Background: an optimization exercise with open tools, aiming at small area, a short achievable clock period and few clock cycles. Do not read the settings as production practice. At most, simulation tests tie the RTL to the original design; equivalence was not proved. The series may have gaps, and a smaller design here may also do less where the tests do not look. For runs 3 to 6, only the layout was checked, not whether the RTL still works. Power is estimated from default activity; no workload was simulated.

Figure 1. Signal wires on met1 (run 1).
Scale bar: 100 µm.
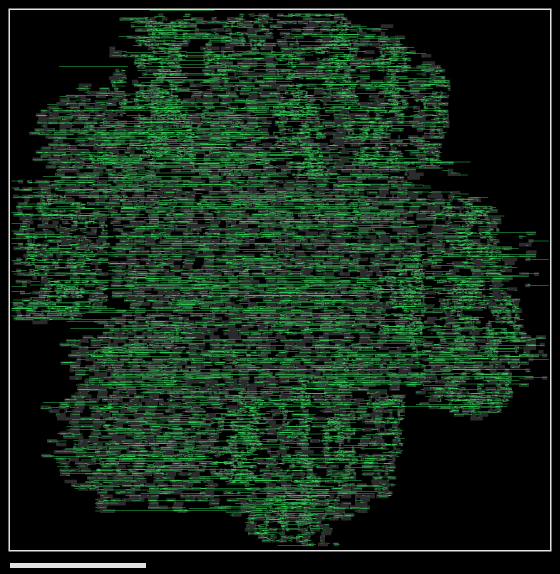
Figure 2. M2 wires (run 1).
Scale bar: 100 µm.
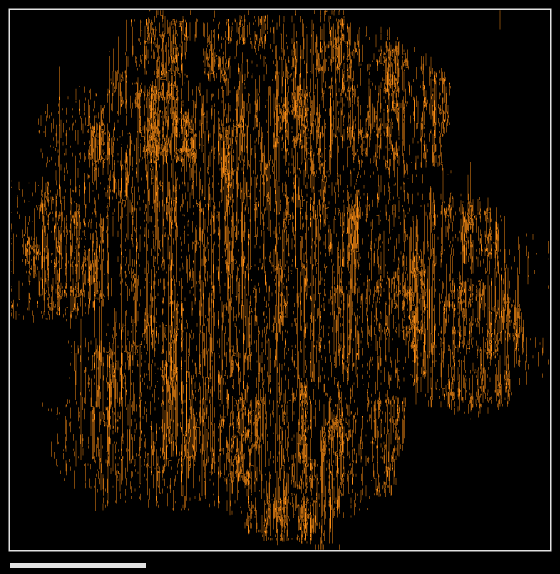
Figure 3. Metal 3 (run 1).
Scale bar: 100 µm.
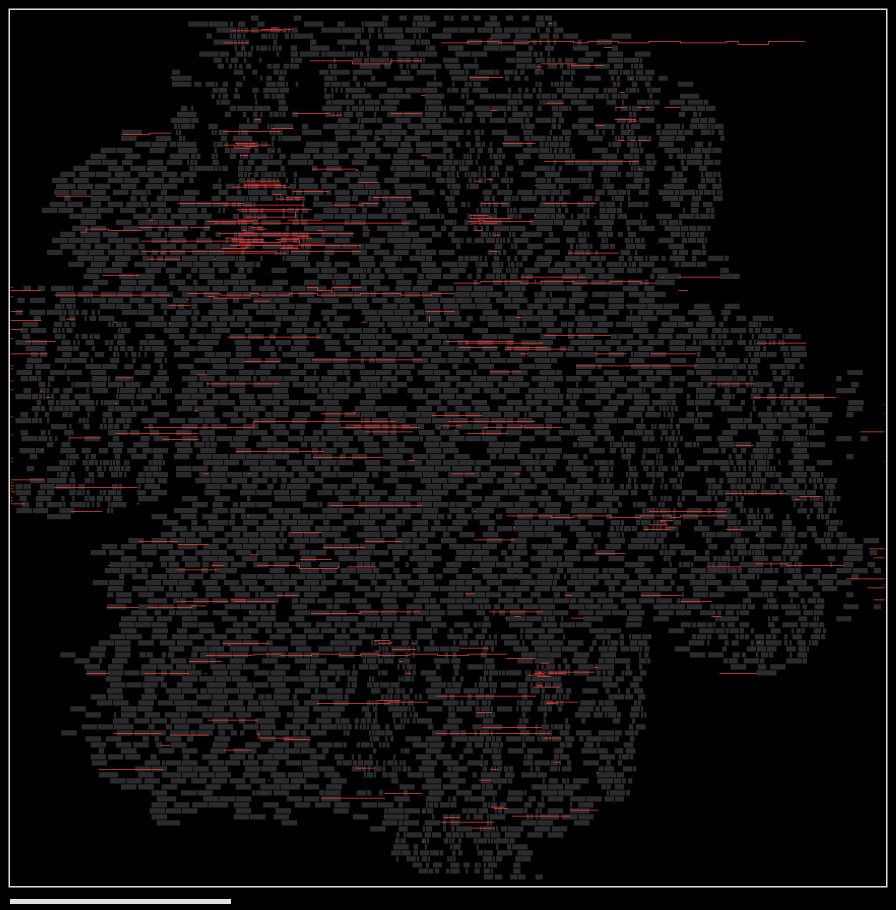
Figure 4. Metal 4 (run 1).
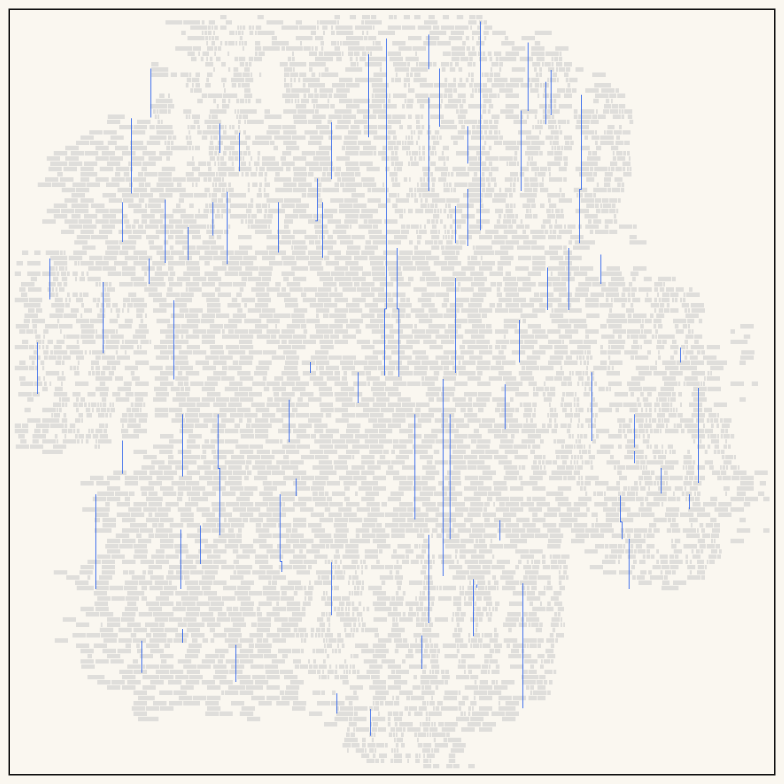
[flow/run.sh]
#!/bin/bash
# synth_recipe.tcl (not shown) runs the flow's synth.tcl, then flattens the netlist and writes it again
# the make line also repeats each setting of config.mk as NAME=value (left out here)
make -C /OpenROAD-flow-scripts/flow DESIGN_CONFIG=/design/flow/config.mk WORK_HOME=/design/flow/orfs CLKGATE_MAP_FILE= SYNTH_SCRIPT=/design/flow/synth_recipe.tcl finish
[flow/config.mk]
export PLATFORM = sky130hd
export DESIGN_NAME = ipdc
export DESIGN_NICKNAME = ipdc
export VERILOG_FILES = /design/flow/design.v
export SDC_FILE = /design/flow/constraint.sdc
export NUM_CORES = 4
export LEC_CHECK = 0
export CAP_MARGIN = 20
export CORE_MARGIN = 2
export CORE_UTILIZATION = 40
export SLEW_MARGIN = 20
[flow/constraint.sdc]
create_clock -name core_clock -period 10.0 [get_ports {i_clk}]
set_input_delay 2.0000 -clock core_clock [delete_from_list [all_inputs] [get_ports {i_clk}]]
set_output_delay 2.0000 -clock core_clock [all_outputs]
set_load 0.01 [all_outputs]
[flow/design.v]
module ycbcr(
    input   [ 7: 0] R,
    input   [ 7: 0] G,
    input   [ 7: 0] B,
    output  [ 7: 0] Y,
    output  [ 7: 0] Cb,
    output  [ 7: 0] Cr
);
wire    [10: 0] Y_;
wire    [10: 0] Cb_;
wire    [10: 0] Cr_;
assign Y_   = {2'b0, R, 1'b0} + {1'b0, G, 2'b0} + {3'b0, G};
assign Y    = Y_[10: 3] + {7'b0, Y_[2]};
assign Cb_  = {1'b1, 10'b0} - {3'b0, R} - {2'b0, G, 1'b0} + {1'b0, B, 2'b0};
assign Cb   = Cb_[10: 3] + {7'b0, Cb_[2]};
assign Cr_  = {1'b1, 10'b0} + {1'b0, R, 2'b0} - {2'b0, G, 1'b0} - {3'b0, G} - {3'b0, B};
assign Cr   = Cr_[10: 3] + {7'b0, Cr_[2]};
endmodule
module sort3_8 (
    input  [7:0] a, b, c,
    output [7:0] lo, md, hi
);
wire ab = (a >= b);
wire ac = (a >= c);
wire bc = (b >= c);
assign hi = (ab & ac)   ? a : (bc  ? b : c);
assign lo = (~ab & ~ac) ? a : (~bc ? b : c);
assign md = ab ? (bc ? b : (ac ? c : a)) : (ac ? a : (bc ? c : b));
endmodule
module max3_8 (input [7:0] a, b, c, output [7:0] y);
wire ab = (a >= b);
wire ac = (a >= c);
wire bc = (b >= c);
assign y = (ab & ac) ? a : (bc ? b : c);
endmodule
module min3_8 (input [7:0] a, b, c, output [7:0] y);
wire ab = (a >= b);
wire ac = (a >= c);
wire bc = (b >= c);
assign y = (~ab & ~ac) ? a : (~bc ? b : c);
endmodule
module med3_8 (input [7:0] a, b, c, output [7:0] y);
wire ab = (a >= b);
wire ac = (a >= c);
wire bc = (b >= c);
assign y = ab ? (bc ? b : (ac ? c : a)) : (ac ? a : (bc ? c : b));
endmodule
module median_ch (
    input        clk,
    input  [7:0] top, mid, bot,      
    input        lz, rz,             
    output reg [7:0] med             
);
wire [7:0] l0, m0, h0;
sort3_8 u_sort (.a(top), .b(mid), .c(bot), .lo(l0), .md(m0), .hi(h0));
reg [7:0] l1, m1, h1;    
reg [7:0] l2, m2, h2;    
reg [7:0] l3, m3, h3;    
always @(posedge clk) begin
    {l1, m1, h1} <= {l0, m0, h0};
    {l2, m2, h2} <= {l1, m1, h1};
    {l3, m3, h3} <= {l2, m2, h2};
end
wire [7:0] la = lz ? 8'd0 : l3, ma = lz ? 8'd0 : m3, ha = lz ? 8'd0 : h3;
wire [7:0] lc = rz ? 8'd0 : l1, mc = rz ? 8'd0 : m1, hc = rz ? 8'd0 : h1;
wire [7:0] mx, md, mn;
max3_8 u_mx (.a(la), .b(l2), .c(lc), .y(mx));
med3_8 u_md (.a(ma), .b(m2), .c(mc), .y(md));
min3_8 u_mn (.a(ha), .b(h2), .c(hc), .y(mn));
reg [7:0] s_mx, s_md, s_mn;
always @(posedge clk) {s_mx, s_md, s_mn} <= {mx, md, mn};
wire [7:0] fin;
med3_8 u_fin (.a(s_mx), .b(s_md), .c(s_mn), .y(fin));
always @(posedge clk) med <= fin;
endmodule
module ipdc (                        
	input         i_clk,
	input         i_rst_n,
	input         i_op_valid,
	input  [ 2:0] i_op_mode,
	input         i_in_valid,
	input  [23:0] i_in_data,
	output        o_in_ready,
	output        o_out_valid,
	output [23:0] o_out_data
);
reg  [1535:0] ring;
wire [  23:0] rp [0:63];
genvar gi;
generate
    for (gi = 0; gi < 64; gi = gi + 1) begin : g_rp
        assign rp[gi] = ring[24*gi +: 24];
    end
endgenerate
reg  [23:0] in_q;            
reg         ld_ins;          
reg         ld_first;        
reg         med_ins;         
wire [23:0] med_res;
wire [23:0] ring_in = med_ins ? med_res : (ld_ins ? in_q : rp[0]);
always @(posedge i_clk) begin
    ring <= {ring_in, ring[1535:24]};
    in_q <= i_in_data;
end
reg [5:0] B;
always @(posedge i_clk or negedge i_rst_n) begin
    if (!i_rst_n)               B <= 6'd0;
    else if (ld_ins & ld_first) B <= 6'd63;
    else                        B <= B - 6'd1;
end
wire op_load = i_op_valid & (i_op_mode == 3'd0);
wire op_disp = i_op_valid & (i_op_mode != 3'd0) & ~i_op_mode[2] | i_op_valid & (i_op_mode == 3'd4);
wire op_med  = i_op_valid & (i_op_mode == 3'd5);
wire op_cs   = i_op_valid & (i_op_mode[2:1] == 2'b11);
reg in_ready_r;
always @(posedge i_clk or negedge i_rst_n) begin
    if (!i_rst_n) in_ready_r <= 1'b0;
    else          in_ready_r <= op_load;
end
assign o_in_ready = in_ready_r;
reg [5:0] icnt;
always @(posedge i_clk or negedge i_rst_n) begin
    if (!i_rst_n) begin
        icnt     <= 6'd0;
        ld_ins   <= 1'b0;
        ld_first <= 1'b0;
    end
    else begin
        if (i_in_valid) icnt <= icnt + 6'd1;
        ld_ins   <= i_in_valid;
        ld_first <= i_in_valid & (icnt == 6'd0);
    end
end
wire ld_done = i_in_valid & (icnt == 6'd63);
reg       med_pend;
reg [5:0] ins_cnt;
wire      med_go = (med_pend | op_med) & (B == 6'd1);
always @(posedge i_clk or negedge i_rst_n) begin
    if (!i_rst_n) begin
        med_pend <= 1'b0;
        med_ins  <= 1'b0;
        ins_cnt  <= 6'd0;
    end
    else begin
        if (med_go) begin
            med_ins  <= 1'b1;
            ins_cnt  <= 6'd0;
            med_pend <= 1'b0;
        end
        else begin
            if (op_med) med_pend <= 1'b1;
            if (med_ins) begin
                ins_cnt <= ins_cnt + 6'd1;
                if (ins_cnt == 6'd63) med_ins <= 1'b0;
            end
        end
    end
end
wire med_done = med_ins & (ins_cnt == 6'd61);
wire [5:0] m_next = 6'd9 - B;
wire [5:0] n_now  = 6'd7 - B;
reg mtop, mbot, lz, rz;
reg [7:0] dly_lz;
always @(posedge i_clk) begin
    mtop <= (m_next[5:3] == 3'd0);
    mbot <= (m_next[5:3] == 3'd7);
    lz   <= (n_now[2:0] == 3'd0);
    rz   <= (n_now[2:0] == 3'd7);
end
wire [23:0] tap_t = rp[0]  & {24{~mtop}};
wire [23:0] tap_m = rp[8];
wire [23:0] tap_b = rp[16] & {24{~mbot}};
wire [23:0] med3c;
generate
    for (gi = 0; gi < 3; gi = gi + 1) begin : g_med
        median_ch u_ch (
            .clk (i_clk),
            .top (tap_t[8*gi +: 8]),
            .mid (tap_m[8*gi +: 8]),
            .bot (tap_b[8*gi +: 8]),
            .lz  (lz),
            .rz  (rz),
            .med (med3c[8*gi +: 8])
        );
    end
endgenerate
reg [23:0] md4, md5, md6, md7;
always @(posedge i_clk) begin
    md4 <= med3c;
    md5 <= md4;
    md6 <= md5;
    md7 <= md6;
end
assign med_res = md7;
reg [2:0] ox, oy;
reg       ymode;
wire [2:0] ox1 = (ox < 3'd4) ? ox + 3'd1 : ox;
wire [2:0] oy2 = (oy < 3'd4) ? oy + 3'd1 : oy;
wire [5:0] Bn  = B - 6'd1;
wire [5:0] q1 = Bn + {oy, ox1};
wire [5:0] q2 = Bn + {oy2, ox};
wire [5:0] q3 = Bn;
wire [5:0] q4 = Bn + 6'd18;
function [15:0] onehot16(input [3:0] k);
    begin
        onehot16    = 16'd0;
        onehot16[k] = 1'b1;
    end
endfunction
reg [5:0]  q_is;
always @(*) begin
    case (i_op_mode)
        3'd1:    q_is = q1;
        3'd2:    q_is = q2;
        3'd3:    q_is = q3;
        default: q_is = q4;
    endcase
end
reg        dw;           
reg [5:0]  qw;           
reg        run;          
reg [3:0]  cnt;
reg [15:0] ksel;         
wire [5:0] qn = qw - 6'd1;
always @(posedge i_clk or negedge i_rst_n) begin
    if (!i_rst_n) begin
        ox    <= 3'd0;
        oy    <= 3'd0;
        ymode <= 1'b0;
        dw    <= 1'b0;
        qw    <= 6'd0;
        run   <= 1'b0;
        cnt   <= 4'd0;
        ksel  <= 16'd0;
    end
    else begin
        if (op_cs) ymode <= ~i_op_mode[0];
        if (op_disp) begin
            case (i_op_mode)
                3'd1:    begin ox <= ox1;  end
                3'd2:    begin oy <= oy2;  end
                3'd3:    begin ox <= 3'd0; oy <= 3'd0; end
                default: begin ox <= 3'd2; oy <= 3'd2; end
            endcase
            if (q_is[1:0] == 2'd2) begin
                run  <= 1'b1;
                cnt  <= 4'd0;
                ksel <= onehot16(q_is[5:2]);
            end
            else begin
                dw <= 1'b1;
                qw <= q_is;
            end
        end
        else if (dw) begin
            qw <= qn;
            if (qn[1:0] == 2'd2) begin
                dw   <= 1'b0;
                run  <= 1'b1;
                cnt  <= 4'd0;
                ksel <= onehot16(qn[5:2]);
            end
        end
        if (run) begin
            cnt <= cnt + 4'd1;
            if (cnt[1:0] == 2'd3) ksel <= {ksel[14:0], ksel[15]};
            if (cnt == 4'd15) run <= 1'b0;
        end
    end
end
reg [23:0] pix;
integer k;
always @(*) begin
    pix = 24'd0;
    for (k = 0; k < 16; k = k + 1)
        pix = pix | (rp[4*k + 2'd2] & {24{ksel[k]}});
end
reg [23:0] px_r;
reg        pv;
always @(posedge i_clk) px_r <= pix;
wire [7:0] Y, Cb, Cr;
ycbcr u_ycbcr (px_r[7:0], px_r[15:8], px_r[23:16], Y, Cb, Cr);
reg [23:0] od;
reg        ov;
always @(posedge i_clk) od <= ymode ? {Cr, Cb, Y} : pix;
always @(posedge i_clk or negedge i_rst_n) begin
    if (!i_rst_n) begin
        pv <= 1'b0;
        ov <= 1'b0;
    end
    else begin
        pv <= run;
        ov <= (ymode ? pv : run) | ld_done | med_done | op_cs;
    end
end
assign o_out_valid = ov;
assign o_out_data  = od;
endmodule
==> flow_metrics.env, run 1 <==
export IMPL_status="no timing/DRC/antenna violations"
export IMPL_powerClk_w=0.00748
export IMPL_globalRouteTotalUtil=0.165
export IMPL_end_kind="register"
export IMPL_dieWidth_um=397
export IMPL_total_power_w=0.0234
export IMPL_hold_class="reg -> reg"
export IMPL_switching_share=0.321
export IMPL_combPwrFrac=0.274
export IMPL_grt_pass1_vias=34493
export IMPL_synthAdderAreaFrac=0.0956
export IMPL_yosys_cell_count_top_type="dfxtp_1"
export IMPL_area_growth_pct=15.5
export IMPL_power_leakage_nw=29.9
export IMPL_period_share=0.580
export IMPL_synth_seq_cells=2080
export IMPL_yosys_area_share_xor_xnor=0.00931
export IMPL_crit_slowest_cell="clkdlybuf4s50_1"
export IMPL_synth_seq_area_share=0.680
export IMPL_synth_common_cells="dfxtp_1, ha_1, inv_1"
export IMPL_layout_nets=5446
export IMPL_maxSlewViolCount=0
export IMPL_synth_top_family_by_area="compound AO/OA/AOI/OAI gates"
export IMPL_wl_met3_um=5030
export IMPL_routed_via_density=4.76
export IMPL_drive_above_1_share=0.0879
export IMPL_timing_rr_start="lz$_DFF_P_"
export IMPL_postCtsResizedCells=0
export IMPL_power_share_clock=0.319
export IMPL_grt_max_degree=61
export IMPL_path_clk_slew_ns=0.06
export IMPL_p_comb_w=0.00643
export IMPL_cp_num_buf_inv=2
export IMPL_setup_violations=0
export IMPL_core_um2=154000
export IMPL_syn_area_per_cell_um2=12.8
export IMPL_worstSetupPathType="in -> reg"
export IMPL_powerDensity_nw_per_um2=329
export IMPL_reg2reg_slack_ns=5.78
export IMPL_rsz0062_at_grt="false"
export IMPL_io_buffers=56
export IMPL_finClkSkew_ns=0.0575
export IMPL_cts_setup_buffers=0
export IMPL_post_drt_wl_per_cell_um=18.1
export IMPL_p_int_w=0.0159
export IMPL_synthSimpleGateAreaFrac=0.0654
export IMPL_grt_overflow=0
export IMPL_crit_fanout=16
export IMPL_synth_top_area_cell="dfxtp_1"
export IMPL_h_tree_depth=4
export IMPL_syn_nets=5287
export IMPL_ys_flop_type="dfxtp_1"
export IMPL_crit_end="ksel[12]$_DFF_PN0_"
export IMPL_grt_pass1_wl_um=202000
export IMPL_cts_num_sinks=2080
export IMPL_cts_made_buffers=192
export IMPL_routed_top_layer="met4"
export IMPL_insertion_delay_ns=0.80
export IMPL_row_count=144
export IMPL_r2r_cells=12
export IMPL_synth_cell_types=82
export IMPL_routabilityCongestion=0.845
export IMPL_pwr_share_seq=0.406
export IMPL_busiest_layer="met2"
export IMPL_startpoint="i_op_mode[2]"
export IMPL_power_leader="sequential cells"
export IMPL_ir_worst_vdd_v=0.000336
export IMPL_power_switching_w=0.00751
export IMPL_wl_met1_um=66900
export IMPL_postSynth_asyncResetShare=0.0288
export IMPL_drc=0
export IMPL_via_count=34072
export IMPL_powerSeq_w=0.00951
export IMPL_dp_hpwl_um=86900
export IMPL_synth_area_um2=61700
export IMPL_ys_warnings_count=2
export IMPL_largest_register="ring"
export IMPL_tightest_slew_ns=1.06
export IMPL_globalRouteMet1Util=0.243
export IMPL_largest_register_ff_count=1536
export IMPL_cpLargestDelayFamily="compound AO/OA/AOI/OAI gates"
export IMPL_slew_headroom=0.290
export IMPL_drt_initial_drc_count=2021
export IMPL_synth_top_area_share=0.655
export IMPL_die_area_um2=157000
export IMPL_met2_length_um=55200
export IMPL_postCtsHoldBufs=0
export IMPL_ctsLongestPathBuffers=3
export IMPL_crit_arrival_ns=6.50
export IMPL_hold_violations=0
export IMPL_synth_edf_count=0
export IMPL_synth_cells=4803
export IMPL_synth_compound_area_frac=0.0996
export IMPL_dr_pass1_iters=6
export IMPL_postLayoutCoreUtil=0.464
export IMPL_ios=57
export IMPL_synth_mux_area_fraction=0.0255
export IMPL_required_ns=10.70
export IMPL_cp_depth=15
export IMPL_wl_um=130000
export IMPL_start_kind="input pin"
export IMPL_postRouteAntennaNets=0
export IMPL_cts_tree="built"
export IMPL_post_route_min_period_ns=5.80
export IMPL_ys_top_cells_by_area="dfxtp_1, ha_1, dfrtp_1"
export IMPL_die_height_um=397
export IMPL_fmax_mhz=172
export IMPL_fillerInstances=13565
export IMPL_cts_root_buf="clkbuf_16"
export IMPL_start_util=0.401
export IMPL_antenna_found_initial=3
export IMPL_grt_use_met2=0.248
export IMPL_critical_path_max_stage_delay_ns=0.67
export IMPL_path_cells="clkdlybuf4s50_1, nand2b_1, nor2_1, nor2_1, xor2_1, ha_1, fa_1, maj3_1, o31ai_1, nor3_1, a31oi_1, buf_4, a221o_1, o21ai_0, o31ai_1"
export IMPL_met3_usage=0.0286
export IMPL_cap_viol_max_count=0
export IMPL_rr_endpoint="g_med[1].u_ch.s_md[0]$_DFF_P_"
Testbench counts for the RTL of run 1, summed over its fixed seeds: cycles 15,536.
## Picture notes: Figure 1
- longest straight run: 139 µm
- nets with wire on the layer: 5278

## Picture notes: Figure 2
- main direction: vertical
- longest straight run: 120 µm
- nets with wire on the layer: 4577

## Picture notes: Figure 3
- share of all routed wire: 3.9%
- main direction: horizontal
- wire length on this layer: 5030 µm
- nets with wire on the layer: 193

## Picture notes: Figure 4
- main direction: vertical
- nets with wire on the layer: 33
- longest straight run: 140 µm

-- run 1: placed cells by master (no fill, tap or decap), types with 12 or more instances in the layout --
cell type / n
mux2i_1: 93
o21a_1: 23
buf_4: 29
nor2_1: 193
fa_1: 29
xnor2_1: 32
a22o_1: 93
o21ai_0: 165
a211oi_1: 30
o32ai_1: 13
ha_1: 424
nand3_1: 44
nand2_1: 152
a21o_1: 73
clkinv_2: 32
a222oi_1: 24
clkbuf_8: 45
xor2_1: 28
nand2b_1: 191
nor3_1: 18
clkdlybuf4s50_1: 55
dfrtp_1: 58
a22oi_1: 18
and2_1: 15
inv_1: 283
a2111oi_0: 22
nor2b_1: 90
and3_1: 12
mux2_2: 57
clkbuf_1: 28
dfxtp_1: 2018
a221oi_1: 143
a21oi_1: 164
clkbuf_16: 193
nand4_1: 31
o22ai_1: 17
bufinv_16: 15
-- run 1: per-stage QoR --
step	hold slack (ns)	instances	cell area, µm²	worst slack [ns]
final	0.307	7165	71300	4.20
after global routing	0.311	7164	71300	3.88
after CTS	0.304	7164	71200	4.30
after detailed placement	0.312	6812	64600	3.45
after global placement	0.310	6812	64600	3.52
after floorplan	0.310	4803	61700	5.09
-- run 1: worst min-delay path by stage --
stage	from	to	slack (ns)	cells past startpoint
floorplan	g_med[0].u_ch.med[0]$_DFF_P_	md4[0]$_DFF_P_	0.31	0
global placement	ring[756]$_DFF_P_	ring[732]$_DFF_P_	0.31	0
detailed placement	ring[1439]$_DFF_P_	ring[1415]$_DFF_P_	0.31	0
CTS	ring[866]$_DFF_P_	ring[842]$_DFF_P_	0.30	0
global route	g_med[1].u_ch.med[6]$_DFF_P_	md4[14]$_DFF_P_	0.31	0
finish	ring[866]$_DFF_P_	ring[842]$_DFF_P_	0.31	0
-- run 1: final cells by class --
cell class / instances / area (µm²) / share of cell area
repair buffers: 85 / 773 / 0.0108
well taps: 2044 / 2560 / 0.0359
diodes: 1 / 2.50 / 0.0000351
flip-flops and latches: 2080 / 41900 / 0.589
inverters: 284 / 1070 / 0.0150
multi-input cells: 2319 / 18300 / 0.256
clock inverters: 86 / 1120 / 0.0157
clock buffers: 266 / 5550 / 0.0779
Figure 5. Routing congestion map (run 1).
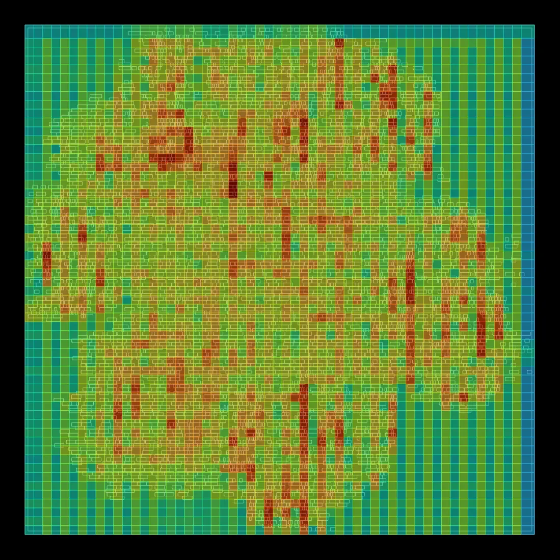

## Run 2: files that changed since run 1, shown whole
==> flow/design.v <==
module ge8 (input [7:0] a, b, output y);
wire [7:0] g1 = a & ~b;
wire [7:0] e1 = a | ~b;
wire [3:0] g2, e2;
wire [1:0] g4, e4;
genvar i;
generate
    for (i = 0; i < 4; i = i + 1) begin : l2
        assign g2[i] = g1[2*i+1] | e1[2*i+1] & g1[2*i];
        assign e2[i] = g1[2*i+1] | e1[2*i+1] & e1[2*i];
    end
    for (i = 0; i < 2; i = i + 1) begin : l4
        assign g4[i] = g2[2*i+1] | e2[2*i+1] & g2[2*i];
        assign e4[i] = g2[2*i+1] | e2[2*i+1] & e2[2*i];
    end
endgenerate
assign y = g4[1] | e4[1] & e4[0];
endmodule
module sort3_8 (
    input  [7:0] a, b, c,
    output [7:0] lo, md, hi
);
wire ab, ac, bc;
ge8 u_ab (.a(a), .b(b), .y(ab));
ge8 u_ac (.a(a), .b(c), .y(ac));
ge8 u_bc (.a(b), .b(c), .y(bc));
assign hi = (ab & ac)   ? a : (bc  ? b : c);
assign lo = (~ab & ~ac) ? a : (~bc ? b : c);
assign md = ab ? (bc ? b : (ac ? c : a)) : (ac ? a : (bc ? c : b));
endmodule
module max3_8 (input [7:0] a, b, c, output [7:0] y);
wire ab, ac, bc;
ge8 u_ab (.a(a), .b(b), .y(ab));
ge8 u_ac (.a(a), .b(c), .y(ac));
ge8 u_bc (.a(b), .b(c), .y(bc));
assign y = (ab & ac) ? a : (bc ? b : c);
endmodule
module min3_8 (input [7:0] a, b, c, output [7:0] y);
wire ab, ac, bc;
ge8 u_ab (.a(a), .b(b), .y(ab));
ge8 u_ac (.a(a), .b(c), .y(ac));
ge8 u_bc (.a(b), .b(c), .y(bc));
assign y = (~ab & ~ac) ? a : (~bc ? b : c);
endmodule
module med3_8 (input [7:0] a, b, c, output [7:0] y);
wire ab, ac, bc;
ge8 u_ab (.a(a), .b(b), .y(ab));
ge8 u_ac (.a(a), .b(c), .y(ac));
ge8 u_bc (.a(b), .b(c), .y(bc));
assign y = ab ? (bc ? b : (ac ? c : a)) : (ac ? a : (bc ? c : b));
endmodule
module median_ch (
    input        clk,
    input  [7:0] top, mid, bot,      
    input        lz, rz,             
    output reg [7:0] med             
);
wire [7:0] l0, m0, h0;
sort3_8 u_sort (.a(top), .b(mid), .c(bot), .lo(l0), .md(m0), .hi(h0));
reg [7:0] l1, m1, h1;    
reg [7:0] l2, m2, h2;    
reg [7:0] l3, m3, h3;    
always @(posedge clk) begin
    {l1, m1, h1} <= {l0, m0, h0};
    {l2, m2, h2} <= {l1, m1, h1};
    {l3, m3, h3} <= {l2, m2, h2};
end
wire [7:0] la = lz ? 8'd0 : l3, ma = lz ? 8'd0 : m3, ha = lz ? 8'd0 : h3;
wire [7:0] lc = rz ? 8'd0 : l1, mc = rz ? 8'd0 : m1, hc = rz ? 8'd0 : h1;
wire [7:0] mx, md, mn;
max3_8 u_mx (.a(la), .b(l2), .c(lc), .y(mx));
med3_8 u_md (.a(ma), .b(m2), .c(mc), .y(md));
min3_8 u_mn (.a(ha), .b(h2), .c(hc), .y(mn));
reg [7:0] s_mx, s_md, s_mn;
always @(posedge clk) {s_mx, s_md, s_mn} <= {mx, md, mn};
wire [7:0] fin;
med3_8 u_fin (.a(s_mx), .b(s_md), .c(s_mn), .y(fin));
always @(posedge clk) med <= fin;
endmodule
module ipdc (                        
	input         i_clk,
	input         i_rst_n,
	input         i_op_valid,
	input  [ 2:0] i_op_mode,
	input         i_in_valid,
	input  [23:0] i_in_data,
	output        o_in_ready,
	output        o_out_valid,
	output [23:0] o_out_data
);
reg  [1535:0] ring;
wire [  23:0] rp [0:63];
genvar gi;
generate
    for (gi = 0; gi < 64; gi = gi + 1) begin : g_rp
        assign rp[gi] = ring[24*gi +: 24];
    end
endgenerate
reg  [23:0] in_q;            
reg         ld_ins;          
reg         ld_first;        
reg         med_ins;         
wire [23:0] med_res;
wire [23:0] ring_in = med_ins ? med_res : (ld_ins ? in_q : rp[0]);
always @(posedge i_clk) begin
    ring <= {ring_in, ring[1535:24]};
    in_q <= i_in_data;
end
reg [5:0] B;
always @(posedge i_clk or negedge i_rst_n) begin
    if (!i_rst_n)               B <= 6'd0;
    else if (ld_ins & ld_first) B <= 6'd63;
    else                        B <= B - 6'd1;
end
wire op_load = i_op_valid & (i_op_mode == 3'd0);
wire op_disp = i_op_valid & (i_op_mode != 3'd0) & ~i_op_mode[2] | i_op_valid & (i_op_mode == 3'd4);
wire op_med  = i_op_valid & (i_op_mode == 3'd5);
wire op_cs   = i_op_valid & (i_op_mode[2:1] == 2'b11);
reg in_ready_r;
always @(posedge i_clk or negedge i_rst_n) begin
    if (!i_rst_n) in_ready_r <= 1'b0;
    else          in_ready_r <= op_load;
end
assign o_in_ready = in_ready_r;
reg [5:0] icnt;
reg       icnt0, icnt63;     
always @(posedge i_clk or negedge i_rst_n) begin
    if (!i_rst_n) begin
        icnt     <= 6'd0;
        icnt0    <= 1'b1;
        icnt63   <= 1'b0;
        ld_ins   <= 1'b0;
        ld_first <= 1'b0;
    end
    else begin
        if (i_in_valid) begin
            icnt   <= icnt + 6'd1;
            icnt0  <= (icnt == 6'd63);
            icnt63 <= (icnt == 6'd62);
        end
        ld_ins   <= i_in_valid;
        ld_first <= i_in_valid & icnt0;
    end
end
wire ld_done = i_in_valid & icnt63;
reg       med_pend;
reg [5:0] ins_cnt;
reg       b_is1;             
always @(posedge i_clk or negedge i_rst_n) begin
    if (!i_rst_n) b_is1 <= 1'b0;
    else          b_is1 <= (B == 6'd2) & ~(ld_ins & ld_first);
end
wire      med_go = (med_pend | op_med) & b_is1;
always @(posedge i_clk or negedge i_rst_n) begin
    if (!i_rst_n) begin
        med_pend <= 1'b0;
        med_ins  <= 1'b0;
        ins_cnt  <= 6'd0;
    end
    else begin
        if (med_go) begin
            med_ins  <= 1'b1;
            ins_cnt  <= 6'd0;
            med_pend <= 1'b0;
        end
        else begin
            if (op_med) med_pend <= 1'b1;
            if (med_ins) begin
                ins_cnt <= ins_cnt + 6'd1;
                if (ins_cnt == 6'd63) med_ins <= 1'b0;
            end
        end
    end
end
wire med_done = med_ins & (ins_cnt == 6'd61);
wire [5:0] m_next = 6'd9 - B;
wire [5:0] n_now  = 6'd7 - B;
reg mtop, mbot, lz, rz;
always @(posedge i_clk) begin
    mtop <= (m_next[5:3] == 3'd0);
    mbot <= (m_next[5:3] == 3'd7);
    lz   <= (n_now[2:0] == 3'd0);
    rz   <= (n_now[2:0] == 3'd7);
end
wire [23:0] tap_t = rp[0]  & {24{~mtop}};
wire [23:0] tap_m = rp[8];
wire [23:0] tap_b = rp[16] & {24{~mbot}};
wire [23:0] med3c;
generate
    for (gi = 0; gi < 3; gi = gi + 1) begin : g_med
        median_ch u_ch (
            .clk (i_clk),
            .top (tap_t[8*gi +: 8]),
            .mid (tap_m[8*gi +: 8]),
            .bot (tap_b[8*gi +: 8]),
            .lz  (lz),
            .rz  (rz),
            .med (med3c[8*gi +: 8])
        );
    end
endgenerate
reg [23:0] md4, md5, md6, md7;
always @(posedge i_clk) begin
    md4 <= med3c;
    md5 <= md4;
    md6 <= md5;
    md7 <= md6;
end
assign med_res = md7;
reg [2:0] ox, oy;
reg       ymode;
wire [2:0] ox1 = (ox < 3'd4) ? ox + 3'd1 : ox;
wire [2:0] oy2 = (oy < 3'd4) ? oy + 3'd1 : oy;
reg [5:0] cq1, cq2, cq3, cq4;
always @(posedge i_clk) begin
    cq1 <= B - 6'd2 + {oy, ox1};
    cq2 <= B - 6'd2 + {oy2, ox};
    cq3 <= B - 6'd2;
    cq4 <= B + 6'd16;
end
reg       dreq;
reg [1:0] dsel;
always @(posedge i_clk or negedge i_rst_n) begin
    if (!i_rst_n) begin
        dreq <= 1'b0;
        dsel <= 2'd0;
    end
    else begin
        dreq <= op_disp;
        dsel <= i_op_mode[1:0];
    end
end
reg [5:0] q_is;
always @(*) begin
    case (dsel)
        2'd1:    q_is = cq1;
        2'd2:    q_is = cq2;
        2'd3:    q_is = cq3;
        default: q_is = cq4;
    endcase
end
reg        dact;
reg [5:0]  dq;
reg [3:0]  cnt;
wire       run = dact & (dq[1:0] == 2'd2);
always @(posedge i_clk or negedge i_rst_n) begin
    if (!i_rst_n) begin
        ox    <= 3'd0;
        oy    <= 3'd0;
        ymode <= 1'b0;
        dact  <= 1'b0;
        dq    <= 6'd0;
        cnt   <= 4'd0;
    end
    else begin
        if (op_cs) ymode <= ~i_op_mode[0];
        if (dreq) begin
            case (dsel)
                2'd1:    begin ox <= ox1;  end
                2'd2:    begin oy <= oy2;  end
                2'd3:    begin ox <= 3'd0; oy <= 3'd0; end
                default: begin ox <= 3'd2; oy <= 3'd2; end
            endcase
            dact <= 1'b1;
            dq   <= q_is;
            cnt  <= 4'd0;
        end
        else if (dact) begin
            if (run) begin
                cnt <= cnt + 4'd1;
                if (cnt[1:0] == 2'd3) dq[5:2] <= dq[5:2] + 4'd1;
                if (cnt == 4'd15)     dact <= 1'b0;
            end
            else begin
                dq <= dq - 6'd1;
            end
        end
    end
end
reg [23:0] pix;
integer k;
always @(*) begin
    pix = 24'd0;
    for (k = 0; k < 16; k = k + 1)
        if (dq[5:2] == k) pix = rp[4*k + 2'd2];
end
reg [23:0] px_r;
always @(posedge i_clk) px_r <= pix;
wire [7:0] pr = px_r[7:0], pg = px_r[15:8], pb = px_r[23:16];
reg  [10:0] y_a, cb_a, cr_a;
reg  [ 7:0] y_g, cb_r;
reg  [ 8:0] cr_s;
always @(posedge i_clk) begin
    y_a  <= {2'b0, pr, 1'b0} + {1'b0, pg, 2'b0} + 11'd4;
    y_g  <= pg;
    cb_a <= {1'b0, pb, 2'b0} - {2'b0, pg, 1'b0} + 11'd1028;
    cb_r <= pr;
    cr_a <= {1'b0, pr, 2'b0} - {2'b0, pg, 1'b0} + 11'd1028;
    cr_s <= {1'b0, pg} + {1'b0, pb};
end
wire [10:0] y_s  = y_a  + {3'b0, y_g};
wire [10:0] cb_s = cb_a - {3'b0, cb_r};
wire [10:0] cr_f = cr_a - {2'b0, cr_s};
reg [23:0] od;
reg        ov, pv1, pv2;
always @(posedge i_clk) od <= ymode ? {cr_f[10:3], cb_s[10:3], y_s[10:3]} : pix;
always @(posedge i_clk or negedge i_rst_n) begin
    if (!i_rst_n) begin
        pv1 <= 1'b0;
        pv2 <= 1'b0;
        ov  <= 1'b0;
    end
    else begin
        pv1 <= run;
        pv2 <= pv1;
        ov  <= (ymode ? pv2 : run) | ld_done | med_done | op_cs;
    end
end
assign o_out_valid = ov;
assign o_out_data  = od;
endmodule
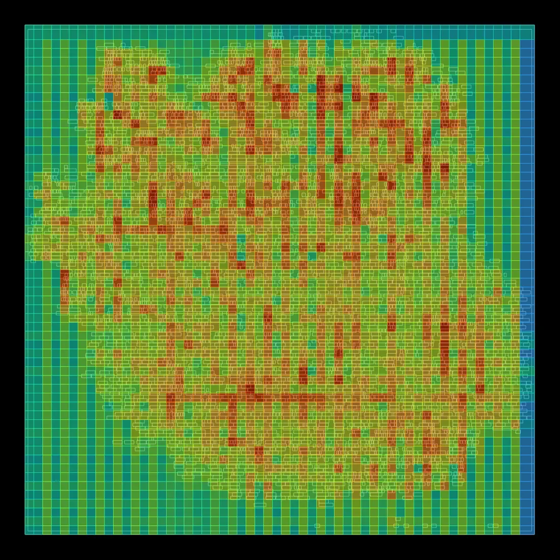
Figure 6: run 2, routing congestion map.
fin util: 0.465
met1 Use GR: 0.244
met3 Use GR: 0.0277
grt peak-use layer: met2

==> run 2 against run 1 <==
Register-to-register slack got worse by 0.096 ns. Synthesized area rose by 0.53%. Via count rose by 8.2%. Critical path depth fell by 5. Still clean on timing, DRC and antenna. Wire length rose by 6.5%. Cell area rose by 0.49%. Maximum frequency rose by 34%. Sequential power rose by 13%. Worst hold slack got worse by 0.016 ns. Clock power rose by 3.1%. Die area rose by 0.52%.
==> flow_metrics.env, run 2 <==
export IMPL_powerDensity_nw_per_um2=348
export IMPL_synth_cells=5149
export IMPL_start_util=0.403
export IMPL_num_antenna_cells=0
export IMPL_status="no timing/DRC/antenna violations"
export IMPL_grt_overflow=0
export IMPL_cts_tree="built"
export IMPL_place_area_um2=64800
export IMPL_min_delay_start="ring[368]$_DFF_P_"
export IMPL_slew_headroom=0.312
export IMPL_globalRouteTotalUtil=0.173
export IMPL_dieWidth_um=398
export IMPL_area_growth_pct=15.5
export IMPL_yosys_cell_count_top_type="dfxtp_1"
export IMPL_finClkSkew_ns=0.0523
export IMPL_crit_arrival_ns=4.98
export IMPL_start_kind="register"
export IMPL_final_common_cell="dfxtp_1"
export IMPL_drc=0
export IMPL_required_ns=10.66
export IMPL_critical_path_max_stage_delay_ns=0.64
export IMPL_routed_via_density=4.93
export IMPL_ys_warnings_count=2
export IMPL_fmax_mhz=232
export IMPL_setup_violations=0
export IMPL_design_area_um2=71600
export IMPL_cts_root_buf="clkbuf_16"
export IMPL_path_cells="buf_4, nor2b_1, or3_1, a221oi_1, o21ai_0, a31o_2, a31oi_2, nor2b_1, a211oi_1, o22a_1"
export IMPL_total_power_w=0.0249
export IMPL_postCtsHoldBufs=0
export IMPL_startpoint="lz$_DFF_P_"
export IMPL_antenna_found_initial=5
export IMPL_synth_seq_cells=2145
export IMPL_core_um2=154000
export IMPL_path_clk_slew_ns=0.06
export IMPL_grt_max_degree=63
export IMPL_synth_top_area_cell="dfxtp_1"
export IMPL_io_buffers=56
export IMPL_layout_common_cells="dfxtp_1, nand2_1, o21ai_0, inv_1, a21oi_1"
export IMPL_cap_viol_max_count=0
export IMPL_synth_edf_count=0
export IMPL_die_height_um=398
export IMPL_wl_um=138000
export IMPL_postRouteAntennaNets=0
export IMPL_ys_top_cells_by_area="dfxtp_1, o21ai_0, ha_1"
export IMPL_ir_worst_vdd_v=0.000198
export IMPL_ios=57
export IMPL_postSynth_asyncResetShare=0.0233
export IMPL_dr_pass1_iters=6
export IMPL_post_route_min_period_ns=4.32
export IMPL_hold_violations=0
export IMPL_multi_input_area_um2=17200
export IMPL_ctsLongestPathBuffers=3
export IMPL_dp_hpwl_um=93900
export IMPL_routabilityCongestion=0.839
export IMPL_synth_seq_area_share=0.696
export IMPL_dp_cells=7112
export IMPL_tightest_slew_ns=1.03
export IMPL_cts_setup_buffers=0
export IMPL_grt_use_met2=0.274
export IMPL_insertion_delay_ns=0.81
export IMPL_period_share=0.432
export IMPL_drt_initial_drc_count=2648
export IMPL_power_leakage_nw=28.7
export IMPL_seq_area_um2=43200
export IMPL_grt_pass1_wl_um=213000
export IMPL_stdcell_count=7472
export IMPL_row_count=144
export IMPL_syn_nets=5285
Testbench counts for the RTL of run 2, summed over its fixed seeds: cycles 16,147.
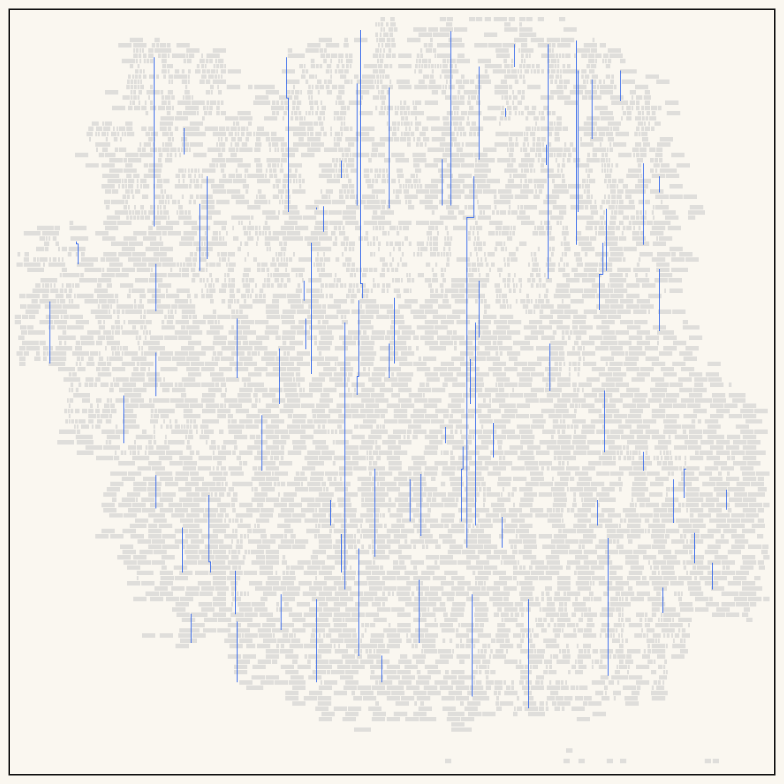
Figure 7: run 2, metal 4.
- share of all routed wire: 2.2%
- wire length on this layer: 3000 µm
- main direction: vertical
- longest straight run: 172 µm
- nets with wire on the layer: 33

==> run 2: changes by cell type in the layout (fill, tap and decap cells not counted), sizes merged, moves of 85 or more <==
cell | previous run | this run
a21oi | 165 | 251
a22o | 93 | 4
ha | 424 | 101
maj3 | 1 | 86
nand2 | 152 | 332
nand2b | 191 | 62
o21ai | 176 | 277
==> run 2: area by class of cell <==
type | instances | area share
clock inverter | 98 | 0.0176
sequential | 2145 | 0.603
clock buffer | 261 | 0.0781
timing repair buffer | 89 | 0.0112
inverter | 274 | 0.0144
multi-input combinational | 2561 | 0.240
tap | 2044 | 0.0357
==> run 2: power by group <==
group	switching [W]	total [W]	internal [W]
Sequential	0.000879	0.0107	0.00983
Clock	0.00326	0.00771	0.00445
Combinational	0.00381	0.00652	0.00272
Total	0.00794	0.0249	0.0170
==> run 2: worst paths after layout <==
check	cells past startpoint	endpoint
max	10	g_med[1].u_ch.s_md[4]$_DFF_P_
min	0	ring[344]$_DFF_P_
max reg2reg	10	g_med[1].u_ch.s_md[4]$_DFF_P_
min reg2reg	0	ring[344]$_DFF_P_
max in group asynchronous	2	ymode$_DFFE_PN0P_
min in group asynchronous	2	icnt[0]$_DFFE_PN0P_
==> run 2: critical path: cells and delay by family (launching register included) <==
kind / cells / cell delay [ns]
buffers and inverters: 1 / 0.64
AND/OR/NAND/NOR: 3 / 1.06
flip-flops: 1 / 0.60
AO/OA/AOI/OAI: 6 / 1.78
==> run 2: cell families (layout without fill, tap and decap cells) <==
kind of cell,after synthesis,after routing,synth area share
muxes,156,156,0.0273
adders and majority gates,191,191,0.0360
and+or+nand+nor,957,957,0.0725
xor gates and xnor gates,89,89,0.0130
DFF,2145,2145,0.696
buffers and inverters,443,722,0.0274
AOI/OAI and AO/OA,1168,1168,0.127
==> run 2: routing by layer <==
layer / share of wire / routed length (µm)
met5: 0.000087 / 12
met4: 0.022 / 3000
met3: 0.040 / 5490
met2: 0.45 / 62100
met1: 0.49 / 67400
==> run 2: per-stage QoR <==
stage                     setup slack (ns)  hold WS, ns
after floorplan                       6.97        0.310
after global placement                5.69        0.310
after detailed placement              5.56        0.312
after CTS                             5.52        0.289
after global routing                  5.42        0.295
final                                 5.68        0.290
Figure 8. Signal wires on met1 (run 2).
Scale bar: 100 µm.
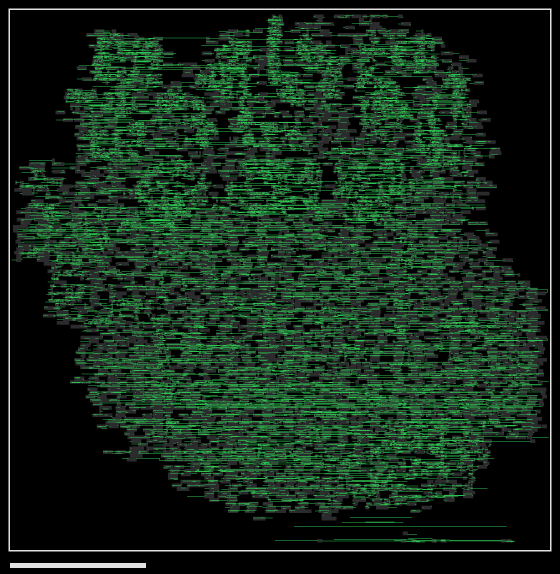

--- run 3 (diff from run 2) ---
--- a/flow/design.v
+++ b/flow/design.v
@@ -59,18 +59,33 @@
 sort3_8 u_sort (.a(top), .b(mid), .c(bot), .lo(l0), .md(m0), .hi(h0));
 reg [7:0] l1, m1, h1;    
 reg [7:0] l2, m2, h2;    
-reg [7:0] l3, m3, h3;    
+reg [7:0] m3;            
+reg [7:0] lp, hp;        
+reg       c32;           
 always @(posedge clk) begin
     {l1, m1, h1} <= {l0, m0, h0};
     {l2, m2, h2} <= {l1, m1, h1};
-    {l3, m3, h3} <= {l2, m2, h2};
+    m3 <= m2;
 end
-wire [7:0] la = lz ? 8'd0 : l3, ma = lz ? 8'd0 : m3, ha = lz ? 8'd0 : h3;
-wire [7:0] lc = rz ? 8'd0 : l1, mc = rz ? 8'd0 : m1, hc = rz ? 8'd0 : h1;
-wire [7:0] mx, md, mn;
-max3_8 u_mx (.a(la), .b(l2), .c(lc), .y(mx));
-med3_8 u_md (.a(ma), .b(m2), .c(mc), .y(md));
-min3_8 u_mn (.a(ha), .b(h2), .c(hc), .y(mn));
+wire g21l, g21m, g21h, g31m;
+ge8 u_g21l (.a(l2), .b(l1), .y(g21l));
+ge8 u_g21m (.a(m2), .b(m1), .y(g21m));
+ge8 u_g21h (.a(h2), .b(h1), .y(g21h));
+ge8 u_g31m (.a(m3), .b(m1), .y(g31m));
+wire [7:0] l21 = g21l ? l2 : l1;         
+wire [7:0] h21 = g21h ? h1 : h2;         
+wire gpl, gph;
+ge8 u_gpl (.a(lp), .b(l1), .y(gpl));
+ge8 u_gph (.a(hp), .b(h1), .y(gph));
+always @(posedge clk) begin
+    lp  <= l21;
+    hp  <= h21;
+    c32 <= g21m;
+end
+wire [7:0] mx = lz ? l21 : rz ? lp : (gpl ? lp : l1);
+wire [7:0] mn = (lz | rz) ? 8'd0 : (gph ? h1 : hp);
+wire [7:0] md3 = c32 ? (g21m ? m2 : (g31m ? m1 : m3)) : (g31m ? m3 : (g21m ? m1 : m2));
+wire [7:0] md = lz ? (g21m ? m1 : m2) : rz ? (c32 ? m2 : m3) : md3;
 reg [7:0] s_mx, s_md, s_mn;
 always @(posedge clk) {s_mx, s_md, s_mn} <= {mx, md, mn};
 wire [7:0] fin;
@@ -175,24 +190,21 @@
 wire med_done = med_ins & (ins_cnt == 6'd61);
 wire [5:0] m_next = 6'd9 - B;
 wire [5:0] n_now  = 6'd7 - B;
-reg mtop, mbot, lz, rz;
-always @(posedge i_clk) begin
-    mtop <= (m_next[5:3] == 3'd0);
-    mbot <= (m_next[5:3] == 3'd7);
-    lz   <= (n_now[2:0] == 3'd0);
-    rz   <= (n_now[2:0] == 3'd7);
-end
-wire [23:0] tap_t = rp[0]  & {24{~mtop}};
-wire [23:0] tap_m = rp[8];
-wire [23:0] tap_b = rp[16] & {24{~mbot}};
 wire [23:0] med3c;
 generate
     for (gi = 0; gi < 3; gi = gi + 1) begin : g_med
+        reg mtop, mbot, lz, rz;
+        always @(posedge i_clk) begin
+            mtop <= (m_next[5:3] == 3'd0);
+            mbot <= (m_next[5:3] == 3'd7);
+            lz   <= (n_now[2:0] == 3'd0);
+            rz   <= (n_now[2:0] == 3'd7);
+        end
         median_ch u_ch (
             .clk (i_clk),
-            .top (tap_t[8*gi +: 8]),
-            .mid (tap_m[8*gi +: 8]),
-            .bot (tap_b[8*gi +: 8]),
+            .top (rp[0][8*gi +: 8]  & {8{~mtop}}),
+            .mid (rp[8][8*gi +: 8]),
+            .bot (rp[16][8*gi +: 8] & {8{~mbot}}),
             .lz  (lz),
             .rz  (rz),
             .med (med3c[8*gi +: 8])
@@ -218,21 +230,9 @@
     cq3 <= B - 6'd2;
     cq4 <= B + 6'd16;
 end
-reg       dreq;
-reg [1:0] dsel;
-always @(posedge i_clk or negedge i_rst_n) begin
-    if (!i_rst_n) begin
-        dreq <= 1'b0;
-        dsel <= 2'd0;
-    end
-    else begin
-        dreq <= op_disp;
-        dsel <= i_op_mode[1:0];
-    end
-end
 reg [5:0] q_is;
 always @(*) begin
-    case (dsel)
+    case (i_op_mode[1:0])
         2'd1:    q_is = cq1;
         2'd2:    q_is = cq2;
         2'd3:    q_is = cq3;
@@ -254,8 +254,8 @@
     end
     else begin
         if (op_cs) ymode <= ~i_op_mode[0];
-        if (dreq) begin
-            case (dsel)
+        if (op_disp) begin
+            case (i_op_mode[1:0])
                 2'd1:    begin ox <= ox1;  end
                 2'd2:    begin oy <= oy2;  end
                 2'd3:    begin ox <= 3'd0; oy <= 3'd0; end
==> flow/flow/run.sh (new file) <==
#!/bin/bash
# Standard ORFS layout; timing repair aims for a setup slack of 6.5 ns
# against the 10 ns clock, i.e. for a cycle of about 3.5 ns.
bash standard.sh SETUP_SLACK_MARGIN=6.5 finish > standard.log 2>&1
==> flow/standard.sh (new file) <==
#!/bin/bash
# synth_recipe.tcl (not shown) runs the flow's synth.tcl, then flattens the netlist and writes it again
# the make line also repeats each setting of config.mk as NAME=value (left out here)
make -C /OpenROAD-flow-scripts/flow DESIGN_CONFIG=/design/flow/config.mk WORK_HOME=/design/flow/orfs CLKGATE_MAP_FILE= SYNTH_SCRIPT=/design/flow/synth_recipe.tcl "${@:-finish}"
removed: flow/run.sh
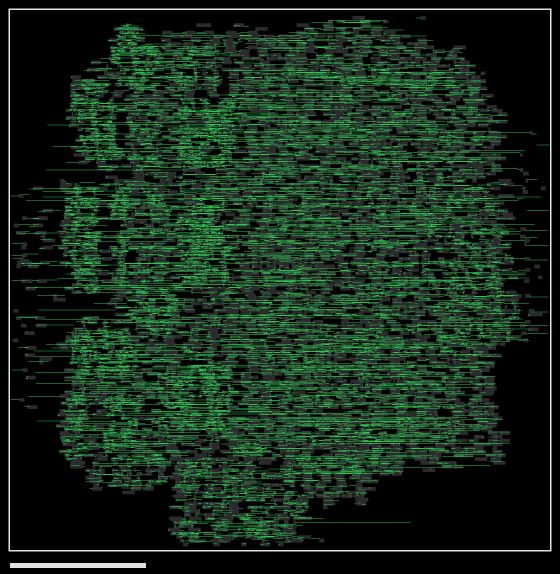
Figure 9: run 3, signal wires on met1.
Scale bar: 100 µm.
Post-Route WL: 132000 µm
met1 Use GR: 0.248
DR vias: 35615

==> run 3 against run 2 <==
Clock power increased by 2%. Sequential power about the same. Critical path type is now reg -> out. Critical path depth decreased by 9. Largest power group unchanged. Critical endpoint is now o_out_data[13]. Still clean on timing, DRC and antenna. Clock-buffer cell count increased by 12.
==> flow_metrics.env, run 3 <==
export IMPL_status="no timing/DRC/antenna violations"
export IMPL_drt_initial_drc_count=2421
export IMPL_synth_top_area_cell="dfxtp_1"
export IMPL_finClkSkew_ns=0.0433
export IMPL_die_area_um2=157000
export IMPL_fin_ws_ns=6.58
export IMPL_synth_top_area_share=0.683
export IMPL_cts_num_sinks=2145
export IMPL_ios=57
export IMPL_layout_common_cells="dfxtp_1, nand2_1, o21ai_0, inv_1"
export IMPL_fmax_mhz=293
export IMPL_layout_nets=5260
export IMPL_post_drt_wl_per_cell_um=18.0
export IMPL_synth_common_cells="dfxtp_1, nand2_1, o21ai_0"
export IMPL_ctsLongestPathBuffers=3
export IMPL_final_common_cell="dfxtp_1"
export IMPL_end_kind="output pin"
export IMPL_dp_hpwl_um=87400
export IMPL_rsz0062_at_grt="true"
export IMPL_post_route_min_period_ns=3.42
export IMPL_grt_pass1_vias=34999
export IMPL_cts_tree="built"
export IMPL_cap_viol_max_count=0
export IMPL_synth_seq_area_share=0.702
export IMPL_io_buffers=56
export IMPL_grt_max_degree=75
export IMPL_maxSlewViolCount=0
export IMPL_cts_root_buf="clkbuf_16"
export IMPL_powerDensity_nw_per_um2=329
export IMPL_die_height_um=396
export IMPL_yosys_cell_count_top_type="dfxtp_1"
export IMPL_synth_area_um2=61500
export IMPL_postRouteAntennaNets=0
export IMPL_postSynth_asyncResetShare=0.0219
export IMPL_path_cells="clkdlybuf4s15_2"
export IMPL_dp_cells=6950
export IMPL_postLayoutCoreUtil=0.470
export IMPL_globalRouteTotalUtil=0.167
export IMPL_cp_num_buf_inv=1
export IMPL_worstSetupPathType="reg -> out"
export IMPL_drc=0
export IMPL_hold_class="reg -> reg"
export IMPL_syn_nets=5135
export IMPL_ir_worst_vdd_v=0.000158
export IMPL_routabilityCongestion=0.842
export IMPL_period_share=0.342
export IMPL_synth_cells=4999
export IMPL_critical_path_max_stage_delay_ns=0.36
export IMPL_total_power_w=0.0236
export IMPL_ys_warnings_count=2
export IMPL_wl_met3_um=5710
export IMPL_ys_flop_type="dfxtp_1"
export IMPL_wl_met1_um=67800
export IMPL_hold_violations=0
export IMPL_synth_seq_cells=2145
export IMPL_start_kind="register"
export IMPL_tightest_slew_ns=0.955
export IMPL_crit_slowest_cell="dfxtp_1"
export IMPL_crit_arrival_ns=1.42
export IMPL_ys_top_cells_by_area="dfxtp_1, nand2_1, o21ai_0"
export IMPL_fillerInstances=13326
export IMPL_crit_fanout=1
export IMPL_power_leakage_nw=28.8
export IMPL_insertion_delay_ns=0.82
export IMPL_syn_area_per_cell_um2=12.3
export IMPL_cpLargestDelayFamily="flip-flops"
export IMPL_cts_made_buffers=198
export IMPL_drive_above_1_share=0.111
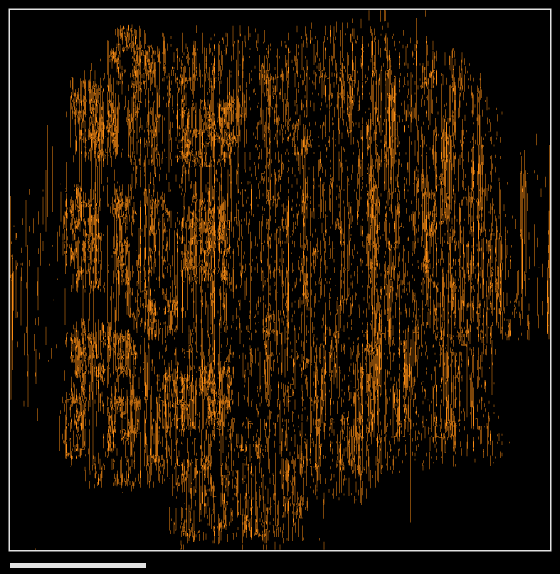
Figure 10: run 3, M2 wires.
Scale bar: 100 µm.
- wire length on this layer: 56.2 mm
- share of all routed wire: 43%

[run 3: logic make-up (layout without fill, tap and decap cells)]
kind of cell | Yosys count | count (layout) | share of synthesized area
simple gates | 916 | 916 | 0.0689
xor+xnor | 80 | 80 | 0.0115
other cells | 0 | 3 | 0
fa+ha+maj | 202 | 202 | 0.0382
buf+inv | 435 | 727 | 0.0270
flops | 2145 | 2145 | 0.702
mux | 200 | 200 | 0.0383
compound gates | 1021 | 1022 | 0.114
[run 3: final cells by class]
cell class | count | area, µm² | share of cell area
Multi-Input combinational cell | 2420 | 16900 | 0.236
Timing Repair Buffer | 89 | 842 | 0.0118
Sequential cell | 2145 | 43200 | 0.604
Inverter | 270 | 1020 | 0.0143
Antenna cell | 3 | 7.51 | 0.000105
Tap cell | 2030 | 2540 | 0.0355
Clock buffer | 273 | 5700 | 0.0796
Clock inverter | 95 | 1370 | 0.0191
[run 3: per-stage QoR]
step / hold slack, ns / cell area [µm²]
2_1_floorplan: 0.310 / 61500
3_3_place_gp: 0.310 / 64200
3_5_place_dp: 0.312 / 64200
4_1_cts: 0.289 / 71400
5_1_grt: 0.290 / 71500
6_report: 0.299 / 71600
[run 3: metal layers]
| metal | vias up | GRT usage |
|---|---|---|
| met5 | - | 0 |
| met1 | 17101 | 0.248 |
| li1 | 17562 | - |
| met4 | 0 | 0.0441 |
| met2 | 771 | 0.249 |
| met3 | 181 | 0.0278 |
[run 3: repair_timing]
item	CTS	global route
gates resized for setup	109	28
buffers inserted	2	0
endpoints found under the setup margin	121	58
gates cloned	0	2
pin swaps	0	2
[run 3: worst paths after layout]
kind | from | to | slack (ns) | cells after the start
max reg2reg | dq[2]$_DFFE_PN0P_ | od[6]$_DFF_P_ | 6.62 | 11
min | md5[7]$_DFF_P_ | md6[7]$_DFF_P_ | 0.30 | 0
min reg2reg | md5[7]$_DFF_P_ | md6[7]$_DFF_P_ | 0.30 | 0
max | od[13]$_DFF_P_ | o_out_data[13] | 6.58 | 1
max in group asynchronous | i_rst_n | dq[4]$_DFFE_PN0P_ | 8.32 | 1
min in group asynchronous | i_rst_n | icnt[3]$_DFFE_PN0P_ | 1.20 | 1
[run 3: where the power goes]
group          total, W  internal [W]  switching (W)
combinational   0.00506       0.00214        0.00293
sequential       0.0106       0.00979       0.000805
clock           0.00790       0.00463        0.00327
total            0.0236        0.0166        0.00700
Figure 11. Routing congestion map (run 3).
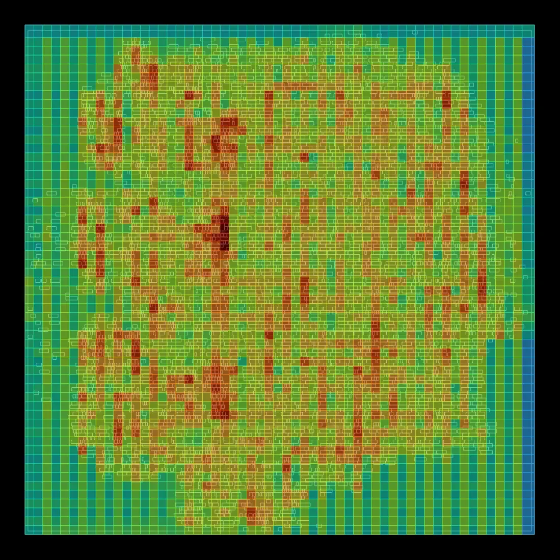

--- run 4 (diff from run 3) ---
==> flow/flow/run.sh (replaced) <==
#!/bin/bash
# Standard ORFS layout; timing repair aims for a setup slack of 7.0 ns
# against the 10 ns clock, i.e. for a cycle of about 3.0 ns.
bash standard.sh SETUP_SLACK_MARGIN=7.0 finish > standard.log 2>&1
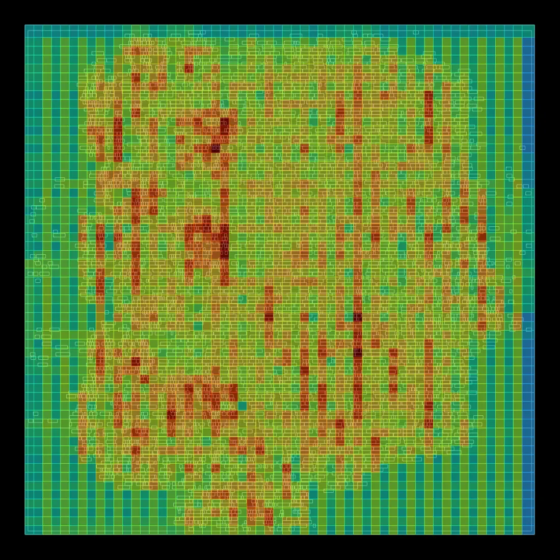
Figure 12: run 4, routing congestion map.
GRT Total Usage: 0.170
met3 Use GR: 0.0290
met2 Use GR: 0.256

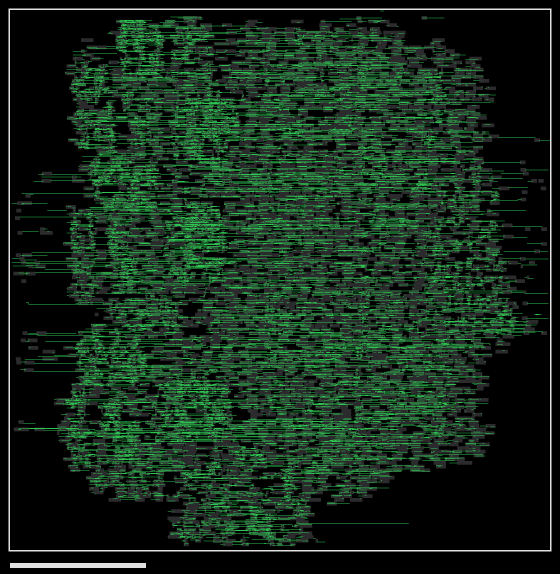
Figure 13: run 4, signal wires on met1.
Scale bar: 100 µm.
- nets with wire on the layer: 5095
- longest straight run: 122 µm
- share of all routed wire: 51%
- main direction: horizontal
- wire length on this layer: 67.8 mm

==> run 4 against run 3 <==
Sequential cell count is the same. Synthesized area did not move. Via count increased by 0.84%. Total power rose by 3.2%. Critical path depth unchanged. Non-clock buffer count up 43. Global-route usage rose by 0.30 points. Clock skew decreased by 0.0044 ns. Sequential share of layout area decreased by 1.3 points. Maximum frequency up 3.3%. Synthesized cell count unchanged.
==> flow_metrics.env, run 4 <==
export IMPL_p_int_w=0.0170
export IMPL_dp_hpwl_um=87000
export IMPL_cp_depth=1
export IMPL_tightest_slew_ns=1.03
export IMPL_h_tree_depth=4
export IMPL_drt_initial_drc_count=2612
export IMPL_total_power_w=0.0243
export IMPL_yosys_cell_count_top_type="dfxtp_1"
export IMPL_finClkSkew_ns=0.0389
export IMPL_power_share_clock=0.331
export IMPL_fmax_mhz=302
export IMPL_stdcell_count=7373
export IMPL_routed_via_density=4.87
export IMPL_cpLargestDelayFamily="flip-flops"
export IMPL_rr_endpoint="g_med[1].u_ch.s_mn[0]$_SDFF_PP0_"
export IMPL_synth_cell_types=83
export IMPL_area_growth_pct=19.1
export IMPL_cts_root_buf="clkbuf_16"
export IMPL_via_count=35913
export IMPL_end_kind="output pin"
export IMPL_cp_num_buf_inv=1
export IMPL_power_leakage_nw=29.4
export IMPL_hold_violations=0
export IMPL_largest_register="ring"
export IMPL_startpoint="od[1]$_DFF_P_"
export IMPL_period_share=0.331
export IMPL_synth_seq_area_share=0.702
export IMPL_crit_slowest_cell="dfxtp_4"
export IMPL_layout_common_cells="dfxtp_1, nand2_1, inv_1, o21ai_0, clkbuf_16"
export IMPL_insertion_delay_ns=0.82
export IMPL_synth_seq_cells=2145
export IMPL_layout_nets=5303
export IMPL_reg2reg_slack_ns=6.99
export IMPL_setup_violations=0
export IMPL_start_util=0.404
export IMPL_start_kind="register"
export IMPL_hold_depth=0
export IMPL_ios=57
export IMPL_ir_worst_vdd_v=0.000176
export IMPL_syn_nets=5135
export IMPL_ys_warnings_count=2
export IMPL_synth_top_area_share=0.683
export IMPL_powerDensity_nw_per_um2=332
export IMPL_grt_max_degree=57
export IMPL_postCtsHoldBufs=0
export IMPL_core_um2=152000
export IMPL_crit_fanout=1
export IMPL_slew_headroom=0.310
export IMPL_rsz0062_at_grt="true"
export IMPL_status="no timing/DRC/antenna violations"
export IMPL_dp_cells=6950
export IMPL_combPwrFrac=0.233
export IMPL_postRouteAntennaNets=0
export IMPL_path_clk_slew_ns=0.07
export IMPL_synth_top_area_cell="dfxtp_1"
export IMPL_place_area_um2=64200
export IMPL_synth_common_cells="dfxtp_1, nand2_1, o21ai_0"
export IMPL_synth_edf_count=0
export IMPL_grt_pass1_wl_um=208000
export IMPL_drc=0
export IMPL_drive_above_1_share=0.148
export IMPL_r2r_cells=9
export IMPL_row_count=143
export IMPL_postLayoutCoreUtil=0.481
export IMPL_dieWidth_um=396
-- run 4: cell types whose count changed in the layout (fill, tap and decap cells not counted), moves of 14 or more --
cell,delta
buf_4,+24
dfxtp_1,-24
a22oi_2,+18
a22oi_1,-18
o21ai_1,+31
mux2_2,-26
dfxtp_4,+14
o21ai_0,-41
mux2_4,+26
maj3_2,+16
buf_6,+32
maj3_1,-19
-- run 4: how the worst min path moves through the flow --
stage	to	start	slack, ns
global route	ring[1024]$_DFF_P_	ring[1048]$_DFF_P_	0.29
floorplan	md4[0]$_DFF_P_	g_med[0].u_ch.med[0]$_DFF_P_	0.31
global placement	ring[110]$_DFF_P_	ring[134]$_DFF_P_	0.31
finish	ring[1219]$_DFF_P_	ring[1243]$_DFF_P_	0.29
detailed placement	ring[11]$_DFF_P_	ring[35]$_DFF_P_	0.31
CTS	ring[629]$_DFF_P_	ring[653]$_DFF_P_	0.29
-- run 4: final cells by class --
cell class	count	area, µm²
clock buffer	277	5740
fill	13234	79100
clock inverter	98	1470
inverter	270	1030
sequential	2145	43300
antenna	1	2.50
multi-input combinational	2420	17700
tap	2030	2540
timing repair buffer	132	1410
-- run 4: cells by family (layout without fill, tap and decap cells) --
family | count (synthesis) | in the layout | share of synthesized area
flip-flops | 2145 | 2145 | 0.702
AO/OA/AOI/OAI | 1021 | 1022 | 0.114
AND/OR/NAND/NOR | 916 | 916 | 0.0689
buffers and inverters | 435 | 777 | 0.0270
adder cells (fa/ha/maj) | 202 | 202 | 0.0382
multiplexers | 200 | 200 | 0.0383
XOR/XNOR | 80 | 80 | 0.0115
other | 0 | 1 | 0
-- run 4: power by group through the flow --
stage | registers [W] | clock network, W | logic, W
3_3_place_gp | 0.0108 | 0 | 0.00495
5_1_grt | 0.0108 | 0.00856 | 0.00623
6_report | 0.0106 | 0.00803 | 0.00565
2_1_floorplan | 0.0104 | 0 | 0.00372
3_5_place_dp | 0.0108 | 0 | 0.00503
4_1_cts | 0.0106 | 0.00820 | 0.00546
-- run 4: per-layer routing --
metal  vias to the layer above  global-route usage
met5                         -                   0
met4                         0              0.0531
met3                       223              0.0290
met2                       790               0.256
met1                     17221               0.247
li1                      17679                   -
-- run 4: what timing repair did --
item                       4_1_cts  5_1_grt
setup endpoints to repair      220      178
buffers inserted                23       17
pin swaps                       47       84
resized for setup              313      181
gates cloned                     6        1
Figure 14. Metal 4 (run 4).
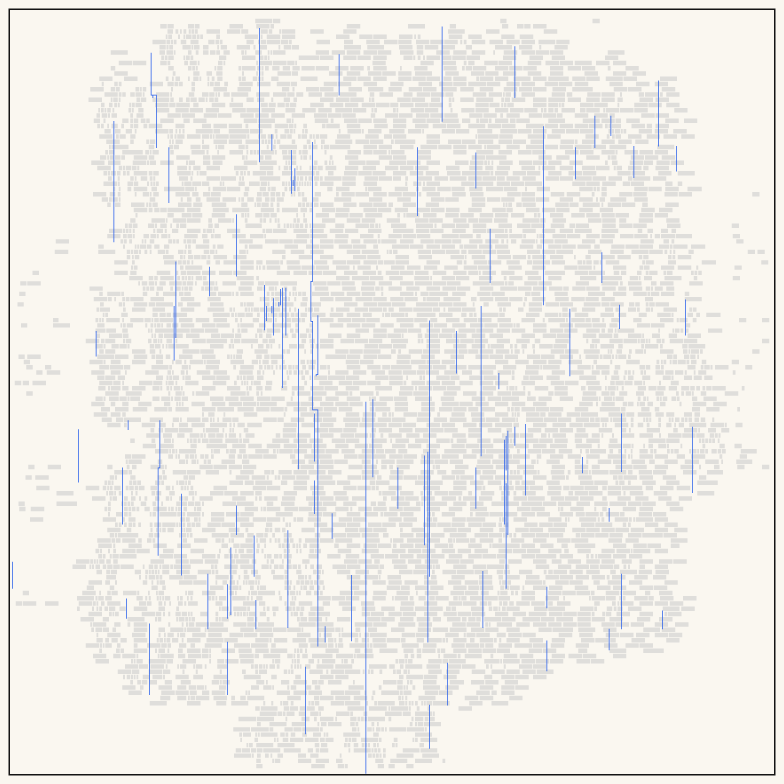

--- run 5 (diff from run 4) ---
==> flow/flow/run.sh (replaced) <==
#!/bin/bash
# Standard ORFS layout; timing repair aims for a setup slack of 6.75 ns
# against the 10 ns clock, i.e. for a cycle of about 3.25 ns.
bash standard.sh SETUP_SLACK_MARGIN=6.75 finish > standard.log 2>&1
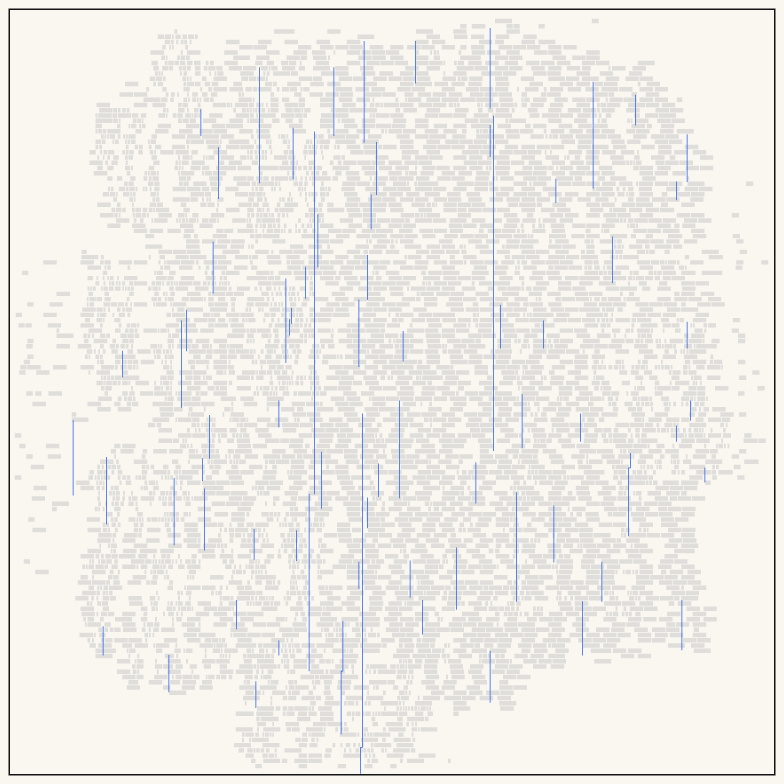
Figure 15: run 5, metal 4.
- share of all routed wire: 1.7%
- main direction: vertical
- wire length on this layer: 2310 µm
- longest straight run: 188 µm

==> run 5 against run 4 <==
Synthesized area unchanged. Total power down 2.2%. First-iteration DRC count down 5.6%. Critical path depth unchanged. Cell count down 0.45%. Non-clock buffer count down 32. Critical endpoint is now o_out_data[6]. Wire length down 0.53%. Clock power down 1%.
==> flow_metrics.env, run 5 <==
export IMPL_status="no timing/DRC/antenna violations"
export IMPL_pre_cts_slack_ns=5.35
export IMPL_powerDensity_nw_per_um2=330
export IMPL_dp_hpwl_um=87400
export IMPL_largest_register="ring"
export IMPL_layout_common_cells="dfxtp_1, nand2_1, inv_1, o21ai_0, clkbuf_16"
export IMPL_h_tree_depth=4
export IMPL_grt_overflow=0
export IMPL_dr_pass1_iters=6
export IMPL_synth_area_um2=61500
export IMPL_ys_warnings_count=2
export IMPL_grt_pass1_wl_um=206000
export IMPL_postCtsHoldBufs=0
export IMPL_die_area_um2=157000
export IMPL_hold_violations=0
export IMPL_maxSlewViolCount=0
export IMPL_start_kind="register"
export IMPL_dieWidth_um=396
export IMPL_cts_root_buf="clkbuf_16"
export IMPL_globalRouteTotalUtil=0.168
export IMPL_cts_tree="built"
export IMPL_postLayoutCoreUtil=0.473
export IMPL_worstSetupPathType="reg -> out"
export IMPL_synth_top_area_share=0.683
export IMPL_path_clk_slew_ns=0.06
export IMPL_drive_above_1_share=0.125
export IMPL_layout_nets=5272
export IMPL_fillerInstances=13276
export IMPL_synth_top_area_cell="dfxtp_1"
export IMPL_row_count=143
export IMPL_slew_headroom=0.307
export IMPL_drc=0
export IMPL_ctsLongestPathBuffers=3
export IMPL_yosys_cell_count_top_type="dfxtp_1"
export IMPL_syn_area_per_cell_um2=12.3
export IMPL_io_buffers=56
export IMPL_synth_edf_count=0
export IMPL_hold_class="reg -> reg"
export IMPL_synth_cell_types=83
export IMPL_synth_cells=4999
export IMPL_cts_num_sinks=2145
export IMPL_drt_initial_drc_count=2465
export IMPL_rsz0062_at_grt="true"
export IMPL_crit_fanout=1
export IMPL_synth_seq_cells=2145
export IMPL_wl_um=133000
export IMPL_start_util=0.404
export IMPL_final_common_cell="dfxtp_1"
export IMPL_critical_path_max_stage_delay_ns=0.38
export IMPL_via_count=35734
export IMPL_cpLargestDelayFamily="flip-flops"
export IMPL_cap_viol_max_count=0
export IMPL_reg2reg_slack_ns=6.78
export IMPL_tightest_slew_ns=1.04
export IMPL_crit_slowest_cell="dfxtp_4"
export IMPL_ios=57
export IMPL_area_growth_pct=17.2
export IMPL_ir_worst_vdd_v=0.000157
export IMPL_routabilityCongestion=0.842
export IMPL_rr_endpoint="g_med[1].u_ch.m1[5]$_DFF_P_"
export IMPL_required_ns=8.00
export IMPL_insertion_delay_ns=0.83
export IMPL_synth_common_cells="dfxtp_1, nand2_1, o21ai_0"
export IMPL_design_area_um2=72000
export IMPL_ys_top_cells_by_area="dfxtp_1, nand2_1, o21ai_0"
export IMPL_post_route_min_period_ns=3.32
export IMPL_stdcell_count=7340
export IMPL_dp_cells=6950
export IMPL_path_cells="buf_6"
export IMPL_postRouteAntennaNets=0
export IMPL_antenna_found_initial=5
export IMPL_cp_depth=1
export IMPL_ys_flop_type="dfxtp_1"
export IMPL_finClkSkew_ns=0.0432
export IMPL_power_leakage_nw=29.0
export IMPL_synth_seq_area_share=0.702
export IMPL_routed_via_density=4.87
export IMPL_syn_nets=5135
export IMPL_startpoint="od[6]$_DFF_P_"
export IMPL_setup_violations=0
export IMPL_tns_ns=0
export IMPL_end_kind="output pin"
export IMPL_r2r_cells=10
export IMPL_crit_arrival_ns=1.32
export IMPL_worst_hold_slack_ns=0.296
export IMPL_hold_depth=0
export IMPL_min_to="ring[638]$_DFF_P_"
export IMPL_fin_ws_ns=6.68
export IMPL_fmax_mhz=301
export IMPL_min_delay_start="ring[662]$_DFF_P_"
export IMPL_largest_register_ff_count=1536
export IMPL_post_drt_wl_per_cell_um=18.2
export IMPL_core_um2=152000
export IMPL_total_power_w=0.0238
export IMPL_cp_num_buf_inv=1
export IMPL_grt_pass1_vias=35104
export IMPL_cts_made_buffers=198
export IMPL_die_height_um=396
export IMPL_timing_rr_start="g_med[0].mbot$_DFF_P_"
export IMPL_grt_max_degree=75
export IMPL_period_share=0.332
export IMPL_postSynth_asyncResetShare=0.0219
export IMPL_place_area_um2=64200
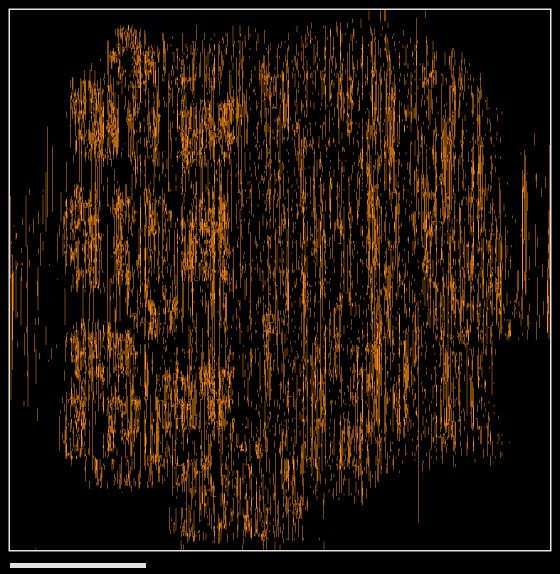
Figure 16: run 5, M2 wires.
Scale bar: 100 µm.
- nets with wire on the layer: 4406
- wire length on this layer: 57.1 mm
- share of all routed wire: 43%

run 5: changes by cell type in the layout (fill, tap and decap cells not counted), moves of 14 or more:
cell	change
a22oi_1	+16
a22oi_2	-16
buf_4	-17
maj3_1	+14
mux2_2	+18
mux2_4	-18
o21ai_0	+36
o21ai_1	-29
run 5: per-layer routing:
metal	part of all wire	track usage
met5	0	0
met4	0.017	0.0443
met3	0.043	0.0278
met2	0.43	0.252
met1	0.51	0.249
run 5: area by class of cell:
| class | instances | area, µm² | share of cell area |
|---|---|---|---|
| repair buffers | 100 | 1030 | 0.0143 |
| inverters | 270 | 1030 | 0.0143 |
| clock buffers | 273 | 5700 | 0.0791 |
| clock inverters | 95 | 1370 | 0.0189 |
| multi-input cells | 2421 | 17100 | 0.238 |
| flip-flops and latches | 2145 | 43300 | 0.600 |
| well taps | 2030 | 2540 | 0.0353 |
| diodes | 6 | 15.0 | 0.000208 |
run 5: worst max path at each step:
stage,slack (ns),endpoint
2_1_floorplan,6.76,oy[0]$_DFFE_PN0P_
3_3_place_gp,5.42,g_med[2].u_ch.m1[4]$_DFF_P_
5_1_grt,6.62,o_out_data[22]
6_report,6.68,o_out_data[6]
3_5_place_dp,5.35,g_med[2].u_ch.m1[3]$_DFF_P_
4_1_cts,6.60,o_out_data[22]
run 5: kinds of logic after synthesis:
group	count (synthesis)	synth area share
DFF	2145	0.702
and+or+nand+nor	916	0.0689
AOI/OAI and AO/OA	1021	0.114
muxes	200	0.0383
buffers and inverters	435	0.0270
adders and majority gates	202	0.0382
xor gates and xnor gates	80	0.0115
run 5: report_power, final:
part           total [W]  switching [W]  internal [W]
logic            0.00525        0.00299       0.00225
clock network    0.00791        0.00328       0.00463
registers         0.0106       0.000815       0.00980
run 5: what timing repair did:
item / CTS / global route
resized for setup: 233 / 64
setup buffers: 0 / 11
gates cloned: 4 / 1
endpoints found under the setup margin: 165 / 143
pin swaps: 2 / 10
run 5: worst register-to-register path: stages, from the launching register on:
cell and delay [ns]:
dfxtp_1 0.29, buf_4 0.25, or3b_2 0.57, maj3_1 0.37
maj3_1 0.36, o21ai_0 0.24, a21oi_4 0.17, nor4_4 0.37
mux2i_1 0.23, a21oi_1 0.17, a221oi_1 0.07
Figure 17. Signal wires on met1 (run 5).
Scale bar: 100 µm.
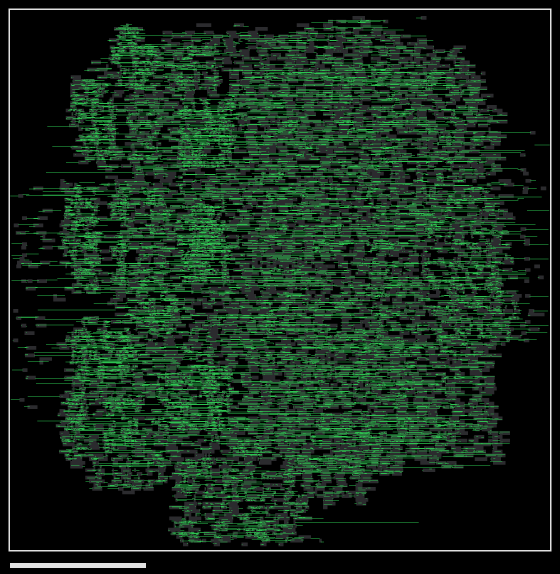

--- run 6 (diff from run 5) ---
==> flow/flow/run.sh (replaced) <==
#!/bin/bash
# Standard ORFS layout; timing repair aims for a setup slack of 7 ns
# against the 10 ns clock, i.e. for a cycle of about 3 ns.
bash standard.sh SETUP_SLACK_MARGIN=7 finish > standard.log 2>&1
--- a/flow/config.mk
+++ b/flow/config.mk
@@ -8,4 +8,5 @@
 export CAP_MARGIN = 20
 export CORE_MARGIN = 2
 export CORE_UTILIZATION = 40
+export CTS_BUF_LIST = sky130_fd_sc_hd__clkbuf_8
 export SLEW_MARGIN = 20
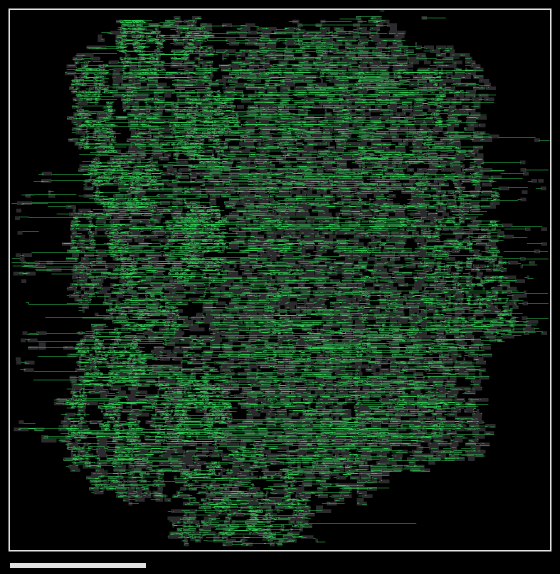
Figure 18: run 6, signal wires on met1.
Scale bar: 100 µm.
- wire length on this layer: 67.8 mm
- main direction: horizontal
- longest straight run: 113 µm
- nets with wire on the layer: 5231

==> run 6 against run 5 <==
Non-clock buffer count grew 34. Wire length grew 1.9%. Sequential cell count is the same. Synthesized area is the same. Core utilization grew 0.46 points. Setup slack lost 0.13 ns. First-iteration DRC count grew 0.73%. Critical endpoint is now o_out_data[1]. Still clean. Total power shrank 1.1%. Cell count grew 3.1%. Largest power group unchanged. Global-route usage grew 0.35 points. Combinational power grew 7.8%.
==> flow_metrics.env, run 6 <==
export IMPL_status="no timing/DRC/antenna violations"
export IMPL_die_area_um2=157000
export IMPL_maxSlewViolCount=0
export IMPL_drive_above_1_share=0.168
export IMPL_synth_area_um2=61500
export IMPL_globalRouteTotalUtil=0.171
export IMPL_ys_warnings_count=2
export IMPL_yosys_cell_count_top_type="dfxtp_1"
export IMPL_timing_rr_start="g_med[1].u_ch.hp[0]$_DFF_P_"
export IMPL_dieWidth_um=396
export IMPL_fmax_mhz=290
export IMPL_synth_edf_count=0
export IMPL_synth_cells=4999
export IMPL_ir_worst_vdd_v=0.000153
export IMPL_start_kind="register"
export IMPL_drc=0
export IMPL_ys_flop_type="dfxtp_1"
export IMPL_worst_hold_slack_ns=0.286
export IMPL_syn_area_per_cell_um2=12.3
export IMPL_grt_use_met2=0.257
export IMPL_cpLargestDelayFamily="flip-flops"
export IMPL_place_area_um2=64200
export IMPL_largest_register_ff_count=1536
export IMPL_largest_register="ring"
export IMPL_grt_max_degree=57
export IMPL_stdcell_count=7570
export IMPL_period_share=0.345
export IMPL_required_ns=8.00
export IMPL_tightest_slew_ns=0.943
export IMPL_startpoint="od[1]$_DFF_P_"
export IMPL_ios=57
export IMPL_ctsLongestPathBuffers=4
export IMPL_layout_common_cells="dfxtp_1, clkbuf_8, inv_1, nand2_1, o21ai_0"
export IMPL_drt_initial_drc_count=2483
export IMPL_synth_seq_cells=2145
export IMPL_cts_tree="built"
export IMPL_grt_pass1_wl_um=210000
export IMPL_seq_area_um2=43300
export IMPL_insertion_delay_ns=1.00
export IMPL_rr_endpoint="g_med[1].u_ch.s_mn[0]$_SDFF_PP0_"
export IMPL_cap_viol_max_count=0
export IMPL_reg2reg_slack_ns=6.99
export IMPL_multi_input_area_um2=17800
export IMPL_row_count=143
export IMPL_grt_pass1_vias=36597
export IMPL_critical_path_max_stage_delay_ns=0.35
export IMPL_power_leakage_nw=29.7
export IMPL_rsz0062_at_grt="true"
export IMPL_syn_nets=5135
export IMPL_final_common_cell="dfxtp_1"
export IMPL_globalRouteMet1Util=0.245
export IMPL_cp_num_buf_inv=1
export IMPL_postLayoutCoreUtil=0.478
export IMPL_met3_usage=0.0372
export IMPL_via_count=36614
export IMPL_post_route_min_period_ns=3.45
export IMPL_finClkSkew_ns=0.0581
export IMPL_synth_top_area_cell="dfxtp_1"
export IMPL_synth_top_area_share=0.683
export IMPL_postRouteAntennaNets=0
export IMPL_ys_top_cells_by_area="dfxtp_1, nand2_1, o21ai_0"
export IMPL_post_drt_wl_per_cell_um=18.0
export IMPL_hold_class="reg -> reg"
export IMPL_routabilityCongestion=0.847
export IMPL_core_um2=152000
export IMPL_synth_common_cells="dfxtp_1, nand2_1, o21ai_0"
export IMPL_crit_arrival_ns=1.45
export IMPL_worstSetupPathType="reg -> out"
export IMPL_cts_num_sinks=2145
export IMPL_busiest_layer="met2"
export IMPL_die_height_um=396
export IMPL_crit_fanout=1
export IMPL_path_clk_slew_ns=0.06
export IMPL_hold_violations=0
export IMPL_routed_via_density=4.84
export IMPL_r2r_cells=9
export IMPL_crit_slowest_cell="dfxtp_4"
export IMPL_fillerInstances=13382
export IMPL_path_cells="buf_6"
export IMPL_end_kind="output pin"
export IMPL_fin_ws_ns=6.55
export IMPL_min_delay_start="ring[1196]$_DFF_P_"
export IMPL_crit_end="o_out_data[1]"
export IMPL_cts_root_buf="clkbuf_8"
export IMPL_dp_cells=6950
export IMPL_total_power_w=0.0235
export IMPL_antenna_found_initial=4
export IMPL_cp_depth=1
export IMPL_wl_um=136000
export IMPL_grt_overflow=0
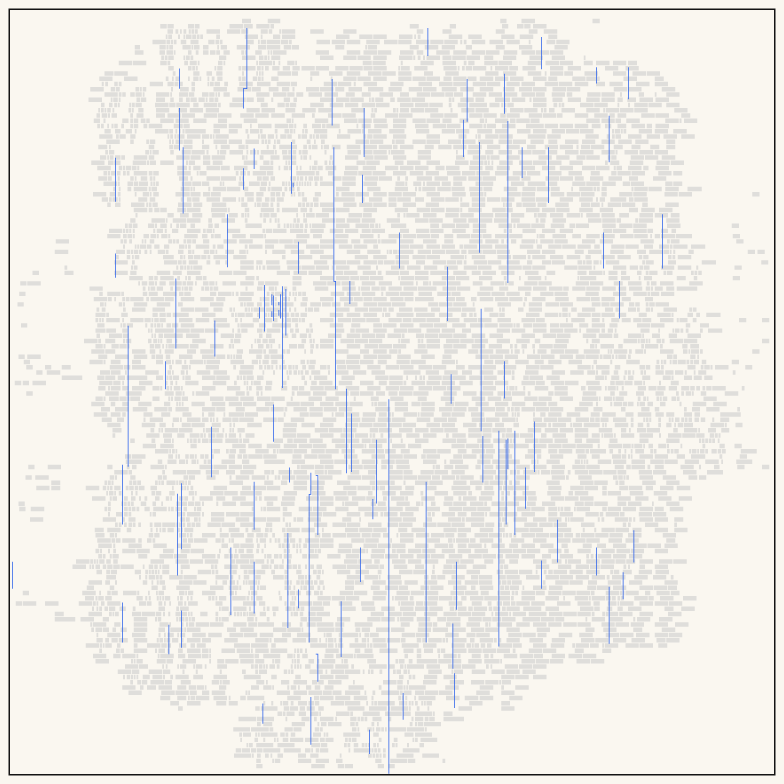
Figure 19: run 6, metal 4.
- share of all routed wire: 2.0%
- nets with wire on the layer: 72

-- run 6: cell types whose count changed in the layout (fill, tap and decap cells not counted), moves of 13 or more --
cell,delta
clkbuf_8,+376
clkbuf_16,-198
inv_1,+97
o21ai_0,-37
clkbuf_1,-30
o21ai_1,+29
a22oi_1,-20
a22oi_2,+20
buf_4,+20
mux2_2,-20
mux2_4,+20
maj3_1,-15
bufinv_16,-13
maj3_2,+13
-- run 6: cell families (layout without fill, tap and decap cells) --
family          count (synthesis)  count (layout)  share of synthesized area
compound gates               1021            1022                      0.114
flops                        2145            2145                      0.702
xor+xnor                       80              80                     0.0115
buf+inv                       435             974                     0.0270
mux                           200             200                     0.0383
simple gates                  916             916                     0.0689
fa+ha+maj                     202             202                     0.0382
other cells                     0               1                          0
-- run 6: worst min path at each step --
stage | to | depth (start not counted)
after floorplan | md4[0]$_DFF_P_ | 0
after global routing | ring[290]$_DFF_P_ | 0
final | ring[1172]$_DFF_P_ | 0
after CTS | ring[1172]$_DFF_P_ | 0
after detailed placement | ring[11]$_DFF_P_ | 0
after global placement | ring[110]$_DFF_P_ | 0
-- run 6: layout make-up --
type,count,share of cell area
flip-flops and latches,2145,0.595
multi-input cells,2420,0.244
clock buffers,420,0.0795
well taps,2030,0.0349
repair buffers,134,0.0197
inverters,270,0.0142
clock inverters,150,0.0125
diodes,1,0.0000344
-- run 6: repair_timing --
item | 4_1_cts | 5_1_grt
buffers inserted | 22 | 19
pin swaps | 55 | 91
setup endpoints to repair | 208 | 196
gates resized for setup | 331 | 177
endpoints found under the hold margin | 0 | 0
gates cloned | 6 | 2
-- run 6: where the power goes --
part	internal, W	switching (W)
Clock	0.00402	0.00319
Combinational	0.00249	0.00317
Sequential	0.00981	0.000815
Total	0.0163	0.00717
-- run 6: metal layers --
| metal | vias up | share of wire |
|---|---|---|
| li1 | 17987 | - |
| met1 | 17449 | 0.50 |
| met2 | 938 | 0.43 |
| met3 | 240 | 0.051 |
| met4 | 0 | 0.020 |
| met5 | - | 0 |
Figure 20. M2 wires (run 6).
Scale bar: 100 µm.
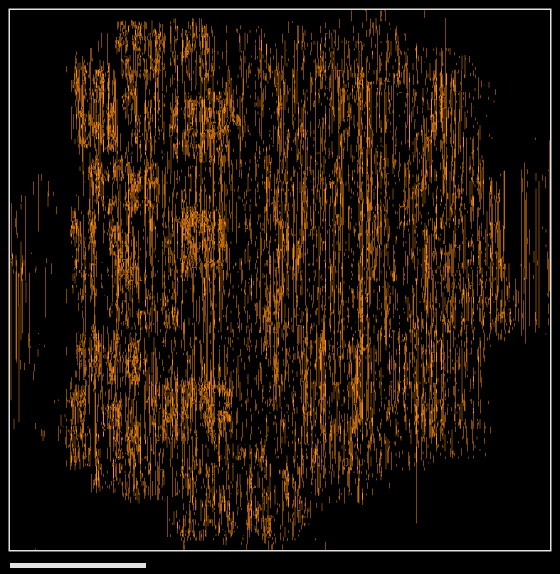

--- run 7 (diff from run 6) ---
--- a/flow/design.v
+++ b/flow/design.v
@@ -111,20 +111,17 @@
         assign rp[gi] = ring[24*gi +: 24];
     end
 endgenerate
-reg  [23:0] in_q;            
-reg         ld_ins;          
-reg         ld_first;        
+wire        ld_first;        
 reg         med_ins;         
 wire [23:0] med_res;
-wire [23:0] ring_in = med_ins ? med_res : (ld_ins ? in_q : rp[0]);
+wire [23:0] ring_in = med_ins ? med_res : (i_in_valid ? i_in_data : rp[0]);
 always @(posedge i_clk) begin
     ring <= {ring_in, ring[1535:24]};
-    in_q <= i_in_data;
 end
 reg [5:0] B;
 always @(posedge i_clk or negedge i_rst_n) begin
     if (!i_rst_n)               B <= 6'd0;
-    else if (ld_ins & ld_first) B <= 6'd63;
+    else if (ld_first)          B <= 6'd63;
     else                        B <= B - 6'd1;
 end
 wire op_load = i_op_valid & (i_op_mode == 3'd0);
@@ -144,8 +141,6 @@
         icnt     <= 6'd0;
         icnt0    <= 1'b1;
         icnt63   <= 1'b0;
-        ld_ins   <= 1'b0;
-        ld_first <= 1'b0;
     end
     else begin
         if (i_in_valid) begin
@@ -153,19 +148,18 @@
             icnt0  <= (icnt == 6'd63);
             icnt63 <= (icnt == 6'd62);
         end
-        ld_ins   <= i_in_valid;
-        ld_first <= i_in_valid & icnt0;
     end
 end
+assign ld_first = i_in_valid & icnt0;
 wire ld_done = i_in_valid & icnt63;
 reg       med_pend;
 reg [5:0] ins_cnt;
 reg       b_is1;             
 always @(posedge i_clk or negedge i_rst_n) begin
     if (!i_rst_n) b_is1 <= 1'b0;
-    else          b_is1 <= (B == 6'd2) & ~(ld_ins & ld_first);
+    else          b_is1 <= (B[2:0] == 3'd2) & ~ld_first;
 end
-wire      med_go = (med_pend | op_med) & b_is1;
+wire      med_go = (med_pend | op_med) & b_is1 & ~med_ins;
 always @(posedge i_clk or negedge i_rst_n) begin
     if (!i_rst_n) begin
         med_pend <= 1'b0;
@@ -191,6 +185,15 @@
 wire [5:0] m_next = 6'd9 - B;
 wire [5:0] n_now  = 6'd7 - B;
 wire [23:0] med3c;
+reg  [191:0] sv;             
+wire         sv_cap = med_ins & (ins_cnt[5:3] == 3'd0);
+always @(posedge i_clk) sv <= {sv[167:0], sv_cap ? rp[0] : sv[191:168]};
+reg          sv_sel;         
+always @(posedge i_clk or negedge i_rst_n) begin
+    if (!i_rst_n) sv_sel <= 1'b0;
+    else          sv_sel <= med_ins & (ins_cnt >= 6'd47) & (ins_cnt <= 6'd54);
+end
+wire [23:0] bot_raw = sv_sel ? sv[191:168] : rp[16];
 generate
     for (gi = 0; gi < 3; gi = gi + 1) begin : g_med
         reg mtop, mbot, lz, rz;
@@ -204,7 +207,7 @@
             .clk (i_clk),
             .top (rp[0][8*gi +: 8]  & {8{~mtop}}),
             .mid (rp[8][8*gi +: 8]),
-            .bot (rp[16][8*gi +: 8] & {8{~mbot}}),
+            .bot (bot_raw[8*gi +: 8] & {8{~mbot}}),
             .lz  (lz),
             .rz  (rz),
             .med (med3c[8*gi +: 8])
==> flow/flow/run.sh (replaced) <==
#!/bin/bash
# Standard ORFS layout; timing repair aims for a setup slack of 6.75 ns
# against the 10 ns clock, i.e. for a cycle of about 3.25 ns. The clock tree
# is built without dummy loads.
bash standard.sh SETUP_SLACK_MARGIN=6.75 \
  'CTS_ARGS=-sink_clustering_enable -repair_clock_nets -dont_use_dummy_load' \
  finish > standard.log 2>&1
--- a/flow/config.mk
+++ b/flow/config.mk
@@ -8,5 +8,4 @@
 export CAP_MARGIN = 20
 export CORE_MARGIN = 2
 export CORE_UTILIZATION = 40
-export CTS_BUF_LIST = sky130_fd_sc_hd__clkbuf_8
 export SLEW_MARGIN = 20
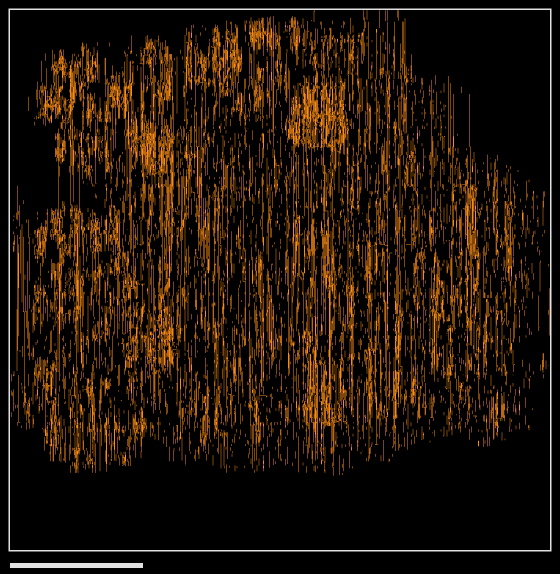
Figure 21: run 7, M2 wires.
Scale bar: 100 µm.
- wire length on this layer: 61.3 mm
- longest straight run: 101 µm
- share of all routed wire: 43%
- main direction: vertical

==> run 7 against run 6 <==
Still clean on timing, DRC and antenna. Clock power shrank about 10%. Register-to-register slack worse by 0.45 ns. Via count grew 0.55%. Combinational power about the same. Synthesized area increased by 5.5%. Clock skew increased by 0.0062 ns.
==> flow_metrics.env, run 7 <==
export IMPL_status="no timing/DRC/antenna violations"
export IMPL_crit_arrival_ns=4.07
export IMPL_postCtsHoldBufs=0
export IMPL_via_count=36816
export IMPL_busiest_layer="met1"
export IMPL_cts_setup_buffers=53
export IMPL_synth_cell_types=90
export IMPL_postCtsResizedCells=345
export IMPL_syn_area_per_cell_um2=12.6
export IMPL_start_kind="register"
export IMPL_grt_pass1_wl_um=218000
export IMPL_rsz0062_at_grt="true"
export IMPL_postSynth_asyncResetShare=0.0199
export IMPL_insertion_delay_ns=0.80
export IMPL_postRouteAntennaNets=0
export IMPL_synth_top_area_share=0.700
export IMPL_ctsLongestPathBuffers=3
export IMPL_synth_seq_area_share=0.717
export IMPL_yosys_area_share_xor_xnor=0.0116
export IMPL_timing_rr_start="g_med[0].u_ch.s_mn[0]$_SDFF_PP0_"
export IMPL_cts_tree="built"
export IMPL_hold_class="reg -> reg"
export IMPL_synth_top_family_by_area="compound AO/OA/AOI/OAI gates"
export IMPL_die_height_um=407
export IMPL_min_delay_start="ring[1165]$_DFF_P_"
export IMPL_globalRouteTotalUtil=0.171
export IMPL_r2r_cells=10
export IMPL_worstSetupPathType="reg -> reg"
export IMPL_largest_register_ff_count=1536
export IMPL_grt_max_degree=77
export IMPL_routabilityCongestion=0.853
export IMPL_synthAdderAreaFrac=0.0426
export IMPL_largest_register="ring"
export IMPL_fillerInstances=14232
export IMPL_wl_um=144000
export IMPL_crit_fanout=7
export IMPL_min_to="ring[1141]$_DFF_P_"
export IMPL_reg2reg_slack_ns=6.54
export IMPL_wl_met1_um=73800
export IMPL_ys_warnings_count=2
export IMPL_fmax_mhz=289
export IMPL_synth_common_cells="dfxtp_1, nand2_1, inv_1"
export IMPL_io_buffers=56
export IMPL_largestRegisters="ring: 1536 flops, sv: 192 flops"
export IMPL_drc=0
export IMPL_antenna_found_initial=5
export IMPL_grt_overflow=0
export IMPL_synthSimpleGateAreaFrac=0.0653
export IMPL_synth_area_um2=64800
export IMPL_fin_ws_ns=6.54
export IMPL_period_share=0.346
export IMPL_end_kind="register"
export IMPL_area_growth_pct=16.2
export IMPL_path_clk_slew_ns=0.06
export IMPL_slew_headroom=0.292
export IMPL_setup_violations=0
export IMPL_maxSlewViolCount=0
export IMPL_synth_cells=5154
export IMPL_hold_depth=0
export IMPL_powerDensity_nw_per_um2=331
export IMPL_met2_length_um=61300
export IMPL_drt_initial_drc_count=2664
export IMPL_synth_compound_area_frac=0.0959
export IMPL_grt_use_met2=0.254
export IMPL_met3_usage=0.0263
export IMPL_tns_ns=0
export IMPL_layout_nets=5524
export IMPL_start_util=0.403
export IMPL_hold_violations=0
export IMPL_synth_seq_cells=2312
export IMPL_cts_num_sinks=2312
export IMPL_synth_top_area_cell="dfxtp_1"
export IMPL_dp_hpwl_um=91800
export IMPL_cts_root_buf="clkbuf_16"
export IMPL_post_route_min_period_ns=3.46
export IMPL_rr_endpoint="g_med[0].u_ch.med[3]$_DFF_P_"
export IMPL_yosys_cell_count_top_type="dfxtp_1"
export IMPL_ys_flop_type="dfxtp_1"
export IMPL_routed_via_density=4.88
export IMPL_post_drt_wl_per_cell_um=19.0
export IMPL_dieWidth_um=407
export IMPL_power_leakage_nw=30.0
export IMPL_syn_nets=5291
export IMPL_finClkSkew_ns=0.0643
export IMPL_ys_top_cells_by_area="dfxtp_1, mux2i_1, ha_1"
export IMPL_layout_common_cells="dfxtp_1, nand2_1, inv_1, o21ai_0, a21oi_1"
export IMPL_cap_viol_max_count=0
export IMPL_grt_pass1_vias=36363
export IMPL_worst_hold_slack_ns=0.281
export IMPL_die_area_um2=165000
export IMPL_dr_pass1_iters=8
export IMPL_required_ns=10.61
export IMPL_wl_met3_um=5960
export IMPL_cts_made_buffers=201
export IMPL_core_um2=161000
export IMPL_ios=57
export IMPL_drive_above_1_share=0.143
export IMPL_tightest_slew_ns=1.06
export IMPL_synth_mux_area_fraction=0.0416
export IMPL_row_count=147
export IMPL_pre_cts_slack_ns=5.60
export IMPL_globalRouteMet1Util=0.258
export IMPL_total_power_w=0.0249
export IMPL_h_tree_depth=4
export IMPL_ir_worst_vdd_v=0.000227
export IMPL_synth_edf_count=0
export IMPL_final_common_cell="dfxtp_1"
export IMPL_routed_top_layer="met4"
Testbench counts for the RTL of run 7, summed over its fixed seeds: cycles 13,492.
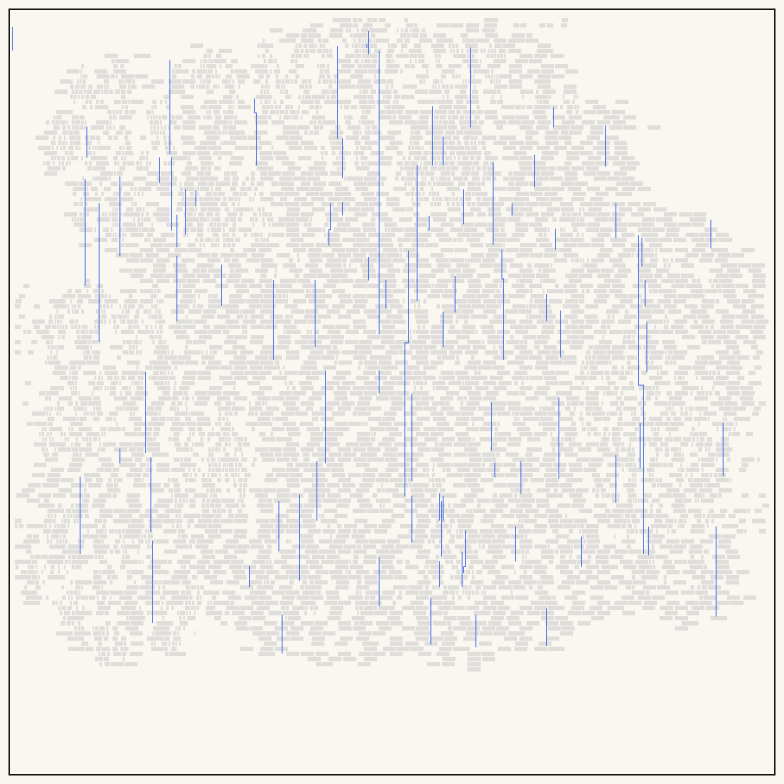
Figure 22: run 7, metal 4.
- wire length on this layer: 2540 µm
- nets with wire on the layer: 34
- longest straight run: 150 µm

run 7: changes by cell type after synthesis, sizes merged, moves of 33 or more:
cell	change
mux2i	+35
nand2	-56
dfxtp	+168
a21oi	+44
maj3	+41
a221oi	-33
run 7: area by class of cell:
cell class              instances  area, µm²  area share
multi-input cells            2411      18000       0.239
inverters                     274       1030      0.0137
clock buffers                 201       5030      0.0668
diodes                          3       7.51   0.0000996
repair buffers                187       2010      0.0267
well taps                    2160       2700      0.0359
flip-flops and latches       2312      46600       0.618
run 7: logic make-up after synthesis:
group                    after synthesis
flip-flops                          2312
AO/OA/AOI/OAI                        943
AND/OR/NAND/NOR                      905
buffers and inverters                436
adder cells (fa/ha/maj)              244
multiplexers                         230
XOR/XNOR                              84
run 7: how the worst max path moves through the flow:
| stage | from | endpoint | slack, ns | depth (start not counted) |
|---|---|---|---|---|
| final | g_med[0].u_ch.s_mn[0]$_SDFF_PP0_ | g_med[0].u_ch.med[3]$_DFF_P_ | 6.54 | 10 |
| after detailed placement | i_op_mode[1] | ins_cnt[2]$_DFFE_PN0P_ | 5.60 | 6 |
| after CTS | g_med[0].u_ch.s_mx[0]$_DFF_P_ | g_med[0].u_ch.med[1]$_DFF_P_ | 6.51 | 10 |
| after global routing | g_med[0].u_ch.s_mn[0]$_SDFF_PP0_ | g_med[0].u_ch.med[3]$_DFF_P_ | 6.44 | 10 |
| after floorplan | g_med[1].u_ch.h1[0]$_DFF_P_ | g_med[1].u_ch.s_mn[4]$_SDFF_PP0_ | 6.79 | 11 |
| after global placement | i_op_mode[1] | ins_cnt[2]$_DFFE_PN0P_ | 5.62 | 6 |
run 7: critical path, stage by stage, from the launching register on:
cell and delay (ns):
dfxtp_2 0.32, nor2b_4 0.11, maj3_2 0.29, maj3_2 0.29
maj3_2 0.29, maj3_2 0.30, maj3_2 0.29, maj3_2 0.29
maj3_2 0.38, xor2_4 0.20, a222oi_1 0.55
run 7: power breakdown:
| group | switching [W] | internal, W |
|---|---|---|
| combinational | 0.00321 | 0.00243 |
| sequential | 0.00116 | 0.0116 |
| clock | 0.00298 | 0.00351 |
| total | 0.00735 | 0.0176 |
run 7: per-stage QoR:
step	cell area [µm²]	std cells	utilization
floorplan	64800	5154	-
global placement	67800	7239	0.422
detailed placement	67800	7239	0.422
CTS	74400	7505	0.463
global route	75300	7545	0.469
finish	75300	7548	0.469
Figure 23. Signal wires on met1 (run 7).
Scale bar: 100 µm.
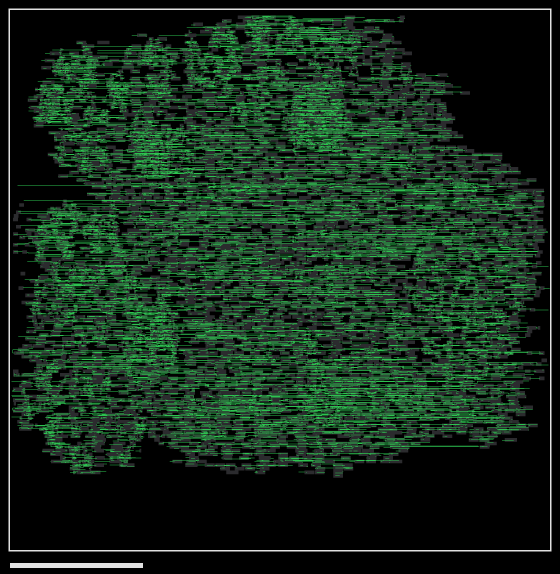

--- run 8 (diff from run 7) ---
==> flow/flow/run.sh (replaced) <==
#!/bin/bash
# Standard ORFS layout; timing repair aims for a setup slack of 6.75 ns
# against the 10 ns clock, i.e. for a cycle of about 3.25 ns.
bash standard.sh SETUP_SLACK_MARGIN=6.75 finish > standard.log 2>&1
--- a/flow/config.mk
+++ b/flow/config.mk
@@ -8,4 +8,6 @@
 export CAP_MARGIN = 20
 export CORE_MARGIN = 2
 export CORE_UTILIZATION = 40
+export CTS_CLUSTER_DIAMETER = 80
+export CTS_CLUSTER_SIZE = 30
 export SLEW_MARGIN = 20
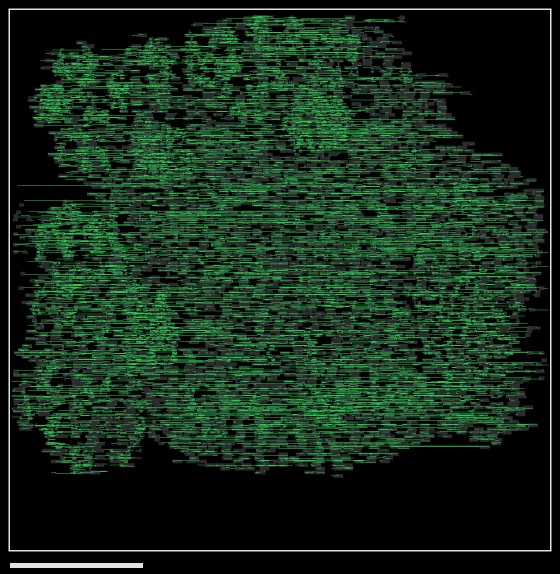
Figure 24: run 8, signal wires on met1.
Scale bar: 100 µm.
met1 Use GR: 0.255
Post-Route WL: 141000 µm

==> run 8 against run 7 <==
Sequential cell count did not move. Sequential power is essentially flat. Largest power group unchanged. Non-clock buffer count down 8. Highest routed layer unchanged. Synthesized cell count did not move. Clock-buffer cell count decreased by 101. Clock power down 29%. Sequential share of layout area up 2.1 points. Maximum frequency shrank 2.9%. Still clean. Die area is the same.
==> flow_metrics.env, run 8 <==
export IMPL_postRouteAntennaNets=0
export IMPL_ios=57
export IMPL_synth_mux_area_fraction=0.0416
export IMPL_rsz0062_at_grt="true"
export IMPL_required_ns=10.64
export IMPL_cpLargestDelayFamily="compound AO/OA/AOI/OAI gates"
export IMPL_synth_cells=5154
export IMPL_die_height_um=407
export IMPL_synth_seq_cells=2312
export IMPL_cts_made_buffers=92
export IMPL_largestRegisters="ring: 1536 flops, sv: 192 flops"
export IMPL_ys_top_cells_by_area="dfxtp_1, mux2i_1, ha_1"
export IMPL_fin_ws_ns=6.43
export IMPL_critical_path_max_stage_delay_ns=0.44
export IMPL_routabilityCongestion=0.853
export IMPL_powerDensity_nw_per_um2=314
export IMPL_routed_via_density=4.85
export IMPL_crit_fanout=6
export IMPL_synth_top_area_cell="dfxtp_1"
export IMPL_grt_overflow=0
export IMPL_syn_nets=5291
export IMPL_hold_violations=0
export IMPL_tns_ns=0
export IMPL_grt_max_degree=77
export IMPL_status="no timing/DRC/antenna violations"
export IMPL_power_leakage_nw=28.7
export IMPL_synth_top_area_share=0.700
export IMPL_synthSimpleGateAreaFrac=0.0653
export IMPL_start_kind="register"
export IMPL_dp_hpwl_um=91800
export IMPL_drc=0
export IMPL_start_util=0.403
export IMPL_hold_class="reg -> reg"
export IMPL_die_area_um2=165000
export IMPL_slew_headroom=0.290
export IMPL_globalRouteTotalUtil=0.167
export IMPL_final_common_cell="dfxtp_1"
export IMPL_cts_root_buf="clkbuf_16"
export IMPL_pre_cts_slack_ns=5.60
export IMPL_fmax_mhz=280
export IMPL_io_buffers=56
export IMPL_synth_seq_area_share=0.717
export IMPL_worst_hold_slack_ns=0.317
export IMPL_synth_top_family_by_area="compound AO/OA/AOI/OAI gates"
export IMPL_maxSlewViolCount=0
export IMPL_cp_num_buf_inv=4
export IMPL_timing_rr_start="sv_sel$_DFF_PN0_"
export IMPL_grt_pass1_vias=35114
export IMPL_layout_common_cells="dfxtp_1, nand2_1, inv_1, o21ai_0, a21oi_1"
export IMPL_period_share=0.357
export IMPL_cts_num_sinks=2312
export IMPL_drt_initial_drc_count=2421
export IMPL_layout_nets=5406
export IMPL_synth_compound_area_frac=0.0959
export IMPL_post_route_min_period_ns=3.57
export IMPL_path_clk_slew_ns=0.11
export IMPL_finClkSkew_ns=0.0320
export IMPL_path_cells="buf_12, buf_12, buf_12, mux2i_4, o21ai_1, a221o_1, o211ai_1, o211ai_1, a21o_1, maj3_2, a221oi_4, buf_12, mux2_2, a221o_1"
export IMPL_largest_register="ring"
export IMPL_ir_worst_vdd_v=0.000167
export IMPL_synth_edf_count=0
export IMPL_row_count=147
export IMPL_drive_above_1_share=0.125
export IMPL_place_area_um2=67800
export IMPL_synthAdderAreaFrac=0.0426
export IMPL_via_count=36165
export IMPL_postSynth_asyncResetShare=0.0199
export IMPL_yosys_area_share_xor_xnor=0.0116
export IMPL_dieWidth_um=407
export IMPL_end_kind="register"
export IMPL_worstSetupPathType="reg -> reg"
export IMPL_ys_warnings_count=2
export IMPL_ctsLongestPathBuffers=3
export IMPL_synth_cell_types=90
export IMPL_h_tree_depth=3
export IMPL_cap_viol_max_count=0
export IMPL_tightest_slew_ns=1.06
export IMPL_insertion_delay_ns=0.75
export IMPL_area_growth_pct=12.3
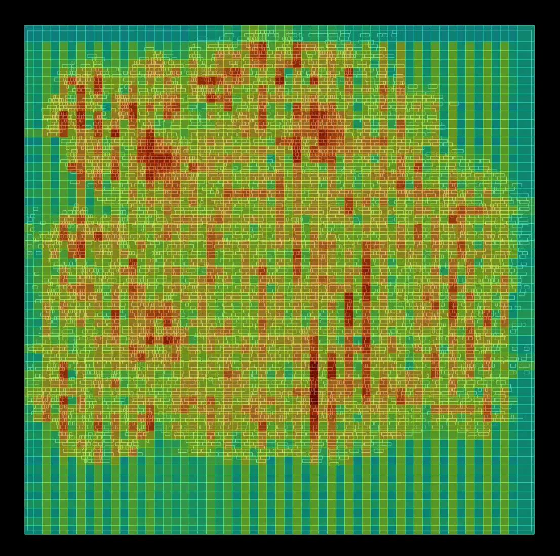
Figure 25: run 8, routing congestion map.
grt peak-use layer: met1
met3 Use GR: 0.0214
met2 Use GR: 0.251
WL per Instance: 18.8 µm
fin util: 0.453

==> run 8: logic make-up after synthesis <==
logic type | after synthesis
XOR/XNOR | 84
AND/OR/NAND/NOR | 905
adder cells (fa/ha/maj) | 244
flip-flops | 2312
buffers and inverters | 436
multiplexers | 230
AO/OA/AOI/OAI | 943
==> run 8: worst paths after layout <==
path | slack, ns | to | depth (start not counted)
setup / recovery | 6.43 | g_med[1].u_ch.m1[0]$_DFF_P_ | 14
hold / removal | 0.32 | md6[14]$_DFF_P_ | 0
setup reg to reg | 6.43 | g_med[1].u_ch.m1[0]$_DFF_P_ | 14
hold reg to reg | 0.32 | md6[14]$_DFF_P_ | 0
max in group asynchronous | 8.23 | dq[2]$_DFFE_PN0P_ | 2
min in group asynchronous | 1.33 | ov$_DFF_PN0_ | 2
==> run 8: layout make-up <==
class,instances,area (µm²)
diodes,3,7.51
flip-flops and latches,2312,46600
well taps,2160,2700
clock buffers,100,2390
inverters,274,1030
fillers,14538,87900
clock inverters,20,334
multi-input cells,2410,17900
repair buffers,179,1910
==> run 8: worst reg2reg max path: cells and delay by family (launching register included) <==
kind	cells	cell delay, ns
mux	2	0.53
compound gates	7	1.58
buf+inv	4	0.59
fa+ha+maj	1	0.32
flops	1	0.44
==> run 8: repair_timing <==
item	CTS	global route
setup buffers	49	37
resized for setup	321	163
endpoints found under the hold margin	0	0
pin swaps	44	68
gates cloned	9	1
hold buffers	0	0
endpoints found under the setup margin	240	210
==> run 8: power by group <==
| part | leakage, nW | switching [W] | internal, W | total (W) |
|---|---|---|---|---|
| Clock | 1.33 | 0.00277 | 0.00181 | 0.00458 |
| Combinational | 8.12 | 0.00316 | 0.00239 | 0.00555 |
| Sequential | 19.3 | 0.00115 | 0.0116 | 0.0128 |
| Total | 28.7 | 0.00708 | 0.0158 | 0.0229 |
==> run 8: per-layer routing <==
layer  part of all wire  up-vias
met3              0.037      155
met5                  0        -
li1                   -    17726
met1               0.52    17639
met2               0.43      645
met4              0.017        0
==> run 8: through the flow <==
stage                util  total power, W
global placement    0.422          0.0177
floorplan               -          0.0158
global route        0.453          0.0241
finish              0.453          0.0229
CTS                 0.447          0.0228
detailed placement  0.422          0.0178
Figure 26. Metal 4 (run 8).
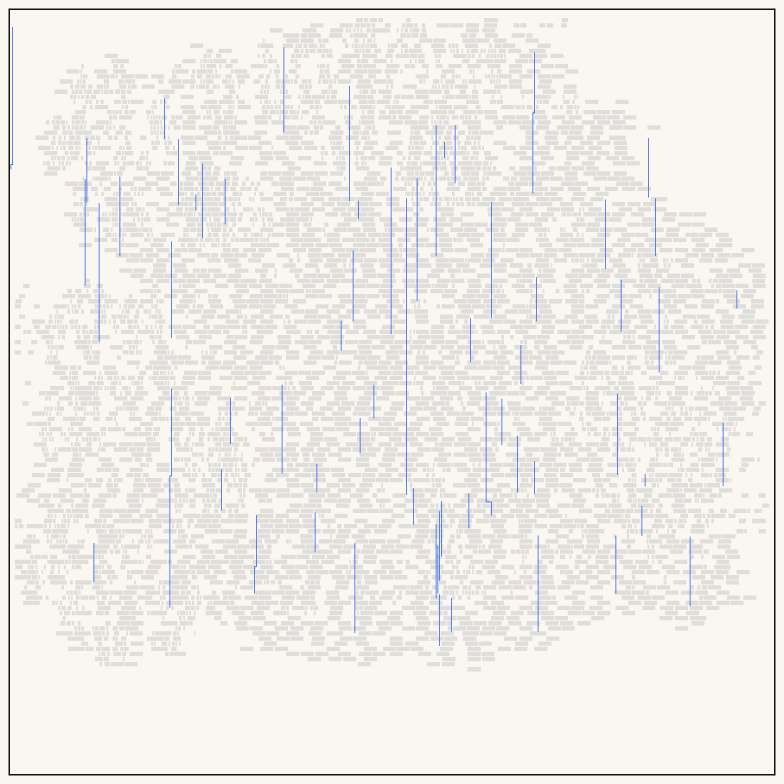

--- run 9 (diff from run 8) ---
--- a/flow/config.mk
+++ b/flow/config.mk
@@ -8,6 +8,4 @@
 export CAP_MARGIN = 20
 export CORE_MARGIN = 2
 export CORE_UTILIZATION = 40
-export CTS_CLUSTER_DIAMETER = 80
-export CTS_CLUSTER_SIZE = 30
 export SLEW_MARGIN = 20
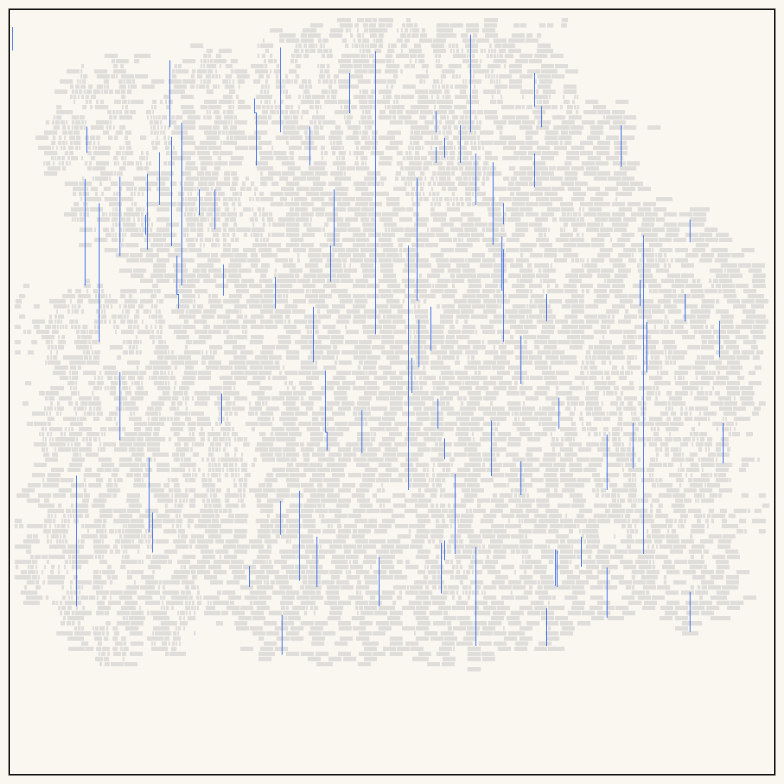
Figure 27: run 9, metal 4.
- wire length on this layer: 2600 µm
- nets with wire on the layer: 38
- share of all routed wire: 1.8%
- main direction: vertical

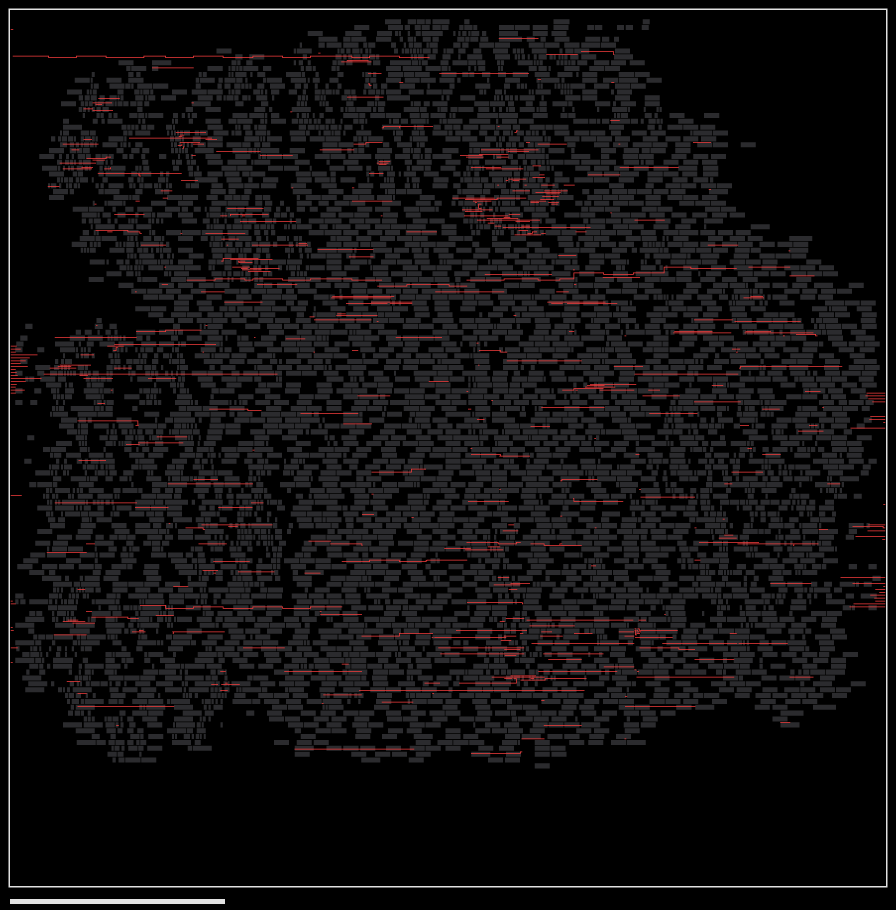
Figure 28: run 9, metal 3.
Scale bar: 100 µm.
- wire length on this layer: 5830 µm
- share of all routed wire: 4.0%
- nets with wire on the layer: 254

==> run 9 against run 8 <==
Setup slack better by 0.069 ns. Via count up 2.3%. Register-to-register slack better by 0.07 ns. Sequential power about the same. Clock skew down 0.0066 ns. Sequential cell count unchanged. Non-clock buffer count up 1. Sequential share of layout area down 3.8 points. Largest cell class unchanged. Highest routed layer unchanged.
==> flow_metrics.env, run 9 <==
export IMPL_ys_top_cells_by_area="dfxtp_1, mux2i_1, ha_1"
export IMPL_setup_violations=0
export IMPL_crit_end="g_med[0].u_ch.med[3]$_DFF_P_"
export IMPL_postRouteAntennaNets=0
export IMPL_critical_path_max_stage_delay_ns=0.56
export IMPL_cts_made_buffers=201
export IMPL_dieWidth_um=407
export IMPL_start_kind="register"
export IMPL_post_drt_wl_per_cell_um=18.8
export IMPL_multi_input_area_um2=18000
export IMPL_antenna_found_initial=4
export IMPL_ys_warnings_count=2
export IMPL_dp_hpwl_um=91800
export IMPL_cap_viol_max_count=0
export IMPL_power_share_clock=0.306
export IMPL_status="no timing/DRC/antenna violations"
export IMPL_io_buffers=56
export IMPL_cpLargestDelayFamily="adder cells"
export IMPL_finClkSkew_ns=0.0254
export IMPL_routabilityCongestion=0.853
export IMPL_crit_arrival_ns=4.13
export IMPL_area_growth_pct=19.4
export IMPL_worstSetupPathType="reg -> reg"
export IMPL_startpoint="g_med[0].u_ch.s_mn[0]$_SDFF_PP0_"
export IMPL_slew_headroom=0.288
export IMPL_cp_depth=10
export IMPL_layout_nets=5516
export IMPL_synth_cell_types=90
export IMPL_p_int_w=0.0188
export IMPL_powerDensity_nw_per_um2=344
export IMPL_pre_cts_slack_ns=5.60
export IMPL_r2r_cells=10
export IMPL_ys_flop_type="dfxtp_1"
export IMPL_switching_share=0.293
export IMPL_drc=0
export IMPL_combPwrFrac=0.213
export IMPL_synth_area_um2=64800
export IMPL_largestRegisters="ring: 1536 flops, sv: 192 flops"
export IMPL_hold_class="reg -> reg"
export IMPL_grt_max_degree=77
export IMPL_rr_endpoint="g_med[0].u_ch.med[3]$_DFF_P_"
export IMPL_ctsLongestPathBuffers=3
export IMPL_postCtsResizedCells=302
export IMPL_crit_top_cell="maj3_2"
export IMPL_cts_root_buf="clkbuf_16"
export IMPL_pwr_share_seq=0.481
export IMPL_dp_cells=7239
export IMPL_synth_top_area_cell="dfxtp_1"
export IMPL_path_clk_slew_ns=0.06
export IMPL_post_route_min_period_ns=3.50
export IMPL_design_area_um2=77400
export IMPL_syn_area_per_cell_um2=12.6
export IMPL_start_util=0.403
export IMPL_h_tree_depth=4
export IMPL_postSynth_asyncResetShare=0.0199
export IMPL_total_power_w=0.0266
export IMPL_synth_top_area_share=0.700
export IMPL_maxSlewViolCount=0
export IMPL_wl_um=145000
export IMPL_globalRouteTotalUtil=0.173
export IMPL_tightest_slew_ns=1.07
export IMPL_crit_slowest_cell="a222oi_1"
export IMPL_tns_ns=0
export IMPL_insertion_delay_ns=0.81
export IMPL_drt_initial_drc_count=2446
export IMPL_postCtsHoldBufs=0
export IMPL_place_area_um2=67800
export IMPL_crit_fanout=7
export IMPL_cts_setup_buffers=41
export IMPL_synth_edf_count=0
export IMPL_synth_common_cells="dfxtp_1, nand2_1, inv_1"
export IMPL_via_count=36986
export IMPL_ios=57
export IMPL_synth_cells=5154
export IMPL_drive_above_1_share=0.162
export IMPL_final_common_cell="dfxtp_1"
export IMPL_synth_seq_cells=2312
export IMPL_fmax_mhz=286
export IMPL_largest_register="ring"
export IMPL_power_leakage_nw=31.0
export IMPL_row_count=147
export IMPL_path_cells="nor2b_4, maj3_2, maj3_2, maj3_2, maj3_2, maj3_2, maj3_2, maj3_2, xor2_4, a222oi_1"
export IMPL_seq_area_um2=46600
export IMPL_syn_nets=5291
export IMPL_largest_register_ff_count=1536
export IMPL_fin_ws_ns=6.50
export IMPL_grt_pass1_wl_um=219000
export IMPL_cts_num_sinks=2312
export IMPL_dr_pass1_iters=7
export IMPL_layout_common_cells="dfxtp_1, nand2_1, inv_1, o21ai_0, clkbuf_16"
export IMPL_routed_via_density=4.79
export IMPL_end_kind="register"
export IMPL_timing_rr_start="g_med[0].u_ch.s_mn[0]$_SDFF_PP0_"
export IMPL_rsz0062_at_grt="true"
export IMPL_yosys_cell_count_top_type="dfxtp_1"
export IMPL_grt_pass1_vias=36463
export IMPL_hold_violations=0
export IMPL_ir_worst_vdd_v=0.000229
export IMPL_cp_num_buf_inv=0
export IMPL_required_ns=10.63
export IMPL_period_share=0.350
export IMPL_synth_seq_area_share=0.717
export IMPL_die_area_um2=165000
[run 9: metal layers]
metal  routed length (µm)  GRT usage
met2                62100      0.257
met3                 5830     0.0264
met4                 2600     0.0490
met1                74100      0.259
met5                    0          0
[run 9: cell families (layout without fill, tap and decap cells)]
| kind of cell | count (synthesis) | count (layout) | share of synthesized area |
|---|---|---|---|
| AOI/OAI and AO/OA | 943 | 944 | 0.0959 |
| xor gates and xnor gates | 84 | 84 | 0.0116 |
| adders and majority gates | 244 | 247 | 0.0426 |
| buffers and inverters | 436 | 829 | 0.0256 |
| DFF | 2312 | 2312 | 0.717 |
| muxes | 230 | 230 | 0.0416 |
| other | 0 | 4 | 0 |
| and+or+nand+nor | 905 | 905 | 0.0653 |
[run 9: area by class of cell]
type | instances | area share
Sequential cell | 2312 | 0.602
Tap cell | 2160 | 0.0349
Clock inverter | 104 | 0.0179
Inverter | 274 | 0.0133
Timing Repair Buffer | 180 | 0.0249
Clock buffer | 271 | 0.0743
Antenna cell | 4 | 0.000129
Multi-Input combinational cell | 2410 | 0.233
[run 9: stage by stage]
stage	hold WS [ns]	utilization
2_1_floorplan	0.310	-
3_3_place_gp	0.310	0.422
3_5_place_dp	0.312	0.422
4_1_cts	0.308	0.474
5_1_grt	0.307	0.481
6_report	0.307	0.481
[run 9: power by group through the flow]
stage / sequential [W] / combinational [W] / clock [W]
2_1_floorplan: 0.0124 / 0.00344 / 0
3_3_place_gp: 0.0129 / 0.00480 / 0
3_5_place_dp: 0.0129 / 0.00485 / 0
4_1_cts: 0.0128 / 0.00538 / 0.00830
5_1_grt: 0.0130 / 0.00620 / 0.00869
6_report: 0.0128 / 0.00567 / 0.00815
[run 9: worst min-delay path by stage]
stage / start / end / slack (ns) / cells past startpoint
CTS: ring[1444]$_DFF_P_ / ring[1420]$_DFF_P_ / 0.31 / 0
finish: ring[1145]$_DFF_P_ / ring[1121]$_DFF_P_ / 0.31 / 0
floorplan: g_med[0].u_ch.med[0]$_DFF_P_ / md4[0]$_DFF_P_ / 0.31 / 0
detailed placement: ring[1064]$_DFF_P_ / ring[1040]$_DFF_P_ / 0.31 / 0
global route: ring[1444]$_DFF_P_ / ring[1420]$_DFF_P_ / 0.31 / 0
global placement: ring[1427]$_DFF_P_ / ring[1403]$_DFF_P_ / 0.31 / 0

## afterwards: timing with drivers on the ports
Ports are ideal in the flow. The routed layouts listed here were re-timed in OpenROAD.
Step 1 (the two cells are an assumption about what drives the block):
set clk [get_ports {i_clk}]
set_driving_cell -lib_cell sky130_fd_sc_hd__clkbuf_16 $clk
set_driving_cell -lib_cell sky130_fd_sc_hd__buf_2 [delete_from_list [all_inputs] $clk]
Step 2 times the ports against the registers' clock, not the clock port: input delays grow and output delays shrink by t, the midpoint of the rising clock arrivals with the driver on.
Slacks: no drivers / after step 1 / after step 2; pairs: no drivers / after step 1.
| run | t (ns) | setup WS [ns] | worst hold slack (ns) | clock arrival spread, ns | worst data-port slew with drivers (ns) |
|---|---|---|---|---|---|
| run 1 | 0.855 | 4.201 / 4.261 / 3.405 | 0.307 / 0.307 / 0.307 | 0.060 / 0.061 | 0.04 |
| run 2 | 0.861 | 5.684 / 5.684 / 5.684 | 0.290 / 0.290 / 0.290 | 0.058 / 0.058 | 0.04 |
| run 3 | 0.872 | 6.583 / 6.514 / 5.950 | 0.299 / 0.299 / 0.299 | 0.046 / 0.046 | 0.07 |
| run 4 | 0.876 | 6.692 / 6.621 / 6.233 | 0.293 / 0.293 / 0.293 | 0.045 / 0.044 | 0.08 |
| run 5 | 0.874 | 6.679 / 6.610 / 6.254 | 0.296 / 0.296 / 0.296 | 0.047 / 0.046 | 0.07 |
| run 6 | 1.034 | 6.550 / 6.478 / 6.233 | 0.286 / 0.286 / 0.286 | 0.071 / 0.072 | 0.08 |
| run 7 | 0.851 | 6.538 / 6.538 / 6.161 | 0.281 / 0.281 / 0.281 | 0.065 / 0.065 | 0.06 |
| run 8 | 0.808 | 6.434 / 6.434 / 6.161 | 0.317 / 0.317 / 0.317 | 0.039 / 0.039 | 0.06 |
| run 9 | 0.877 | 6.504 / 6.504 / 6.133 | 0.307 / 0.307 / 0.307 | 0.031 / 0.031 | 0.06 |
After both steps setup and hold are still met in every run listed. The setup slack of run 1, which loses most, moves by +0.060 ns with the drivers and by -0.796 ns with both steps.
